Context: an optimization exercise on an open-source flow, tuned for small area. The choices shown serve that exercise and are no tape-out recipe. Where RTL was checked, it was by simulation tests only, not by an equivalence proof against the original. Not every run is shown, and edits may drop behaviour that the tests do not exercise. No functional check of the RTL was part of run 1.

<file path="flow/run.sh">
#!/bin/bash
# synth_recipe.tcl (not shown) runs the flow's synth.tcl, then flattens the netlist and writes it again
# the make line also repeats each setting of config.mk as NAME=value (left out here)
make -C /OpenROAD-flow-scripts/flow DESIGN_CONFIG=/design/flow/config.mk WORK_HOME=/design/flow/orfs CLKGATE_MAP_FILE= SYNTH_SCRIPT=/design/flow/synth_recipe.tcl finish
</file>
<file path="flow/config.mk">
export PLATFORM = sky130hd
export DESIGN_NAME = pe_tile_new_unq1
export DESIGN_NICKNAME = pe_tile_new_unq1
export VERILOG_FILES = /design/flow/design.v
export SDC_FILE = /design/flow/constraint.sdc
export NUM_CORES = 4
export LEC_CHECK = 0
export CAP_MARGIN = 20
export CORE_MARGIN = 2
export CORE_UTILIZATION = 40
export SLEW_MARGIN = 20
</file>
<file path="flow/constraint.sdc">
create_clock -name core_clock -period 20.0 [get_ports {clk}]
set_input_delay 4.0000 -clock core_clock [delete_from_list [all_inputs] [get_ports {clk}]]
set_output_delay 4.0000 -clock core_clock [all_outputs]
set_load 0.01 [all_outputs]
</file>
<file path="flow/design.v">
module test_full_add  #(
  parameter DataWidth = 16
) (
  input  [DataWidth-1:0]        a,
  input  [DataWidth-1:0]        b,
  input                         c_in,
  output logic [DataWidth-1:0]  res,
  output logic                  c_out
);
assign {c_out, res} = a + b + c_in;
endmodule
module  test_cmpr(
  input  a_msb,
  input  b_msb,
  input  diff_msb,
  input  is_signed,
  input  eq,
  output lte,
  output gte
);
logic lte_signed;
logic lte_unsigned;
logic gte_signed;
logic gte_unsigned;
assign lte_unsigned = (~(a_msb ^ b_msb) & diff_msb) |
                      (~a_msb & b_msb) |
                      eq;
assign lte_signed   = (~(a_msb ^ b_msb) & diff_msb) |
                      (a_msb & ~b_msb) |
                      eq;
assign gte_unsigned = (~(a_msb ^ b_msb) & ~diff_msb) |
                      (a_msb & ~b_msb);
assign gte_signed   = (~(a_msb ^ b_msb) & ~diff_msb) |
                      (~a_msb & b_msb);
assign lte = is_signed ? lte_signed : lte_unsigned;
assign gte = is_signed ? gte_signed : gte_unsigned;
endmodule
module  test_mult_add  #(
  parameter DataWidth = 16
) (
  input                  is_signed,
  input  [DataWidth-1:0] a,
  input  [DataWidth-1:0] b,
  output logic [2*DataWidth-1:0] res,
  output logic                   c_out
);
  logic signed [2*(DataWidth+1)-1:0] res_signed;
  logic [1:0] nc_res_signed_msb;
  assign nc_res_signed_msb = res_signed[2*(DataWidth+1)-1:2*(DataWidth+1)-2];
  logic signed [DataWidth:0] a_ext;
  logic signed [DataWidth:0] b_ext;
  assign a_ext = $signed({is_signed & a[DataWidth-1], a});
  assign b_ext = $signed({is_signed & b[DataWidth-1], b});
  assign res_signed = a_ext*b_ext;
  assign res = $unsigned(res_signed[2*DataWidth-1:0]);
  assign c_out = 1'b0;
endmodule
module  test_shifter_unq1  #(
  parameter DataWidth = 16,
  parameter B_MSB = $clog2(DataWidth)-1+0
) (
  input                  is_signed,
  input                  dir_left,
  input  [DataWidth-1:0] a,
  input  [B_MSB:0]       b,
  output logic [DataWidth-1:0] res
);
logic [DataWidth-1:0] lshift_val;
logic [DataWidth-1:0] rshift_val;
logic [DataWidth-1:0] shift_inp;
logic [DataWidth-1:0] shift_res;
logic [DataWidth-1:0] a_reverse;
assign shift_inp = dir_left ? a_reverse : a;
assign shift_res =  is_signed ? (shift_inp >>> b): (shift_inp >> b); 
assign rshift_val = shift_res; 
genvar g_i;
generate
  for(g_i = 0; g_i < DataWidth; g_i++) begin: GEN_L_SHIFT
    assign a_reverse[g_i]  = a[DataWidth-1-g_i];
    assign lshift_val[g_i] = shift_res[DataWidth-1-g_i];
  end
endgenerate
assign res = dir_left ? lshift_val: rshift_val;
endmodule
module   test_pe_comp_unq1  #(
  parameter DataWidth = 16
) (
  input [8:0]                    op_code,
  input  [DataWidth-1:0]         op_a,
  input  [DataWidth-1:0]         op_b,
  input                          op_d_p,
  output logic [DataWidth-1:0]   res,
  output logic                   res_p
);
localparam DATA_MSB      = DataWidth - 1;
localparam PE_ADD_OP     = 6'h0;
localparam PE_SUB_OP     = 6'h1;
localparam PE_ABS_OP     = 6'h3;
localparam PE_GTE_MAX_OP = 6'h4;
localparam PE_LTE_MIN_OP = 6'h5;
localparam PE_EQ_OP      = 6'h6;
localparam PE_SEL_OP     = 6'h8;
localparam PE_RSHFT_OP   = 6'hF;
localparam PE_LSHFT_OP   = 6'h11;
localparam PE_MULT_0_OP  = 6'hB;
localparam PE_MULT_1_OP  = 6'hC;
localparam PE_MULT_2_OP  = 6'hD;
localparam PE_RELU       = 6'hE;
localparam PE_OR_OP      = 6'h12;
localparam PE_AND_OP     = 6'h13;
localparam PE_XOR_OP     = 6'h14;
logic [2*DataWidth-1:0] mult_res;
logic [8:0]        nc_op_code;
assign             nc_op_code = op_code;
logic [DATA_MSB:0] res_w;
logic              res_p_w;
logic                 is_signed;
logic                 cmpr_lte;
logic                 cmpr_gte;
logic                 cmpr_eq;
localparam NUM_ADDERS = 1;
localparam ADD_MSB = NUM_ADDERS - 1;
logic [DATA_MSB:0]  add_a     [ADD_MSB:0];
logic [DATA_MSB:0]  add_b     [ADD_MSB:0];
logic               add_c_in  [ADD_MSB:0];
wire [DATA_MSB:0]  add_res   [ADD_MSB:0];
wire               add_c_out [ADD_MSB:0];
genvar ggg;
generate
  for(ggg=0;ggg<NUM_ADDERS;ggg=ggg+1) begin : GEN_ADD
  test_full_add #(.DataWidth(DataWidth)) full_add
    (
      .a     (add_a[ggg]),
      .b     (add_b[ggg]),
      .c_in  (add_c_in[ggg]),
      .res   (add_res[ggg]),
      .c_out (add_c_out[ggg])
    );
  end
endgenerate
assign cmpr_eq   =  ~|(op_a ^ op_b);
test_cmpr  cmpr
(
  .a_msb     (op_a[DATA_MSB]),
  .b_msb     (op_b[DATA_MSB]),
  .diff_msb  (add_res[0][DATA_MSB]),
  .is_signed (is_signed),
  .eq        (cmpr_eq),
  .lte       (cmpr_lte),
  .gte       (cmpr_gte)
);
logic                 mult_c_out;
test_mult_add #(.DataWidth(DataWidth)) test_mult_add
(
  .is_signed (is_signed),
  .a  (op_a),
  .b  (op_b),
  .res   (mult_res),
  .c_out (mult_c_out)
);
logic [DATA_MSB:0] shift_res;
test_shifter_unq1 #(.DataWidth(DataWidth)) test_shifter
(
  .is_signed (is_signed),
  .dir_left(op_code[5:0]==PE_LSHFT_OP),
  .a  (op_a),
  .b   (op_b[$clog2(DataWidth)-1+0:0]),
  .res (shift_res)
);
assign is_signed   = op_code[6];
logic diff_sign;
assign diff_sign = add_res[0][DATA_MSB];
always_comb begin : proc_alu
  add_a[0] = op_a;
  add_b[0] = op_b;
  add_c_in[0] = 1'b0;
  res_w   = add_res[ADD_MSB];
  res_p_w = add_c_out[ADD_MSB];
  unique case (op_code[5:0])
    PE_ADD_OP: begin
        add_c_in[0] = op_d_p;
        res_p_w     = add_c_out[0];
      end
    PE_SUB_OP: begin
        add_b[0]    = ~op_b;
        add_c_in[0] = 1'b1;
      end
    PE_ABS_OP: begin
        add_a[0]    = ~op_a;
        add_c_in[0] = 1'b1;
        res_p_w     = op_a[DATA_MSB];
        res_w       = diff_sign ? op_a : add_res[0];
    end
    PE_GTE_MAX_OP: begin
        add_b[0]    = ~op_b;
        add_c_in[0] = 1'b1;
        res_p_w     = cmpr_gte;
        res_w       = res_p_w ? op_a : op_b;
      end
    PE_LTE_MIN_OP: begin
        add_b[0]    = ~op_b;
        add_c_in[0] = 1'b1;
        res_p_w     = cmpr_lte;
        res_w       = res_p_w ? op_a : op_b;
      end
    PE_EQ_OP: begin
        res_p_w = cmpr_eq;
        res_w   = op_b;
      end
    PE_SEL_OP: begin
        res_w = op_d_p ? op_a : op_b;
      end
    PE_RSHFT_OP: begin
        res_w = shift_res;
      end
    PE_LSHFT_OP: begin
        res_w = shift_res;
      end
    PE_MULT_0_OP: begin
        res_w   = mult_res[DATA_MSB:0];
        res_p_w = mult_c_out;
      end
    PE_MULT_1_OP: begin
        res_w   = mult_res[3*DataWidth/2-1:DataWidth/2];
        res_p_w = mult_c_out;
      end
    PE_MULT_2_OP: begin
        res_w   = mult_res[2*DataWidth-1:DataWidth];
        res_p_w = mult_c_out;
      end
    PE_RELU: begin
        res_w   = diff_sign ? mult_res[2*DataWidth-1:DataWidth] : op_a;
        res_p_w = op_a[DATA_MSB];
      end
    PE_OR_OP: begin
        res_w = op_a | op_b;
      end
    PE_AND_OP: begin
        res_w = op_a & op_b;
      end
    PE_XOR_OP: begin
        res_w = op_a ^ op_b;
      end
    default: begin
        res_w   = op_a;
        res_p_w = op_d_p;
      end
  endcase
end
assign res   = res_w;
assign res_p = res_p_w;
endmodule
module  test_opt_reg  #(
  parameter DataWidth = 16
) (
  input                  clk,
  input                  clk_en,
  input                  rst_n,
  input                  load,
  input  [DataWidth-1:0] val,
  input  [1:0]           mode,
  input        [DataWidth-1:0] data_in,
  output logic [DataWidth-1:0] res
);
logic [DataWidth-1:0] data_in_reg;
logic [DataWidth-1:0] data_in_reg_next;
logic                 data_in_le;
localparam REG_VALID  = 2'h1;  
localparam REG_BYPASS = 2'h2;  
localparam REG_DELAY  = 2'h3;  
assign data_in_reg_next = load ? val : data_in;
assign data_in_le       = load | (mode == REG_DELAY) |
                          ((mode == REG_VALID) & clk_en);
always_ff @(posedge clk) begin  
   if(data_in_le) begin
      data_in_reg <= data_in_reg_next;
   end
end
assign res = (mode == REG_BYPASS) ? data_in : data_in_reg;
endmodule
module  test_lut  #(
  parameter DataWidth = 16
) (
  input                  cfg_clk,
  input                  cfg_rst_n,
  input  [31:0]          cfg_d,
  input  [7:0]           cfg_a,
  input                  cfg_en,
  input  [DataWidth-1:0] op_a_in,
  input  [DataWidth-1:0] op_b_in,
  input               op_c_in,
  output logic [DataWidth-1:0] res
);
genvar ggg;
generate
  for (ggg = 0; ggg < DataWidth; ggg = ggg +1) begin : GEN_LUT
    logic [7:0] lut;
    always_ff @(posedge cfg_clk or negedge cfg_rst_n) begin
      if(~cfg_rst_n) begin
        lut   <= 8'h0;
      end else if(cfg_en && (cfg_a == $unsigned(ggg/4)) ) begin
        lut   <= cfg_d[7: 0];
      end
    end
     assign res[ggg] = 0;
  end
endgenerate
logic [31:0] nc_cfg_d;
assign nc_cfg_d = cfg_d;
endmodule
module   test_pe_unq1  #(
  parameter DataWidth = 16
) (
  input                clk,
  input                rst_n,
  input                clk_en,
  input         [31:0] cfg_d,
  input         [7:0]  cfg_a,
  input                cfg_en,
  input  [DataWidth-1:0]        data0, 
  input  [DataWidth-1:0]        data1, 
  input                         bit0, 
  input                         bit1, 
  input                         bit2, 
  output logic [DataWidth-1:0]  res,
  output logic                  res_p
);
logic  [DataWidth-1:0]        op_a;
logic  [DataWidth-1:0]        op_b;
logic                         op_d_p;
logic                         op_e_p;
logic                         op_f_p;
logic [DataWidth-1:0] comp_res;
logic                 comp_res_p;
logic                 res_p_w;
logic [15:0] inp_code;
logic [15:0] op_code;
always_ff @(posedge clk) begin  
   if(cfg_en && (&cfg_a)) begin
    inp_code <= cfg_d[31:16];
    op_code  <= cfg_d[15:0];
  end
end
logic [15:0] nc_inp_code;
assign nc_inp_code = inp_code;
logic [15:0] nc_op_code;
assign nc_op_code = op_code;
test_opt_reg #(.DataWidth(DataWidth)) test_opt_reg_a
(
  .clk        (clk),
  .clk_en     (clk_en),
  .rst_n      (rst_n),
  .load       (cfg_en && (cfg_a == 8'hF0)),
  .val        (cfg_d[DataWidth-1:0]),
  .mode       (inp_code[1:0]),
  .data_in    (data0), 
  .res        (op_a)
);
logic                 op_b_ld;
logic [DataWidth-1:0] op_b_val;
  assign op_b_ld  = cfg_en && (cfg_a == 8'hF1);
  assign op_b_val = cfg_d[DataWidth-1:0];
test_opt_reg #(.DataWidth(DataWidth)) test_opt_reg_b
(
  .clk        (clk),
  .clk_en     (clk_en),
  .rst_n      (rst_n),
  .load       (op_b_ld),
  .val        (op_b_val),
  .mode       (inp_code[3:2]),
  .data_in    (data1), 
  .res        (op_b)
);
test_opt_reg #(.DataWidth(1)) test_opt_reg_d
(
  .clk        (clk),
  .clk_en     (clk_en),
  .rst_n      (rst_n),
  .load       (cfg_en && (cfg_a == 8'hF3)),
  .val        (cfg_d[0]),
  .mode       (inp_code[9:8]),
  .data_in    (bit0), 
  .res        (op_d_p)
);
test_opt_reg #(.DataWidth(1)) test_opt_reg_e
(
  .clk        (clk),
  .clk_en     (clk_en),
  .rst_n      (rst_n),
  .load       (cfg_en && (cfg_a == 8'hF4)),
  .val        (cfg_d[0]),
  .mode       (inp_code[11:10]),
  .data_in    (bit1), 
  .res        (op_e_p)
);
test_opt_reg #(.DataWidth(1)) test_opt_reg_f
(
  .clk        (clk),
  .clk_en     (clk_en),
  .rst_n      (rst_n),
  .load       (cfg_en && (cfg_a == 8'hF5)),
  .val        (cfg_d[0]),
  .mode       (inp_code[13:12]),
  .data_in    (bit2), 
  .res        (op_f_p)
);
test_pe_comp_unq1  test_pe_comp
(
  .op_code (op_code[8:0]),
  .op_a     (op_a),
  .op_b     (op_b),
  .op_d_p   (op_d_p),
  .res      (comp_res),
  .res_p    (comp_res_p)
);
logic res_lut;
test_lut #(.DataWidth(1)) test_lut
(
  .cfg_clk  (clk),
  .cfg_rst_n(rst_n),
  .cfg_d    (cfg_d),
  .cfg_a    (cfg_a),
  .cfg_en   (cfg_en),
  .op_a_in  (op_d_p),
  .op_b_in  (op_e_p),
  .op_c_in  (op_f_p),
  .res      (res_lut)
);
  assign res_p_w = op_code[8] ? res_lut : comp_res_p;
  assign res   = comp_res;
  assign res_p = res_p_w;
endmodule
module cb_unq1 (
clk, reset,
in_0,
in_1,
in_2,
in_3,
in_4,
in_5,
in_6,
in_7,
in_8,
in_9,
out,
config_addr,
config_data,
config_en
);
  input  clk;
  input  reset;
  input  config_en;
  input [31:0] config_data;
  /*verilator lint_off UNUSED*/
  input [31:0] config_addr;
  /*verilator lint_on UNUSED*/
  output reg [15:0] out;
  input [15:0] in_0;
  input [15:0] in_1;
  input [15:0] in_2;
  input [15:0] in_3;
  input [15:0] in_4;
  input [15:0] in_5;
  input [15:0] in_6;
  input [15:0] in_7;
  input [15:0] in_8;
  input [15:0] in_9;
  /*verilator lint_off UNUSED*/
  reg [31:0] config_cb;
  /*verilator lint_on UNUSED*/
  always @(posedge clk) begin
    if (reset==1'b1) begin
      config_cb <= 32'd0;
    end else begin
      if (config_en==1'b1) begin
         case (config_addr[31:24])
           8'd0: config_cb[31:0] <= config_data;
           default: ;
         endcase
      end
    end
  end
  always @(*) begin
    case (config_cb[3:0])
        4'd0: out = in_0;
        4'd1: out = in_1;
        4'd2: out = in_2;
        4'd3: out = in_3;
        4'd4: out = in_4;
        4'd5: out = in_5;
        4'd6: out = in_6;
        4'd7: out = in_7;
        4'd8: out = in_8;
        4'd9: out = in_9;
        default: out = config_cb[19:4];
    endcase
  end
endmodule
module cb_unq2 (
clk, reset,
in_0,
in_1,
in_2,
in_3,
in_4,
in_5,
in_6,
in_7,
in_8,
in_9,
out,
config_addr,
config_data,
config_en
);
  input  clk;
  input  reset;
  input  config_en;
  input [31:0] config_data;
  /*verilator lint_off UNUSED*/
  input [31:0] config_addr;
  /*verilator lint_on UNUSED*/
  output reg [0:0] out;
  input [0:0] in_0;
  input [0:0] in_1;
  input [0:0] in_2;
  input [0:0] in_3;
  input [0:0] in_4;
  input [0:0] in_5;
  input [0:0] in_6;
  input [0:0] in_7;
  input [0:0] in_8;
  input [0:0] in_9;
  /*verilator lint_off UNUSED*/
  reg [31:0] config_cb;
  /*verilator lint_on UNUSED*/
  always @(posedge clk) begin
    if (reset==1'b1) begin
      config_cb <= 32'd0;
    end else begin
      if (config_en==1'b1) begin
         case (config_addr[31:24])
           8'd0: config_cb[31:0] <= config_data;
           default: ;
         endcase
      end
    end
  end
  always @(*) begin
    case (config_cb[3:0])
        4'd0: out = in_0;
        4'd1: out = in_1;
        4'd2: out = in_2;
        4'd3: out = in_3;
        4'd4: out = in_4;
        4'd5: out = in_5;
        4'd6: out = in_6;
        4'd7: out = in_7;
        4'd8: out = in_8;
        4'd9: out = in_9;
        default: out = config_cb[4:4];
    endcase
  end
endmodule
module sb_unq1 (
clk, reset,
pe_output_0,
out_0_0,
in_0_0,
out_0_1,
in_0_1,
out_0_2,
in_0_2,
out_0_3,
in_0_3,
out_0_4,
in_0_4,
out_1_0,
in_1_0,
out_1_1,
in_1_1,
out_1_2,
in_1_2,
out_1_3,
in_1_3,
out_1_4,
in_1_4,
out_2_0,
in_2_0,
out_2_1,
in_2_1,
out_2_2,
in_2_2,
out_2_3,
in_2_3,
out_2_4,
in_2_4,
out_3_0,
in_3_0,
out_3_1,
in_3_1,
out_3_2,
in_3_2,
out_3_3,
in_3_3,
out_3_4,
in_3_4,
config_addr,
config_data,
config_en,
reg_1_0,
reg_1_1,
reg_1_2,
reg_1_3,
reg_1_4,
reg_2_0,
reg_2_1,
reg_2_2,
reg_2_3,
reg_2_4
);
  input  clk;
  input  reset;
  input  config_en;
  input [31:0] config_data;
  /*verilator lint_off UNUSED*/
  input [31:0] config_addr;
  /*verilator lint_on UNUSED*/
  input [15:0] pe_output_0;
  output [15:0] out_0_0;
  input [15:0] in_0_0;
  output [15:0] out_0_1;
  input [15:0] in_0_1;
  output [15:0] out_0_2;
  input [15:0] in_0_2;
  output [15:0] out_0_3;
  input [15:0] in_0_3;
  output [15:0] out_0_4;
  input [15:0] in_0_4;
  output [15:0] out_1_0;
  input [15:0] in_1_0;
  output [15:0] out_1_1;
  input [15:0] in_1_1;
  output [15:0] out_1_2;
  input [15:0] in_1_2;
  output [15:0] out_1_3;
  input [15:0] in_1_3;
  output [15:0] out_1_4;
  input [15:0] in_1_4;
  output [15:0] out_2_0;
  input [15:0] in_2_0;
  output [15:0] out_2_1;
  input [15:0] in_2_1;
  output [15:0] out_2_2;
  input [15:0] in_2_2;
  output [15:0] out_2_3;
  input [15:0] in_2_3;
  output [15:0] out_2_4;
  input [15:0] in_2_4;
  output [15:0] out_3_0;
  input [15:0] in_3_0;
  output [15:0] out_3_1;
  input [15:0] in_3_1;
  output [15:0] out_3_2;
  input [15:0] in_3_2;
  output [15:0] out_3_3;
  input [15:0] in_3_3;
  output [15:0] out_3_4;
  input [15:0] in_3_4;
  /*verilator lint_off UNUSED*/
  reg [63:0] config_sb;
  /*verilator lint_on UNUSED*/
  always @(posedge clk) begin
    if (reset==1'b1) begin
      config_sb <= 64'd0;
    end else begin
      if (config_en==1'b1) begin
         case (config_addr[31:24])
           8'd0: config_sb[31:0] <= config_data;
           8'd1: config_sb[63:32] <= config_data;
           default: ;
         endcase
      end
    end
  end
  reg [15:0] out_0_0_i;
  always @(*) begin
    case (config_sb[1:0])
        2'd0: out_0_0_i = in_1_0;
        2'd1: out_0_0_i = in_2_0;
        2'd2: out_0_0_i = in_3_0;
        2'd3: out_0_0_i = pe_output_0;
    endcase
  end
  reg [15:0] out_0_0_id1;
  always @(posedge clk) begin
    out_0_0_id1 <= out_0_0_i;
  end
  assign out_0_0 = config_sb[40]?out_0_0_id1:out_0_0_i; 
  reg [15:0] out_0_1_i;
  always @(*) begin
    case (config_sb[3:2])
        2'd0: out_0_1_i = in_1_1;
        2'd1: out_0_1_i = in_2_1;
        2'd2: out_0_1_i = in_3_1;
        2'd3: out_0_1_i = pe_output_0;
    endcase
  end
  reg [15:0] out_0_1_id1;
  always @(posedge clk) begin
    out_0_1_id1 <= out_0_1_i;
  end
  assign out_0_1 = config_sb[41]?out_0_1_id1:out_0_1_i; 
  reg [15:0] out_0_2_i;
  always @(*) begin
    case (config_sb[5:4])
        2'd0: out_0_2_i = in_1_2;
        2'd1: out_0_2_i = in_2_2;
        2'd2: out_0_2_i = in_3_2;
        2'd3: out_0_2_i = pe_output_0;
    endcase
  end
  reg [15:0] out_0_2_id1;
  always @(posedge clk) begin
    out_0_2_id1 <= out_0_2_i;
  end
  assign out_0_2 = config_sb[42]?out_0_2_id1:out_0_2_i; 
  reg [15:0] out_0_3_i;
  always @(*) begin
    case (config_sb[7:6])
        2'd0: out_0_3_i = in_1_3;
        2'd1: out_0_3_i = in_2_3;
        2'd2: out_0_3_i = in_3_3;
        2'd3: out_0_3_i = pe_output_0;
    endcase
  end
  reg [15:0] out_0_3_id1;
  always @(posedge clk) begin
    out_0_3_id1 <= out_0_3_i;
  end
  assign out_0_3 = config_sb[43]?out_0_3_id1:out_0_3_i; 
  reg [15:0] out_0_4_i;
  always @(*) begin
    case (config_sb[9:8])
        2'd0: out_0_4_i = in_1_4;
        2'd1: out_0_4_i = in_2_4;
        2'd2: out_0_4_i = in_3_4;
        2'd3: out_0_4_i = pe_output_0;
    endcase
  end
  reg [15:0] out_0_4_id1;
  always @(posedge clk) begin
    out_0_4_id1 <= out_0_4_i;
  end
  assign out_0_4 = config_sb[44]?out_0_4_id1:out_0_4_i; 
  reg [15:0] out_1_0_i;
  always @(*) begin
    case (config_sb[11:10])
        2'd0: out_1_0_i = in_0_0;
        2'd1: out_1_0_i = in_2_0;
        2'd2: out_1_0_i = in_3_0;
        2'd3: out_1_0_i = pe_output_0;
    endcase
  end
  reg [15:0] out_1_0_id1;
  always @(posedge clk) begin
    out_1_0_id1 <= out_1_0_i;
  end
  assign out_1_0 = config_sb[45]?out_1_0_id1:out_1_0_i; 
  reg [15:0] out_1_1_i;
  always @(*) begin
    case (config_sb[13:12])
        2'd0: out_1_1_i = in_0_1;
        2'd1: out_1_1_i = in_2_1;
        2'd2: out_1_1_i = in_3_1;
        2'd3: out_1_1_i = pe_output_0;
    endcase
  end
  reg [15:0] out_1_1_id1;
  always @(posedge clk) begin
    out_1_1_id1 <= out_1_1_i;
  end
  assign out_1_1 = config_sb[46]?out_1_1_id1:out_1_1_i; 
  reg [15:0] out_1_2_i;
  always @(*) begin
    case (config_sb[15:14])
        2'd0: out_1_2_i = in_0_2;
        2'd1: out_1_2_i = in_2_2;
        2'd2: out_1_2_i = in_3_2;
        2'd3: out_1_2_i = pe_output_0;
    endcase
  end
  reg [15:0] out_1_2_id1;
  always @(posedge clk) begin
    out_1_2_id1 <= out_1_2_i;
  end
  assign out_1_2 = config_sb[47]?out_1_2_id1:out_1_2_i; 
  reg [15:0] out_1_3_i;
  always @(*) begin
    case (config_sb[17:16])
        2'd0: out_1_3_i = in_0_3;
        2'd1: out_1_3_i = in_2_3;
        2'd2: out_1_3_i = in_3_3;
        2'd3: out_1_3_i = pe_output_0;
    endcase
  end
  reg [15:0] out_1_3_id1;
  always @(posedge clk) begin
    out_1_3_id1 <= out_1_3_i;
  end
  assign out_1_3 = config_sb[48]?out_1_3_id1:out_1_3_i; 
  reg [15:0] out_1_4_i;
  always @(*) begin
    case (config_sb[19:18])
        2'd0: out_1_4_i = in_0_4;
        2'd1: out_1_4_i = in_2_4;
        2'd2: out_1_4_i = in_3_4;
        2'd3: out_1_4_i = pe_output_0;
    endcase
  end
  reg [15:0] out_1_4_id1;
  always @(posedge clk) begin
    out_1_4_id1 <= out_1_4_i;
  end
  assign out_1_4 = config_sb[49]?out_1_4_id1:out_1_4_i; 
  reg [15:0] out_2_0_i;
  always @(*) begin
    case (config_sb[21:20])
        2'd0: out_2_0_i = in_0_0;
        2'd1: out_2_0_i = in_1_0;
        2'd2: out_2_0_i = in_3_0;
        2'd3: out_2_0_i = pe_output_0;
    endcase
  end
  reg [15:0] out_2_0_id1;
  always @(posedge clk) begin
    out_2_0_id1 <= out_2_0_i;
  end
  assign out_2_0 = config_sb[50]?out_2_0_id1:out_2_0_i; 
  reg [15:0] out_2_1_i;
  always @(*) begin
    case (config_sb[23:22])
        2'd0: out_2_1_i = in_0_1;
        2'd1: out_2_1_i = in_1_1;
        2'd2: out_2_1_i = in_3_1;
        2'd3: out_2_1_i = pe_output_0;
    endcase
  end
  reg [15:0] out_2_1_id1;
  always @(posedge clk) begin
    out_2_1_id1 <= out_2_1_i;
  end
  assign out_2_1 = config_sb[51]?out_2_1_id1:out_2_1_i; 
  reg [15:0] out_2_2_i;
  always @(*) begin
    case (config_sb[25:24])
        2'd0: out_2_2_i = in_0_2;
        2'd1: out_2_2_i = in_1_2;
        2'd2: out_2_2_i = in_3_2;
        2'd3: out_2_2_i = pe_output_0;
    endcase
  end
  reg [15:0] out_2_2_id1;
  always @(posedge clk) begin
    out_2_2_id1 <= out_2_2_i;
  end
  assign out_2_2 = config_sb[52]?out_2_2_id1:out_2_2_i; 
  reg [15:0] out_2_3_i;
  always @(*) begin
    case (config_sb[27:26])
        2'd0: out_2_3_i = in_0_3;
        2'd1: out_2_3_i = in_1_3;
        2'd2: out_2_3_i = in_3_3;
        2'd3: out_2_3_i = pe_output_0;
    endcase
  end
  reg [15:0] out_2_3_id1;
  always @(posedge clk) begin
    out_2_3_id1 <= out_2_3_i;
  end
  assign out_2_3 = config_sb[53]?out_2_3_id1:out_2_3_i; 
  reg [15:0] out_2_4_i;
  always @(*) begin
    case (config_sb[29:28])
        2'd0: out_2_4_i = in_0_4;
        2'd1: out_2_4_i = in_1_4;
        2'd2: out_2_4_i = in_3_4;
        2'd3: out_2_4_i = pe_output_0;
    endcase
  end
  reg [15:0] out_2_4_id1;
  always @(posedge clk) begin
    out_2_4_id1 <= out_2_4_i;
  end
  assign out_2_4 = config_sb[54]?out_2_4_id1:out_2_4_i; 
  reg [15:0] out_3_0_i;
  always @(*) begin
    case (config_sb[31:30])
        2'd0: out_3_0_i = in_0_0;
        2'd1: out_3_0_i = in_1_0;
        2'd2: out_3_0_i = in_2_0;
        2'd3: out_3_0_i = pe_output_0;
    endcase
  end
  reg [15:0] out_3_0_id1;
  always @(posedge clk) begin
    out_3_0_id1 <= out_3_0_i;
  end
  assign out_3_0 = config_sb[55]?out_3_0_id1:out_3_0_i; 
  reg [15:0] out_3_1_i;
  always @(*) begin
    case (config_sb[33:32])
        2'd0: out_3_1_i = in_0_1;
        2'd1: out_3_1_i = in_1_1;
        2'd2: out_3_1_i = in_2_1;
        2'd3: out_3_1_i = pe_output_0;
    endcase
  end
  reg [15:0] out_3_1_id1;
  always @(posedge clk) begin
    out_3_1_id1 <= out_3_1_i;
  end
  assign out_3_1 = config_sb[56]?out_3_1_id1:out_3_1_i; 
  reg [15:0] out_3_2_i;
  always @(*) begin
    case (config_sb[35:34])
        2'd0: out_3_2_i = in_0_2;
        2'd1: out_3_2_i = in_1_2;
        2'd2: out_3_2_i = in_2_2;
        2'd3: out_3_2_i = pe_output_0;
    endcase
  end
  reg [15:0] out_3_2_id1;
  always @(posedge clk) begin
    out_3_2_id1 <= out_3_2_i;
  end
  assign out_3_2 = config_sb[57]?out_3_2_id1:out_3_2_i; 
  reg [15:0] out_3_3_i;
  always @(*) begin
    case (config_sb[37:36])
        2'd0: out_3_3_i = in_0_3;
        2'd1: out_3_3_i = in_1_3;
        2'd2: out_3_3_i = in_2_3;
        2'd3: out_3_3_i = pe_output_0;
    endcase
  end
  reg [15:0] out_3_3_id1;
  always @(posedge clk) begin
    out_3_3_id1 <= out_3_3_i;
  end
  assign out_3_3 = config_sb[58]?out_3_3_id1:out_3_3_i; 
  reg [15:0] out_3_4_i;
  always @(*) begin
    case (config_sb[39:38])
        2'd0: out_3_4_i = in_0_4;
        2'd1: out_3_4_i = in_1_4;
        2'd2: out_3_4_i = in_2_4;
        2'd3: out_3_4_i = pe_output_0;
    endcase
  end
  reg [15:0] out_3_4_id1;
  always @(posedge clk) begin
    out_3_4_id1 <= out_3_4_i;
  end
  assign out_3_4 = config_sb[59]?out_3_4_id1:out_3_4_i; 
  output [15:0] reg_1_0;
  assign reg_1_0 = out_1_0_id1;
  output [15:0] reg_1_1;
  assign reg_1_1 = out_1_1_id1;
  output [15:0] reg_1_2;
  assign reg_1_2 = out_1_2_id1;
  output [15:0] reg_1_3;
  assign reg_1_3 = out_1_3_id1;
  output [15:0] reg_1_4;
  assign reg_1_4 = out_1_4_id1;
  output [15:0] reg_2_0;
  assign reg_2_0 = out_2_0_id1;
  output [15:0] reg_2_1;
  assign reg_2_1 = out_2_1_id1;
  output [15:0] reg_2_2;
  assign reg_2_2 = out_2_2_id1;
  output [15:0] reg_2_3;
  assign reg_2_3 = out_2_3_id1;
  output [15:0] reg_2_4;
  assign reg_2_4 = out_2_4_id1;
endmodule
module sb_unq2 (
clk, reset,
pe_output_0,
out_0_0,
in_0_0,
out_0_1,
in_0_1,
out_0_2,
in_0_2,
out_0_3,
in_0_3,
out_0_4,
in_0_4,
out_1_0,
in_1_0,
out_1_1,
in_1_1,
out_1_2,
in_1_2,
out_1_3,
in_1_3,
out_1_4,
in_1_4,
out_2_0,
in_2_0,
out_2_1,
in_2_1,
out_2_2,
in_2_2,
out_2_3,
in_2_3,
out_2_4,
in_2_4,
out_3_0,
in_3_0,
out_3_1,
in_3_1,
out_3_2,
in_3_2,
out_3_3,
in_3_3,
out_3_4,
in_3_4,
config_addr,
config_data,
config_en,
reg_1_0,
reg_1_1,
reg_1_2,
reg_1_3,
reg_1_4,
reg_2_0,
reg_2_1,
reg_2_2,
reg_2_3,
reg_2_4
);
  input  clk;
  input  reset;
  input  config_en;
  input [31:0] config_data;
  /*verilator lint_off UNUSED*/
  input [31:0] config_addr;
  /*verilator lint_on UNUSED*/
  input [0:0] pe_output_0;
  output [0:0] out_0_0;
  input [0:0] in_0_0;
  output [0:0] out_0_1;
  input [0:0] in_0_1;
  output [0:0] out_0_2;
  input [0:0] in_0_2;
  output [0:0] out_0_3;
  input [0:0] in_0_3;
  output [0:0] out_0_4;
  input [0:0] in_0_4;
  output [0:0] out_1_0;
  input [0:0] in_1_0;
  output [0:0] out_1_1;
  input [0:0] in_1_1;
  output [0:0] out_1_2;
  input [0:0] in_1_2;
  output [0:0] out_1_3;
  input [0:0] in_1_3;
  output [0:0] out_1_4;
  input [0:0] in_1_4;
  output [0:0] out_2_0;
  input [0:0] in_2_0;
  output [0:0] out_2_1;
  input [0:0] in_2_1;
  output [0:0] out_2_2;
  input [0:0] in_2_2;
  output [0:0] out_2_3;
  input [0:0] in_2_3;
  output [0:0] out_2_4;
  input [0:0] in_2_4;
  output [0:0] out_3_0;
  input [0:0] in_3_0;
  output [0:0] out_3_1;
  input [0:0] in_3_1;
  output [0:0] out_3_2;
  input [0:0] in_3_2;
  output [0:0] out_3_3;
  input [0:0] in_3_3;
  output [0:0] out_3_4;
  input [0:0] in_3_4;
  /*verilator lint_off UNUSED*/
  reg [63:0] config_sb;
  /*verilator lint_on UNUSED*/
  always @(posedge clk) begin
    if (reset==1'b1) begin
      config_sb <= 64'd0;
    end else begin
      if (config_en==1'b1) begin
         case (config_addr[31:24])
           8'd0: config_sb[31:0] <= config_data;
           8'd1: config_sb[63:32] <= config_data;
           default: ;
         endcase
      end
    end
  end
  reg [0:0] out_0_0_i;
  always @(*) begin
    case (config_sb[1:0])
        2'd0: out_0_0_i = in_1_0;
        2'd1: out_0_0_i = in_2_0;
        2'd2: out_0_0_i = in_3_0;
        2'd3: out_0_0_i = pe_output_0;
    endcase
  end
  reg [0:0] out_0_0_id1;
  always @(posedge clk) begin
    out_0_0_id1 <= out_0_0_i;
  end
  assign out_0_0 = config_sb[40]?out_0_0_id1:out_0_0_i; 
  reg [0:0] out_0_1_i;
  always @(*) begin
    case (config_sb[3:2])
        2'd0: out_0_1_i = in_1_1;
        2'd1: out_0_1_i = in_2_1;
        2'd2: out_0_1_i = in_3_1;
        2'd3: out_0_1_i = pe_output_0;
    endcase
  end
  reg [0:0] out_0_1_id1;
  always @(posedge clk) begin
    out_0_1_id1 <= out_0_1_i;
  end
  assign out_0_1 = config_sb[41]?out_0_1_id1:out_0_1_i; 
  reg [0:0] out_0_2_i;
  always @(*) begin
    case (config_sb[5:4])
        2'd0: out_0_2_i = in_1_2;
        2'd1: out_0_2_i = in_2_2;
        2'd2: out_0_2_i = in_3_2;
        2'd3: out_0_2_i = pe_output_0;
    endcase
  end
  reg [0:0] out_0_2_id1;
  always @(posedge clk) begin
    out_0_2_id1 <= out_0_2_i;
  end
  assign out_0_2 = config_sb[42]?out_0_2_id1:out_0_2_i; 
  reg [0:0] out_0_3_i;
  always @(*) begin
    case (config_sb[7:6])
        2'd0: out_0_3_i = in_1_3;
        2'd1: out_0_3_i = in_2_3;
        2'd2: out_0_3_i = in_3_3;
        2'd3: out_0_3_i = pe_output_0;
    endcase
  end
  reg [0:0] out_0_3_id1;
  always @(posedge clk) begin
    out_0_3_id1 <= out_0_3_i;
  end
  assign out_0_3 = config_sb[43]?out_0_3_id1:out_0_3_i; 
  reg [0:0] out_0_4_i;
  always @(*) begin
    case (config_sb[9:8])
        2'd0: out_0_4_i = in_1_4;
        2'd1: out_0_4_i = in_2_4;
        2'd2: out_0_4_i = in_3_4;
        2'd3: out_0_4_i = pe_output_0;
    endcase
  end
  reg [0:0] out_0_4_id1;
  always @(posedge clk) begin
    out_0_4_id1 <= out_0_4_i;
  end
  assign out_0_4 = config_sb[44]?out_0_4_id1:out_0_4_i; 
  reg [0:0] out_1_0_i;
  always @(*) begin
    case (config_sb[11:10])
        2'd0: out_1_0_i = in_0_0;
        2'd1: out_1_0_i = in_2_0;
        2'd2: out_1_0_i = in_3_0;
        2'd3: out_1_0_i = pe_output_0;
    endcase
  end
  reg [0:0] out_1_0_id1;
  always @(posedge clk) begin
    out_1_0_id1 <= out_1_0_i;
  end
  assign out_1_0 = config_sb[45]?out_1_0_id1:out_1_0_i; 
  reg [0:0] out_1_1_i;
  always @(*) begin
    case (config_sb[13:12])
        2'd0: out_1_1_i = in_0_1;
        2'd1: out_1_1_i = in_2_1;
        2'd2: out_1_1_i = in_3_1;
        2'd3: out_1_1_i = pe_output_0;
    endcase
  end
  reg [0:0] out_1_1_id1;
  always @(posedge clk) begin
    out_1_1_id1 <= out_1_1_i;
  end
  assign out_1_1 = config_sb[46]?out_1_1_id1:out_1_1_i; 
  reg [0:0] out_1_2_i;
  always @(*) begin
    case (config_sb[15:14])
        2'd0: out_1_2_i = in_0_2;
        2'd1: out_1_2_i = in_2_2;
        2'd2: out_1_2_i = in_3_2;
        2'd3: out_1_2_i = pe_output_0;
    endcase
  end
  reg [0:0] out_1_2_id1;
  always @(posedge clk) begin
    out_1_2_id1 <= out_1_2_i;
  end
  assign out_1_2 = config_sb[47]?out_1_2_id1:out_1_2_i; 
  reg [0:0] out_1_3_i;
  always @(*) begin
    case (config_sb[17:16])
        2'd0: out_1_3_i = in_0_3;
        2'd1: out_1_3_i = in_2_3;
        2'd2: out_1_3_i = in_3_3;
        2'd3: out_1_3_i = pe_output_0;
    endcase
  end
  reg [0:0] out_1_3_id1;
  always @(posedge clk) begin
    out_1_3_id1 <= out_1_3_i;
  end
  assign out_1_3 = config_sb[48]?out_1_3_id1:out_1_3_i; 
  reg [0:0] out_1_4_i;
  always @(*) begin
    case (config_sb[19:18])
        2'd0: out_1_4_i = in_0_4;
        2'd1: out_1_4_i = in_2_4;
        2'd2: out_1_4_i = in_3_4;
        2'd3: out_1_4_i = pe_output_0;
    endcase
  end
  reg [0:0] out_1_4_id1;
  always @(posedge clk) begin
    out_1_4_id1 <= out_1_4_i;
  end
  assign out_1_4 = config_sb[49]?out_1_4_id1:out_1_4_i; 
  reg [0:0] out_2_0_i;
  always @(*) begin
    case (config_sb[21:20])
        2'd0: out_2_0_i = in_0_0;
        2'd1: out_2_0_i = in_1_0;
        2'd2: out_2_0_i = in_3_0;
        2'd3: out_2_0_i = pe_output_0;
    endcase
  end
  reg [0:0] out_2_0_id1;
  always @(posedge clk) begin
    out_2_0_id1 <= out_2_0_i;
  end
  assign out_2_0 = config_sb[50]?out_2_0_id1:out_2_0_i; 
  reg [0:0] out_2_1_i;
  always @(*) begin
    case (config_sb[23:22])
        2'd0: out_2_1_i = in_0_1;
        2'd1: out_2_1_i = in_1_1;
        2'd2: out_2_1_i = in_3_1;
        2'd3: out_2_1_i = pe_output_0;
    endcase
  end
  reg [0:0] out_2_1_id1;
  always @(posedge clk) begin
    out_2_1_id1 <= out_2_1_i;
  end
  assign out_2_1 = config_sb[51]?out_2_1_id1:out_2_1_i; 
  reg [0:0] out_2_2_i;
  always @(*) begin
    case (config_sb[25:24])
        2'd0: out_2_2_i = in_0_2;
        2'd1: out_2_2_i = in_1_2;
        2'd2: out_2_2_i = in_3_2;
        2'd3: out_2_2_i = pe_output_0;
    endcase
  end
  reg [0:0] out_2_2_id1;
  always @(posedge clk) begin
    out_2_2_id1 <= out_2_2_i;
  end
  assign out_2_2 = config_sb[52]?out_2_2_id1:out_2_2_i; 
  reg [0:0] out_2_3_i;
  always @(*) begin
    case (config_sb[27:26])
        2'd0: out_2_3_i = in_0_3;
        2'd1: out_2_3_i = in_1_3;
        2'd2: out_2_3_i = in_3_3;
        2'd3: out_2_3_i = pe_output_0;
    endcase
  end
  reg [0:0] out_2_3_id1;
  always @(posedge clk) begin
    out_2_3_id1 <= out_2_3_i;
  end
  assign out_2_3 = config_sb[53]?out_2_3_id1:out_2_3_i; 
  reg [0:0] out_2_4_i;
  always @(*) begin
    case (config_sb[29:28])
        2'd0: out_2_4_i = in_0_4;
        2'd1: out_2_4_i = in_1_4;
        2'd2: out_2_4_i = in_3_4;
        2'd3: out_2_4_i = pe_output_0;
    endcase
  end
  reg [0:0] out_2_4_id1;
  always @(posedge clk) begin
    out_2_4_id1 <= out_2_4_i;
  end
  assign out_2_4 = config_sb[54]?out_2_4_id1:out_2_4_i; 
  reg [0:0] out_3_0_i;
  always @(*) begin
    case (config_sb[31:30])
        2'd0: out_3_0_i = in_0_0;
        2'd1: out_3_0_i = in_1_0;
        2'd2: out_3_0_i = in_2_0;
        2'd3: out_3_0_i = pe_output_0;
    endcase
  end
  reg [0:0] out_3_0_id1;
  always @(posedge clk) begin
    out_3_0_id1 <= out_3_0_i;
  end
  assign out_3_0 = config_sb[55]?out_3_0_id1:out_3_0_i; 
  reg [0:0] out_3_1_i;
  always @(*) begin
    case (config_sb[33:32])
        2'd0: out_3_1_i = in_0_1;
        2'd1: out_3_1_i = in_1_1;
        2'd2: out_3_1_i = in_2_1;
        2'd3: out_3_1_i = pe_output_0;
    endcase
  end
  reg [0:0] out_3_1_id1;
  always @(posedge clk) begin
    out_3_1_id1 <= out_3_1_i;
  end
  assign out_3_1 = config_sb[56]?out_3_1_id1:out_3_1_i; 
  reg [0:0] out_3_2_i;
  always @(*) begin
    case (config_sb[35:34])
        2'd0: out_3_2_i = in_0_2;
        2'd1: out_3_2_i = in_1_2;
        2'd2: out_3_2_i = in_2_2;
        2'd3: out_3_2_i = pe_output_0;
    endcase
  end
  reg [0:0] out_3_2_id1;
  always @(posedge clk) begin
    out_3_2_id1 <= out_3_2_i;
  end
  assign out_3_2 = config_sb[57]?out_3_2_id1:out_3_2_i; 
  reg [0:0] out_3_3_i;
  always @(*) begin
    case (config_sb[37:36])
        2'd0: out_3_3_i = in_0_3;
        2'd1: out_3_3_i = in_1_3;
        2'd2: out_3_3_i = in_2_3;
        2'd3: out_3_3_i = pe_output_0;
    endcase
  end
  reg [0:0] out_3_3_id1;
  always @(posedge clk) begin
    out_3_3_id1 <= out_3_3_i;
  end
  assign out_3_3 = config_sb[58]?out_3_3_id1:out_3_3_i; 
  reg [0:0] out_3_4_i;
  always @(*) begin
    case (config_sb[39:38])
        2'd0: out_3_4_i = in_0_4;
        2'd1: out_3_4_i = in_1_4;
        2'd2: out_3_4_i = in_2_4;
        2'd3: out_3_4_i = pe_output_0;
    endcase
  end
  reg [0:0] out_3_4_id1;
  always @(posedge clk) begin
    out_3_4_id1 <= out_3_4_i;
  end
  assign out_3_4 = config_sb[59]?out_3_4_id1:out_3_4_i; 
  output [0:0] reg_1_0;
  assign reg_1_0 = out_1_0_id1;
  output [0:0] reg_1_1;
  assign reg_1_1 = out_1_1_id1;
  output [0:0] reg_1_2;
  assign reg_1_2 = out_1_2_id1;
  output [0:0] reg_1_3;
  assign reg_1_3 = out_1_3_id1;
  output [0:0] reg_1_4;
  assign reg_1_4 = out_1_4_id1;
  output [0:0] reg_2_0;
  assign reg_2_0 = out_2_0_id1;
  output [0:0] reg_2_1;
  assign reg_2_1 = out_2_1_id1;
  output [0:0] reg_2_2;
  assign reg_2_2 = out_2_2_id1;
  output [0:0] reg_2_3;
  assign reg_2_3 = out_2_3_id1;
  output [0:0] reg_2_4;
  assign reg_2_4 = out_2_4_id1;
endmodule
module pe_tile_new_unq1 (
clk,
config_addr,
config_data,
out_BUS16_S0_T0,
in_BUS16_S0_T0,
out_BUS16_S0_T1,
in_BUS16_S0_T1,
out_BUS16_S0_T2,
in_BUS16_S0_T2,
out_BUS16_S0_T3,
in_BUS16_S0_T3,
out_BUS16_S0_T4,
in_BUS16_S0_T4,
out_BUS16_S1_T0,
in_BUS16_S1_T0,
out_BUS16_S1_T1,
in_BUS16_S1_T1,
out_BUS16_S1_T2,
in_BUS16_S1_T2,
out_BUS16_S1_T3,
in_BUS16_S1_T3,
out_BUS16_S1_T4,
in_BUS16_S1_T4,
out_BUS16_S2_T0,
in_BUS16_S2_T0,
out_BUS16_S2_T1,
in_BUS16_S2_T1,
out_BUS16_S2_T2,
in_BUS16_S2_T2,
out_BUS16_S2_T3,
in_BUS16_S2_T3,
out_BUS16_S2_T4,
in_BUS16_S2_T4,
out_BUS16_S3_T0,
in_BUS16_S3_T0,
out_BUS16_S3_T1,
in_BUS16_S3_T1,
out_BUS16_S3_T2,
in_BUS16_S3_T2,
out_BUS16_S3_T3,
in_BUS16_S3_T3,
out_BUS16_S3_T4,
in_BUS16_S3_T4,
out_BUS1_S0_T0,
in_BUS1_S0_T0,
out_BUS1_S0_T1,
in_BUS1_S0_T1,
out_BUS1_S0_T2,
in_BUS1_S0_T2,
out_BUS1_S0_T3,
in_BUS1_S0_T3,
out_BUS1_S0_T4,
in_BUS1_S0_T4,
out_BUS1_S1_T0,
in_BUS1_S1_T0,
out_BUS1_S1_T1,
in_BUS1_S1_T1,
out_BUS1_S1_T2,
in_BUS1_S1_T2,
out_BUS1_S1_T3,
in_BUS1_S1_T3,
out_BUS1_S1_T4,
in_BUS1_S1_T4,
out_BUS1_S2_T0,
in_BUS1_S2_T0,
out_BUS1_S2_T1,
in_BUS1_S2_T1,
out_BUS1_S2_T2,
in_BUS1_S2_T2,
out_BUS1_S2_T3,
in_BUS1_S2_T3,
out_BUS1_S2_T4,
in_BUS1_S2_T4,
out_BUS1_S3_T0,
in_BUS1_S3_T0,
out_BUS1_S3_T1,
in_BUS1_S3_T1,
out_BUS1_S3_T2,
in_BUS1_S3_T2,
out_BUS1_S3_T3,
in_BUS1_S3_T3,
out_BUS1_S3_T4,
in_BUS1_S3_T4,
reset,
tile_id
);
  input clk;
  input [31:0] config_addr;
  input [31:0] config_data;
  output [15:0] out_BUS16_S0_T0;
  input [15:0] in_BUS16_S0_T0;
  output [15:0] out_BUS16_S0_T1;
  input [15:0] in_BUS16_S0_T1;
  output [15:0] out_BUS16_S0_T2;
  input [15:0] in_BUS16_S0_T2;
  output [15:0] out_BUS16_S0_T3;
  input [15:0] in_BUS16_S0_T3;
  output [15:0] out_BUS16_S0_T4;
  input [15:0] in_BUS16_S0_T4;
  output [15:0] out_BUS16_S1_T0;
  input [15:0] in_BUS16_S1_T0;
  output [15:0] out_BUS16_S1_T1;
  input [15:0] in_BUS16_S1_T1;
  output [15:0] out_BUS16_S1_T2;
  input [15:0] in_BUS16_S1_T2;
  output [15:0] out_BUS16_S1_T3;
  input [15:0] in_BUS16_S1_T3;
  output [15:0] out_BUS16_S1_T4;
  input [15:0] in_BUS16_S1_T4;
  output [15:0] out_BUS16_S2_T0;
  input [15:0] in_BUS16_S2_T0;
  output [15:0] out_BUS16_S2_T1;
  input [15:0] in_BUS16_S2_T1;
  output [15:0] out_BUS16_S2_T2;
  input [15:0] in_BUS16_S2_T2;
  output [15:0] out_BUS16_S2_T3;
  input [15:0] in_BUS16_S2_T3;
  output [15:0] out_BUS16_S2_T4;
  input [15:0] in_BUS16_S2_T4;
  output [15:0] out_BUS16_S3_T0;
  input [15:0] in_BUS16_S3_T0;
  output [15:0] out_BUS16_S3_T1;
  input [15:0] in_BUS16_S3_T1;
  output [15:0] out_BUS16_S3_T2;
  input [15:0] in_BUS16_S3_T2;
  output [15:0] out_BUS16_S3_T3;
  input [15:0] in_BUS16_S3_T3;
  output [15:0] out_BUS16_S3_T4;
  input [15:0] in_BUS16_S3_T4;
  output [0:0] out_BUS1_S0_T0;
  input [0:0] in_BUS1_S0_T0;
  output [0:0] out_BUS1_S0_T1;
  input [0:0] in_BUS1_S0_T1;
  output [0:0] out_BUS1_S0_T2;
  input [0:0] in_BUS1_S0_T2;
  output [0:0] out_BUS1_S0_T3;
  input [0:0] in_BUS1_S0_T3;
  output [0:0] out_BUS1_S0_T4;
  input [0:0] in_BUS1_S0_T4;
  output [0:0] out_BUS1_S1_T0;
  input [0:0] in_BUS1_S1_T0;
  output [0:0] out_BUS1_S1_T1;
  input [0:0] in_BUS1_S1_T1;
  output [0:0] out_BUS1_S1_T2;
  input [0:0] in_BUS1_S1_T2;
  output [0:0] out_BUS1_S1_T3;
  input [0:0] in_BUS1_S1_T3;
  output [0:0] out_BUS1_S1_T4;
  input [0:0] in_BUS1_S1_T4;
  output [0:0] out_BUS1_S2_T0;
  input [0:0] in_BUS1_S2_T0;
  output [0:0] out_BUS1_S2_T1;
  input [0:0] in_BUS1_S2_T1;
  output [0:0] out_BUS1_S2_T2;
  input [0:0] in_BUS1_S2_T2;
  output [0:0] out_BUS1_S2_T3;
  input [0:0] in_BUS1_S2_T3;
  output [0:0] out_BUS1_S2_T4;
  input [0:0] in_BUS1_S2_T4;
  output [0:0] out_BUS1_S3_T0;
  input [0:0] in_BUS1_S3_T0;
  output [0:0] out_BUS1_S3_T1;
  input [0:0] in_BUS1_S3_T1;
  output [0:0] out_BUS1_S3_T2;
  input [0:0] in_BUS1_S3_T2;
  output [0:0] out_BUS1_S3_T3;
  input [0:0] in_BUS1_S3_T3;
  output [0:0] out_BUS1_S3_T4;
  input [0:0] in_BUS1_S3_T4;
  input [15:0] tile_id;
  input reset;
  wire [15:0] fb_BUS16_S1_T0;
  wire [15:0] fb_BUS16_S1_T1;
  wire [15:0] fb_BUS16_S1_T2;
  wire [15:0] fb_BUS16_S1_T3;
  wire [15:0] fb_BUS16_S1_T4;
  wire [15:0] fb_BUS16_S2_T0;
  wire [15:0] fb_BUS16_S2_T1;
  wire [15:0] fb_BUS16_S2_T2;
  wire [15:0] fb_BUS16_S2_T3;
  wire [15:0] fb_BUS16_S2_T4;
  wire [0:0] fb_BUS1_S1_T0;
  wire [0:0] fb_BUS1_S1_T1;
  wire [0:0] fb_BUS1_S1_T2;
  wire [0:0] fb_BUS1_S1_T3;
  wire [0:0] fb_BUS1_S1_T4;
  wire [0:0] fb_BUS1_S2_T0;
  wire [0:0] fb_BUS1_S2_T1;
  wire [0:0] fb_BUS1_S2_T2;
  wire [0:0] fb_BUS1_S2_T3;
  wire [0:0] fb_BUS1_S2_T4;
  reg config_en_pe;
   always @(*) begin
     if (reset) begin
        config_en_pe = 1'b0;
     end else begin
        if ((config_addr[15:0]==tile_id)&&(config_addr[23:16]==8'd0)) begin
          config_en_pe = 1'b1;
        end else begin
          config_en_pe = 1'b0;
        end
     end
   end
  /*verilator lint_off UNUSED*/
  reg [31:0] opcode;
  /*verilator lint_on UNUSED*/
  always @(posedge clk) begin
    if (reset) begin
       opcode <= 32'd0;
    end else begin
       if ((config_addr[15:0]==tile_id)&&(config_addr[23:16]==8'd1)) begin
         opcode <= config_data;
       end
    end
  end
  reg config_en_cb_data0;
  always @(*) begin
    if (reset) begin
       config_en_cb_data0 = 1'b0;
    end else begin
       if ((config_addr[15:0]==tile_id)&&(config_addr[23:16]==8'd2)) begin
         config_en_cb_data0 = 1'b1;
       end else begin
         config_en_cb_data0 = 1'b0;
       end
    end
  end
  wire [15:0] data0;
  cb_unq1  cb_data0
  (
    .clk(clk),
    .reset(reset),
    .out(data0),
    .in_0(in_BUS16_S2_T0),
    .in_1(in_BUS16_S2_T1),
    .in_2(in_BUS16_S2_T2),
    .in_3(in_BUS16_S2_T3),
    .in_4(in_BUS16_S2_T4),
    .in_5(fb_BUS16_S2_T0),
    .in_6(fb_BUS16_S2_T1),
    .in_7(fb_BUS16_S2_T2),
    .in_8(fb_BUS16_S2_T3),
    .in_9(fb_BUS16_S2_T4),
    .config_addr(config_addr),
    .config_data(config_data),
    .config_en(config_en_cb_data0)
  );
  reg config_en_cb_data1;
  always @(*) begin
    if (reset) begin
       config_en_cb_data1 = 1'b0;
    end else begin
       if ((config_addr[15:0]==tile_id)&&(config_addr[23:16]==8'd3)) begin
         config_en_cb_data1 = 1'b1;
       end else begin
         config_en_cb_data1 = 1'b0;
       end
    end
  end
  wire [15:0] data1;
  cb_unq1  cb_data1
  (
    .clk(clk),
    .reset(reset),
    .out(data1),
    .in_0(in_BUS16_S1_T0),
    .in_1(in_BUS16_S1_T1),
    .in_2(in_BUS16_S1_T2),
    .in_3(in_BUS16_S1_T3),
    .in_4(in_BUS16_S1_T4),
    .in_5(fb_BUS16_S1_T0),
    .in_6(fb_BUS16_S1_T1),
    .in_7(fb_BUS16_S1_T2),
    .in_8(fb_BUS16_S1_T3),
    .in_9(fb_BUS16_S1_T4),
    .config_addr(config_addr),
    .config_data(config_data),
    .config_en(config_en_cb_data1)
  );
  reg config_en_cb_bit0;
  always @(*) begin
    if (reset) begin
       config_en_cb_bit0 = 1'b0;
    end else begin
       if ((config_addr[15:0]==tile_id)&&(config_addr[23:16]==8'd4)) begin
         config_en_cb_bit0 = 1'b1;
       end else begin
         config_en_cb_bit0 = 1'b0;
       end
    end
  end
  wire bit0;
  cb_unq2  cb_bit0
  (
    .clk(clk),
    .reset(reset),
    .out(bit0),
    .in_0(in_BUS1_S2_T0),
    .in_1(in_BUS1_S2_T1),
    .in_2(in_BUS1_S2_T2),
    .in_3(in_BUS1_S2_T3),
    .in_4(in_BUS1_S2_T4),
    .in_5(fb_BUS1_S2_T0),
    .in_6(fb_BUS1_S2_T1),
    .in_7(fb_BUS1_S2_T2),
    .in_8(fb_BUS1_S2_T3),
    .in_9(fb_BUS1_S2_T4),
    .config_addr(config_addr),
    .config_data(config_data),
    .config_en(config_en_cb_bit0)
  );
  reg config_en_cb_bit1;
  always @(*) begin
    if (reset) begin
       config_en_cb_bit1 = 1'b0;
    end else begin
       if ((config_addr[15:0]==tile_id)&&(config_addr[23:16]==8'd5)) begin
         config_en_cb_bit1 = 1'b1;
       end else begin
         config_en_cb_bit1 = 1'b0;
       end
    end
  end
  wire bit1;
  cb_unq2  cb_bit1
  (
    .clk(clk),
    .reset(reset),
    .out(bit1),
    .in_0(in_BUS1_S1_T0),
    .in_1(in_BUS1_S1_T1),
    .in_2(in_BUS1_S1_T2),
    .in_3(in_BUS1_S1_T3),
    .in_4(in_BUS1_S1_T4),
    .in_5(fb_BUS1_S1_T0),
    .in_6(fb_BUS1_S1_T1),
    .in_7(fb_BUS1_S1_T2),
    .in_8(fb_BUS1_S1_T3),
    .in_9(fb_BUS1_S1_T4),
    .config_addr(config_addr),
    .config_data(config_data),
    .config_en(config_en_cb_bit1)
  );
  reg config_en_cb_bit2;
  always @(*) begin
    if (reset) begin
       config_en_cb_bit2 = 1'b0;
    end else begin
       if ((config_addr[15:0]==tile_id)&&(config_addr[23:16]==8'd6)) begin
         config_en_cb_bit2 = 1'b1;
       end else begin
         config_en_cb_bit2 = 1'b0;
       end
    end
  end
  wire bit2;
  cb_unq2  cb_bit2
  (
    .clk(clk),
    .reset(reset),
    .out(bit2),
    .in_0(in_BUS1_S2_T0),
    .in_1(in_BUS1_S2_T1),
    .in_2(in_BUS1_S2_T2),
    .in_3(in_BUS1_S2_T3),
    .in_4(in_BUS1_S2_T4),
    .in_5(fb_BUS1_S2_T0),
    .in_6(fb_BUS1_S2_T1),
    .in_7(fb_BUS1_S2_T2),
    .in_8(fb_BUS1_S2_T3),
    .in_9(fb_BUS1_S2_T4),
    .config_addr(config_addr),
    .config_data(config_data),
    .config_en(config_en_cb_bit2)
  );
  reg config_en_sb_wide;
  always @(*) begin
    if (reset) begin
       config_en_sb_wide = 1'b0;
    end else begin
       if ((config_addr[15:0]==tile_id)&&(config_addr[23:16]==8'd7)) begin
         config_en_sb_wide = 1'b1;
       end else begin
         config_en_sb_wide = 1'b0;
       end
    end
  end
  wire [15:0] pe_out_res;
  sb_unq1  sb_wide
  (
    .reg_1_0(fb_BUS16_S1_T0),
    .reg_1_1(fb_BUS16_S1_T1),
    .reg_1_2(fb_BUS16_S1_T2),
    .reg_1_3(fb_BUS16_S1_T3),
    .reg_1_4(fb_BUS16_S1_T4),
    .reg_2_0(fb_BUS16_S2_T0),
    .reg_2_1(fb_BUS16_S2_T1),
    .reg_2_2(fb_BUS16_S2_T2),
    .reg_2_3(fb_BUS16_S2_T3),
    .reg_2_4(fb_BUS16_S2_T4),
    .clk(clk),
    .reset(reset),
    .pe_output_0(pe_out_res),
    .out_0_0(out_BUS16_S0_T0),
    .in_0_0(in_BUS16_S0_T0),
    .out_0_1(out_BUS16_S0_T1),
    .in_0_1(in_BUS16_S0_T1),
    .out_0_2(out_BUS16_S0_T2),
    .in_0_2(in_BUS16_S0_T2),
    .out_0_3(out_BUS16_S0_T3),
    .in_0_3(in_BUS16_S0_T3),
    .out_0_4(out_BUS16_S0_T4),
    .in_0_4(in_BUS16_S0_T4),
    .out_1_0(out_BUS16_S1_T0),
    .in_1_0(in_BUS16_S1_T0),
    .out_1_1(out_BUS16_S1_T1),
    .in_1_1(in_BUS16_S1_T1),
    .out_1_2(out_BUS16_S1_T2),
    .in_1_2(in_BUS16_S1_T2),
    .out_1_3(out_BUS16_S1_T3),
    .in_1_3(in_BUS16_S1_T3),
    .out_1_4(out_BUS16_S1_T4),
    .in_1_4(in_BUS16_S1_T4),
    .out_2_0(out_BUS16_S2_T0),
    .in_2_0(in_BUS16_S2_T0),
    .out_2_1(out_BUS16_S2_T1),
    .in_2_1(in_BUS16_S2_T1),
    .out_2_2(out_BUS16_S2_T2),
    .in_2_2(in_BUS16_S2_T2),
    .out_2_3(out_BUS16_S2_T3),
    .in_2_3(in_BUS16_S2_T3),
    .out_2_4(out_BUS16_S2_T4),
    .in_2_4(in_BUS16_S2_T4),
    .out_3_0(out_BUS16_S3_T0),
    .in_3_0(in_BUS16_S3_T0),
    .out_3_1(out_BUS16_S3_T1),
    .in_3_1(in_BUS16_S3_T1),
    .out_3_2(out_BUS16_S3_T2),
    .in_3_2(in_BUS16_S3_T2),
    .out_3_3(out_BUS16_S3_T3),
    .in_3_3(in_BUS16_S3_T3),
    .out_3_4(out_BUS16_S3_T4),
    .in_3_4(in_BUS16_S3_T4),
    .config_addr(config_addr),
    .config_data(config_data),
    .config_en(config_en_sb_wide)
  );
  reg config_en_sb_1bit;
  always @(*) begin
    if (reset) begin
       config_en_sb_1bit = 1'b0;
    end else begin
       if ((config_addr[15:0]==tile_id)&&(config_addr[23:16]==8'd8)) begin
         config_en_sb_1bit = 1'b1;
       end else begin
         config_en_sb_1bit = 1'b0;
       end
    end
  end
  wire pe_out_res_p;
  sb_unq2  sb_1b
  (
    .reg_1_0(fb_BUS1_S1_T0),
    .reg_1_1(fb_BUS1_S1_T1),
    .reg_1_2(fb_BUS1_S1_T2),
    .reg_1_3(fb_BUS1_S1_T3),
    .reg_1_4(fb_BUS1_S1_T4),
    .reg_2_0(fb_BUS1_S2_T0),
    .reg_2_1(fb_BUS1_S2_T1),
    .reg_2_2(fb_BUS1_S2_T2),
    .reg_2_3(fb_BUS1_S2_T3),
    .reg_2_4(fb_BUS1_S2_T4),
    .clk(clk),
    .reset(reset),
    .pe_output_0(pe_out_res_p),
    .out_0_0(out_BUS1_S0_T0),
    .in_0_0(in_BUS1_S0_T0),
    .out_0_1(out_BUS1_S0_T1),
    .in_0_1(in_BUS1_S0_T1),
    .out_0_2(out_BUS1_S0_T2),
    .in_0_2(in_BUS1_S0_T2),
    .out_0_3(out_BUS1_S0_T3),
    .in_0_3(in_BUS1_S0_T3),
    .out_0_4(out_BUS1_S0_T4),
    .in_0_4(in_BUS1_S0_T4),
    .out_1_0(out_BUS1_S1_T0),
    .in_1_0(in_BUS1_S1_T0),
    .out_1_1(out_BUS1_S1_T1),
    .in_1_1(in_BUS1_S1_T1),
    .out_1_2(out_BUS1_S1_T2),
    .in_1_2(in_BUS1_S1_T2),
    .out_1_3(out_BUS1_S1_T3),
    .in_1_3(in_BUS1_S1_T3),
    .out_1_4(out_BUS1_S1_T4),
    .in_1_4(in_BUS1_S1_T4),
    .out_2_0(out_BUS1_S2_T0),
    .in_2_0(in_BUS1_S2_T0),
    .out_2_1(out_BUS1_S2_T1),
    .in_2_1(in_BUS1_S2_T1),
    .out_2_2(out_BUS1_S2_T2),
    .in_2_2(in_BUS1_S2_T2),
    .out_2_3(out_BUS1_S2_T3),
    .in_2_3(in_BUS1_S2_T3),
    .out_2_4(out_BUS1_S2_T4),
    .in_2_4(in_BUS1_S2_T4),
    .out_3_0(out_BUS1_S3_T0),
    .in_3_0(in_BUS1_S3_T0),
    .out_3_1(out_BUS1_S3_T1),
    .in_3_1(in_BUS1_S3_T1),
    .out_3_2(out_BUS1_S3_T2),
    .in_3_2(in_BUS1_S3_T2),
    .out_3_3(out_BUS1_S3_T3),
    .in_3_3(in_BUS1_S3_T3),
    .out_3_4(out_BUS1_S3_T4),
    .in_3_4(in_BUS1_S3_T4),
    .config_addr(config_addr),
    .config_data(config_data),
    .config_en(config_en_sb_1bit)
  );
test_pe_unq1  test_pe
 (
  .clk(clk),
  .rst_n(~reset),
  .clk_en(1'b1),
  .cfg_d(config_data[31:0]),
  .cfg_a(config_addr[31:24]),
  .cfg_en(config_en_pe),
  .data0(data0),
  .data1(data1),
  .bit0(bit0),
  .bit1(bit1),
  .bit2(bit2),
  .res(pe_out_res),
  .res_p(pe_out_res_p)
);
endmodule
</file>
==> run_1/layout.png <==
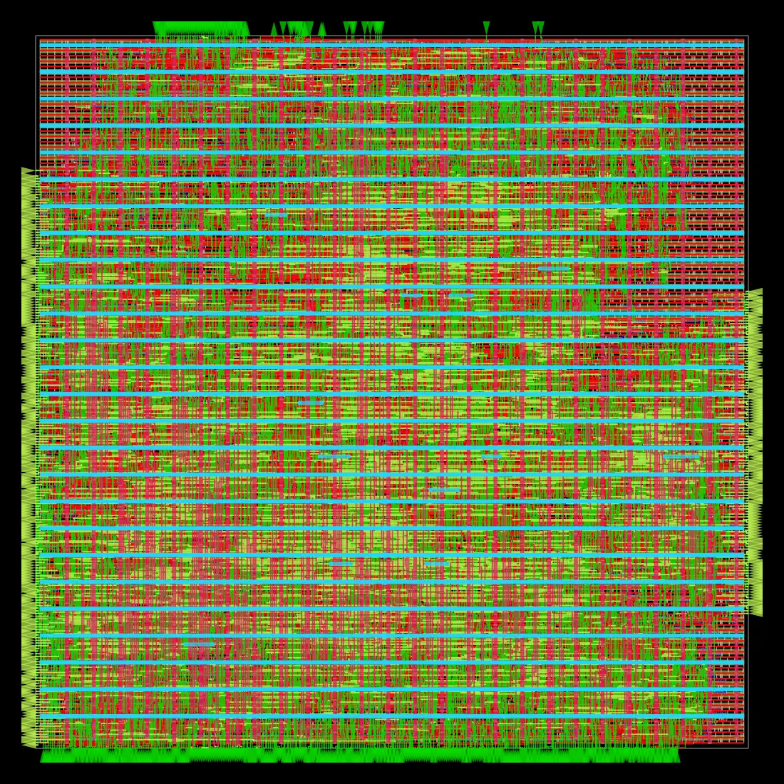
drt total wl: 302000 um
DIE WIDTH: 361 um
IO Pins: 762
area of the die: 130000 um^2
row count: 131

==> run_1/pdn.png <==
Pins as bars on the die edge.
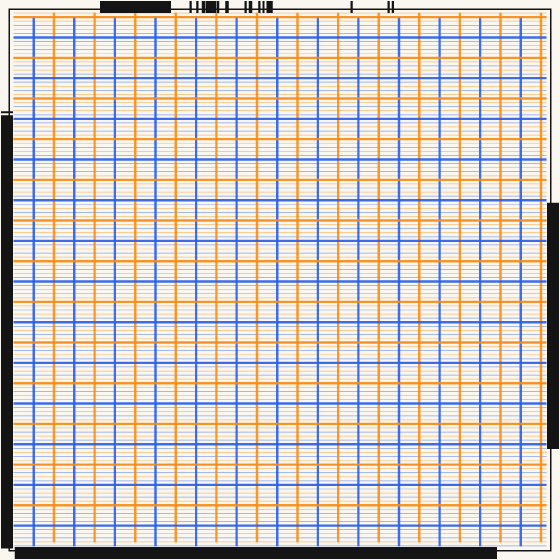
Orange is VDD. Blue is VSS.
26 straps on met4. 132 met1 rails follow the rows.
core area: 127000 um^2
Die H: 361 um

==> run_1/metal_stack.png <==
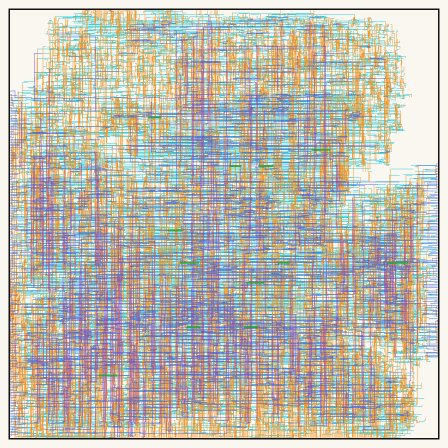
Orange is met2, wire length 122 mm. Blue is met3, wire length 40.6 mm. Cyan is met1, wire length 120 mm. Green is met5, wire length 141 um. Purple is met4, wire length 20.1 mm.

==> run 1: through the flow <==
| step | setup WS [ns] | instances | utilization |
|---|---|---|---|
| after floorplan | 4.47 | 6355 | - |
| after global placement | 1.72 | 8443 | 0.475 |
| after detailed placement | 1.60 | 8447 | 0.476 |
| after CTS | 1.57 | 8577 | 0.495 |
| after global routing | 1.05 | 8582 | 0.495 |
| final | 1.19 | 8595 | 0.495 |
==> run 1: final timing paths <==
path / slack, ns / startpoint / cells after the start / to
hold reg to reg: 0.45 / sb_wide.config_sb[17] / 2 / sb_wide.config_sb[17]
hold / removal: 0.45 / sb_wide.config_sb[17] / 2 / sb_wide.config_sb[17]
setup reg to reg: 8.05 / cb_data0.config_cb[1] / 29 / sb_wide.out_2_0_id1[12]
setup / recovery: 1.19 / in_BUS16_S2_T2[5] / 34 / out_BUS16_S3_T1[12]
==> run 1: per-layer routing <==
metal  part of all wire  track usage  vias up
met4              0.066        0.250       24
li1                   -            -    23457
met5            0.00046            0        -
met3               0.13        0.136      940
met1               0.40        0.602    27769
met2               0.40        0.624     4416
==> impl_metrics.yaml, run 1 <==
critical_path:
  crit_type: "input port to primary output"
  crit_path_frequent_cell: "fa_1"
  cp_max_fo: 17
  required_ns: 16.00
  cp-start-kind: "input port"
  cp_top_family: "compound AO/OA/AOI/OAI gates"
  critPathMaxStageDelay_ns: 0.69
  cp.buffers_inverters: 9
  endpoint_kind: "primary output"
  arrival_ns: 14.81
  cpMaxStageDelayCell: "nand2_2"
global_routing:
  grt_first_pass_wirelength_um: 415000
  grt-ovfl-total: 0
  grt_pass1_vias: 52873
  grt_max_degree: 90
  grt.total_usage: 0.444
  antenna_found_initial: 31
yosys:
  synth_xor_area_frac: 0.0163
  syn-cell-area_um2: 51000
  synth-main-ff-cell: "dfxtp_1"
  ys_seq_area_frac: 0.226
  synth_top_family_by_area: "compound AO/OA/AOI/OAI gates"
  synth.area.mux_share: 0.147
  synth_fa_ha_area_frac: 0.144
  synth_compound_area_frac: 0.217
  synth-simple-area-share: 0.175
  syn-instance-count: 6355
  synth_area_leader_cell: "dfxtp_1"
  yosys-top-cells-count: "nor2_1 (812), nand2_1 (579), mux2i_1 (536), dfxtp_1 (505), a21oi_1 (491)"
  synthTopCellsByArea: "dfxtp_1 (20%), fa_1 (11%), mux2i_1 (11%)"
  yosysWarnings: 16
  avgSynthCellArea_um2: 8.03
  async_flop_share: 0
  synth-seq-cells: 552
  synth_edf_count: 47
  synth.most_common_cell: "nor2_1"
  yosysTopAreaCellShare: 0.198
  synth_cell_types: 117
sta:
  hold_ws_ns: 0.455
  finalClockSkew_ns: 0.0849
  relSlewSlack: 0.153
  timing.fmax_ghz: 0.0532
  post-route-min-period_ns: 18.81
  drv_slew: 0
  fin_crit_sh: 0.940
  setup_viol: 0
  hold_viol_final: 0
  worstMarginPinSlew_ns: 1.26
  fin_tns_setup_ns: 0
  rsz0062_at_grt: "false"
finish:
  layout_common_cells: "nor2_1 (808), clkdlybuf4s50_1 (760), nand2_1 (578), mux2i_1 (536), dfxtp_1 (496)"
  fillers: 12351
  final-clk-cell-share: 0.0381
  nets: 7695
  synthToLayoutAreaGrowth_pct: 23.3
  sh_seq_area: 0.183
  multi_input_area_share: 0.572
  fin_area_um2: 62900
  buffers_excl_clock: 979
  nNonClkInverters: 399
  buffer_area_frac: 0.149
  nMultiInputCombCells: 4855
  num_antenna_cells: 18
  drive_gt1_frac: 0.0950
  n_clock_buffer: 97
  final_common_cell: "nor2_1"
  seq_cell_count: 552
  multi_input_area_um2: 35900
  largestRegisters: "sb_1b.config_sb (60), sb_wide.config_sb (60)"
  ff_latch_area_um2: 11500
  largestClassByArea: "multi-input combinational cells"
cts:
  cts_made_buffers: 71
  clock-sinks: 552
  cts_buffer_depth: 3
  clk_pin_slew_ns: 0.06
  cts.htree.levels: 3
  tritoncts: "yes"
  hold_buffers: 0
  cts-resized-gates: 0
  clock_latency_ns: 0.69
  cts_setup_buffers: 0
  clock-root-buffer: "clkbuf_16"
detailed_routing:
  firstDrtPassIters: 6
  num_vias: 56606
  drtAntennaViolNets: 0
  drt_iter0_markers: 8918
  vias_per_cell: 6.59
  wl_per_cell_um: 35.2
  drc_errors: 0
place:
  routabilityCongestion: 1.05
  io_buffers: 761
  hpwl_um: 231000
  placed_cell_area_um2: 60400
worst_hold_path:
  hold_class: "flop to flop"
job:
  maxCapViolCount: 0
die:
  start_util: 0.402
  tap_cells: 1662
run_status:
  status: "no timing/DRC/antenna violations"
==> run_1/clock_map.png <==
Scale bar: 100 um.
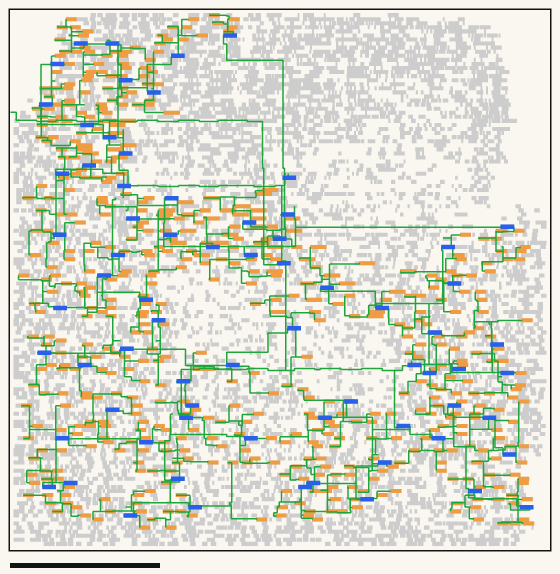

## Run 2: large edit since run 1, in outline
flow/design.v: 1945 -> 1320 lines; modules unchanged: 0
  pe_tile_new_unq1: edited, 537 -> 1312 lines
  pe_fa: new, 4 lines
  pe_nha: new, 4 lines
  removed: test_full_add, test_cmpr, test_mult_add, test_shifter_unq1, test_pe_comp_unq1, test_opt_reg, test_lut, test_pe_unq1, cb_unq1, cb_unq2, sb_unq1, sb_unq2
==> module pe_nha as of run 2 <==
module pe_nha (input a, input b, output s, output co);
  assign s  = ~(a ^ b);
  assign co = a | b;
endmodule
==> module pe_fa as of run 2 <==
module pe_fa (input a, input b, input c, output s, output co);
  assign s  = a ^ b ^ c;
  assign co = (a & b) | (a & c) | (b & c);
endmodule
==> flow/flow/run.sh (new file) <==
#!/bin/bash
# Own layout flow: the standard flow (standard.sh) with two changes.
#  1. Synthesis maps the logic with an area-oriented ABC script (flow/abc_area.script,
#     ABC's &nf mapper) in place of ORFS's delay-oriented one. Everything else in
#     synthesis, including the registers, is ORFS's own, unchanged.
#  2. The port buffers that placement adds are sky130_fd_sc_hd__buf_1.
# Each step's full output goes to a log file in this folder.
set -euo pipefail
W=$PWD
rm -rf "$W/scripts_area"
mkdir -p "$W/scripts_area"
cp -r "$FLOW_HOME/scripts/." "$W/scripts_area/"
cp "$W/flow/abc_area.script" "$W/scripts_area/abc_area.script"
SCRIPTS_DIR="$W/scripts_area" bash standard.sh synth > "$W/synth.log" 2>&1
export BUFFER_PORTS_ARGS="-buffer_cell sky130_fd_sc_hd__buf_1"
bash standard.sh > "$W/layout.log" 2>&1
==> flow/flow/abc_area.script (new file) <==
strash
&get -n
&st
&dch
&nf -R 1000
&put
topo
==> flow/standard.sh (new file) <==
#!/bin/bash
# synth_recipe.tcl (not shown) runs the flow's synth.tcl, then flattens the netlist and writes it again
# the make line also repeats each setting of config.mk as NAME=value (left out here)
make -C /OpenROAD-flow-scripts/flow DESIGN_CONFIG=/design/flow/config.mk WORK_HOME=/design/flow/orfs CLKGATE_MAP_FILE= SYNTH_SCRIPT=/design/flow/synth_recipe.tcl "${@:-finish}"
--- a/flow/config.mk
+++ b/flow/config.mk
@@ -6,6 +6,8 @@
 export NUM_CORES = 4
 export LEC_CHECK = 0
+export ABC_AREA = 1
 export CAP_MARGIN = 20
 export CORE_MARGIN = 2
 export CORE_UTILIZATION = 40
 export SLEW_MARGIN = 20
+export SYNTH_HIERARCHICAL = 1
removed: flow/run.sh
==> run_2/clock_map.png <==
Scale bar: 100 um.
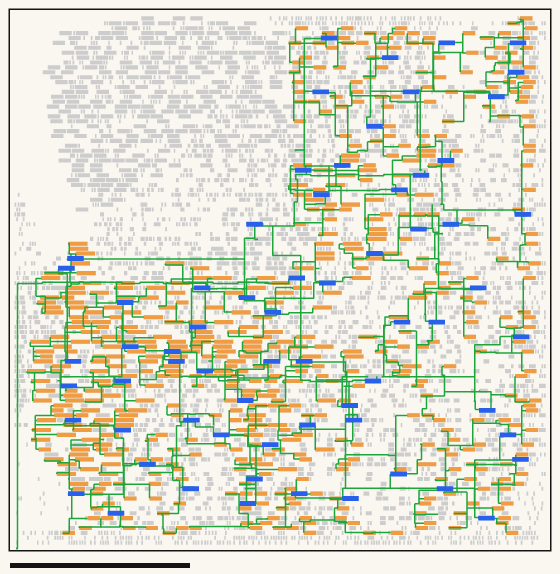
Blue is cells driving clock nets, count 66. Green is clock wires, length 8150 um. Orange is flip-flops, count 545.
There are 67 routed clock nets. Position of the flops: widely spread.

==> run_2/metal_stack.png <==
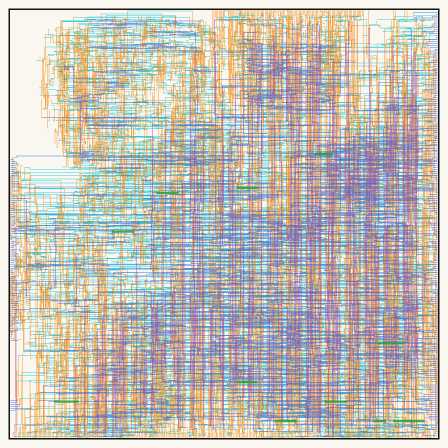
Orange is met2, wire length 90.2 mm. Green is met5, wire length 153 um. Cyan is met1, wire length 75.5 mm. Purple is met4, wire length 20.8 mm. Blue is met3, wire length 31.4 mm.
drt total wl: 218000 um
vias after detailed routing: 38359
Total Routing Usage GR: 0.468

==> run_2/met1.png <==
Supply wires on this layer in grey. Cells faint in the background.
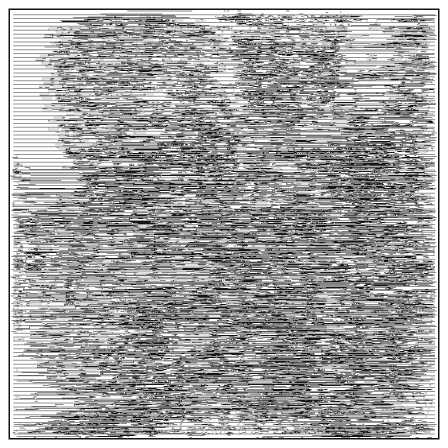
The wires run mostly horizontal. The layer holds 35% of the routed length. 4506 nets have wire on it.

==> run_2/pdn.png <==
Pins as bars on the die edge.
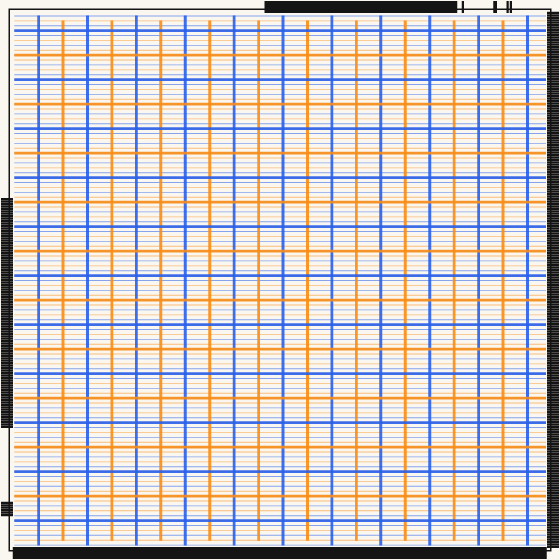
Orange is VDD. Blue is VSS.
The core has 108 rows. 109 met1 rails follow the rows. 21 straps on met5. 762 signal pins sit on the boundary.
core area: 86800 um^2
DIE WIDTH: 300 um
Die H: 300 um

==> run 2 against run 1 <==
  * Register-to-register slack lost 0.43 ns
  * Via count shrank 32%
  * Utilization grew 0.25 points
  * Final area shrank 31%
  * Die area shrank 31%
  * Flip-flop and latch count shrank 7
  * Non-clock buffer count shrank 60
  * Critical endpoint is now out_BUS16_S1_T2[12]
  * Clock skew shrank 0.030 ns
  * Critical path type unchanged
  * Hold slack gained 0.052 ns
==> impl_metrics.yaml, run 2 <==
yosys:
  synthTopCellsByArea: "dfxtp_1 (19%), edfxtp_1 (18%), fa_1 (14%)"
  yosysTopAreaCellShare: 0.195
  synth-main-ff-cell: "dfxtp_1"
  avgSynthCellArea_um2: 10.5
  synth_edf_count: 205
  syn-cell-area_um2: 35000
  ys_seq_area_frac: 0.370
  synth_top_family_by_area: "compound AO/OA/AOI/OAI gates"
  synth.most_common_cell: "nand2_1"
  async_flop_share: 0
  synth-seq-cells: 545
  synth_xor_area_frac: 0.0250
  synth_fa_ha_area_frac: 0.150
  synth_cell_types: 49
  syn-instance-count: 3330
  yosys-top-cells-count: "nand2_1 (855), a222oi_1 (395), mux2_1 (347), dfxtp_1 (340), fa_1 (253)"
finish:
  seq_cell_count: 545
  nNonClkInverters: 18
  buffers_excl_clock: 919
  final_common_cell: "nand2_1"
  n_clock_buffer: 94
  post_layout_nonfiller_instances: 5563
  layout.core_utilization: 0.498
  num_antenna_cells: 18
  fillers: 8378
  largestClassByArea: "multi-input combinational cells"
  largestRegisters: "g_sb.q (320), sb16_sel (40), sb1_sel (40)"
  ff_latch_area_um2: 13000
  sh_seq_area: 0.300
  buffer_area_frac: 0.0956
  synthToLayoutAreaGrowth_pct: 23.4
  multi_input_area_um2: 22300
  multi_input_area_share: 0.515
place:
  hpwl_um: 171000
  io_buffers: 761
  routabilityCongestion: 1.08
  dp_cells: 5424
cts:
  clock-sinks: 545
  cts-resized-gates: 0
  cts_made_buffers: 66
  tritoncts: "yes"
  cts_buffer_depth: 3
  hold_buffers: 0
  clock-root-buffer: "clkbuf_16"
  cts.htree.levels: 3
  clock_latency_ns: 0.66
  cts_setup_buffers: 0
detailed_routing:
  route.met3.wl_um: 31400
  met2_length_um: 90200
  top_layer: "met5"
  drc_errors: 0
  drt_iter0_markers: 8958
  wl_per_cell_um: 39.2
sta:
  finalClockSkew_ns: 0.0549
  drv_slew: 0
  worstMarginPinSlew_ns: 1.28
  setup_viol: 0
  fin_crit_sh: 0.974
  hold_viol_final: 0
  post-route-min-period_ns: 19.48
die:
  io_pins: 762
  tap_cells: 1155
  dieArea_um2: 89900
  start_util: 0.403
critical_path:
  arrival_ns: 15.48
  r2r_end: "g_sb[2].q[13]"
  endpoint_kind: "primary output"
  cp_max_fo: 16
  cp.buffers_inverters: 5
  required_ns: 16.00
  reg2reg_slack_ns: 7.62
  crit_path_frequent_cell: "fa_1"
  crit_type: "input port to primary output"
  critPathMaxStageDelay_ns: 0.55
global_routing:
  antenna_found_initial: 36
  grt_pass1_vias: 36093
  top_usage_layer: "met2"
  grt_max_degree: 43
  grt.met3_usage: 0.163
  grt-ovfl-total: 0
  grt_first_pass_wirelength_um: 293000
worst_hold_path:
  hold_class: "flop to flop"
  hold_path_end: "rd"
  min_path_cells: 1
job:
  maxCapViolCount: 0
run_status:
  status: "no timing/DRC/antenna violations"
run 2: modules after synthesis (local to each module, per instance):
module            copies in the design  flip-flops and latches  cells inside
pe_tile_new_unq1                     1                     545          3077
pe_fa                              253                       0             1
run 2: per-stage QoR:
| step | area [um^2] | hold slack [ns] | worst slack, ns |
|---|---|---|---|
| 2_1_floorplan | 35100 | 0.509 | 1.06 |
| 3_3_place_gp | 40800 | 0.518 | 0.366 |
| 3_5_place_dp | 40800 | 0.527 | 0.128 |
| 4_1_cts | 43100 | 0.505 | 0.0877 |
| 5_1_grt | 43100 | 0.528 | 0.0357 |
| 6_report | 43200 | 0.506 | 0.522 |

==> what the ideal ports hide <==
No port has a modelled driver above. Below, the same layouts with a new extraction and two added sets of constraints.
Step 1, drivers: a clkbuf_16 drives clk and a buf_2 each remaining input, both assumed.
Step 2 times the ports against the registers' clock, not the clock port: input delays grow and output delays shrink by t, the midpoint of the rising clock arrivals with the driver on.
Three values: ideal ports, drivers, drivers and shift; two values: the first two.
| run | shift t [ns] | setup slack, ns | clock arrival spread, ns | worst register clock-pin slew, ns |
|---|---|---|---|---|
| run 1 | 0.720 | 1.190 / 1.109 / 1.109 | 0.085 / 0.086 | 0.07 / 0.07 |
| run 2 | 0.709 | 0.522 / 0.498 / 0.498 | 0.055 / 0.055 | 0.07 / 0.07 |
After both steps every run listed still meets setup and hold. The setup slack of run 1, which loses most, moves by -0.081 ns with the drivers and by -0.081 ns with both steps.
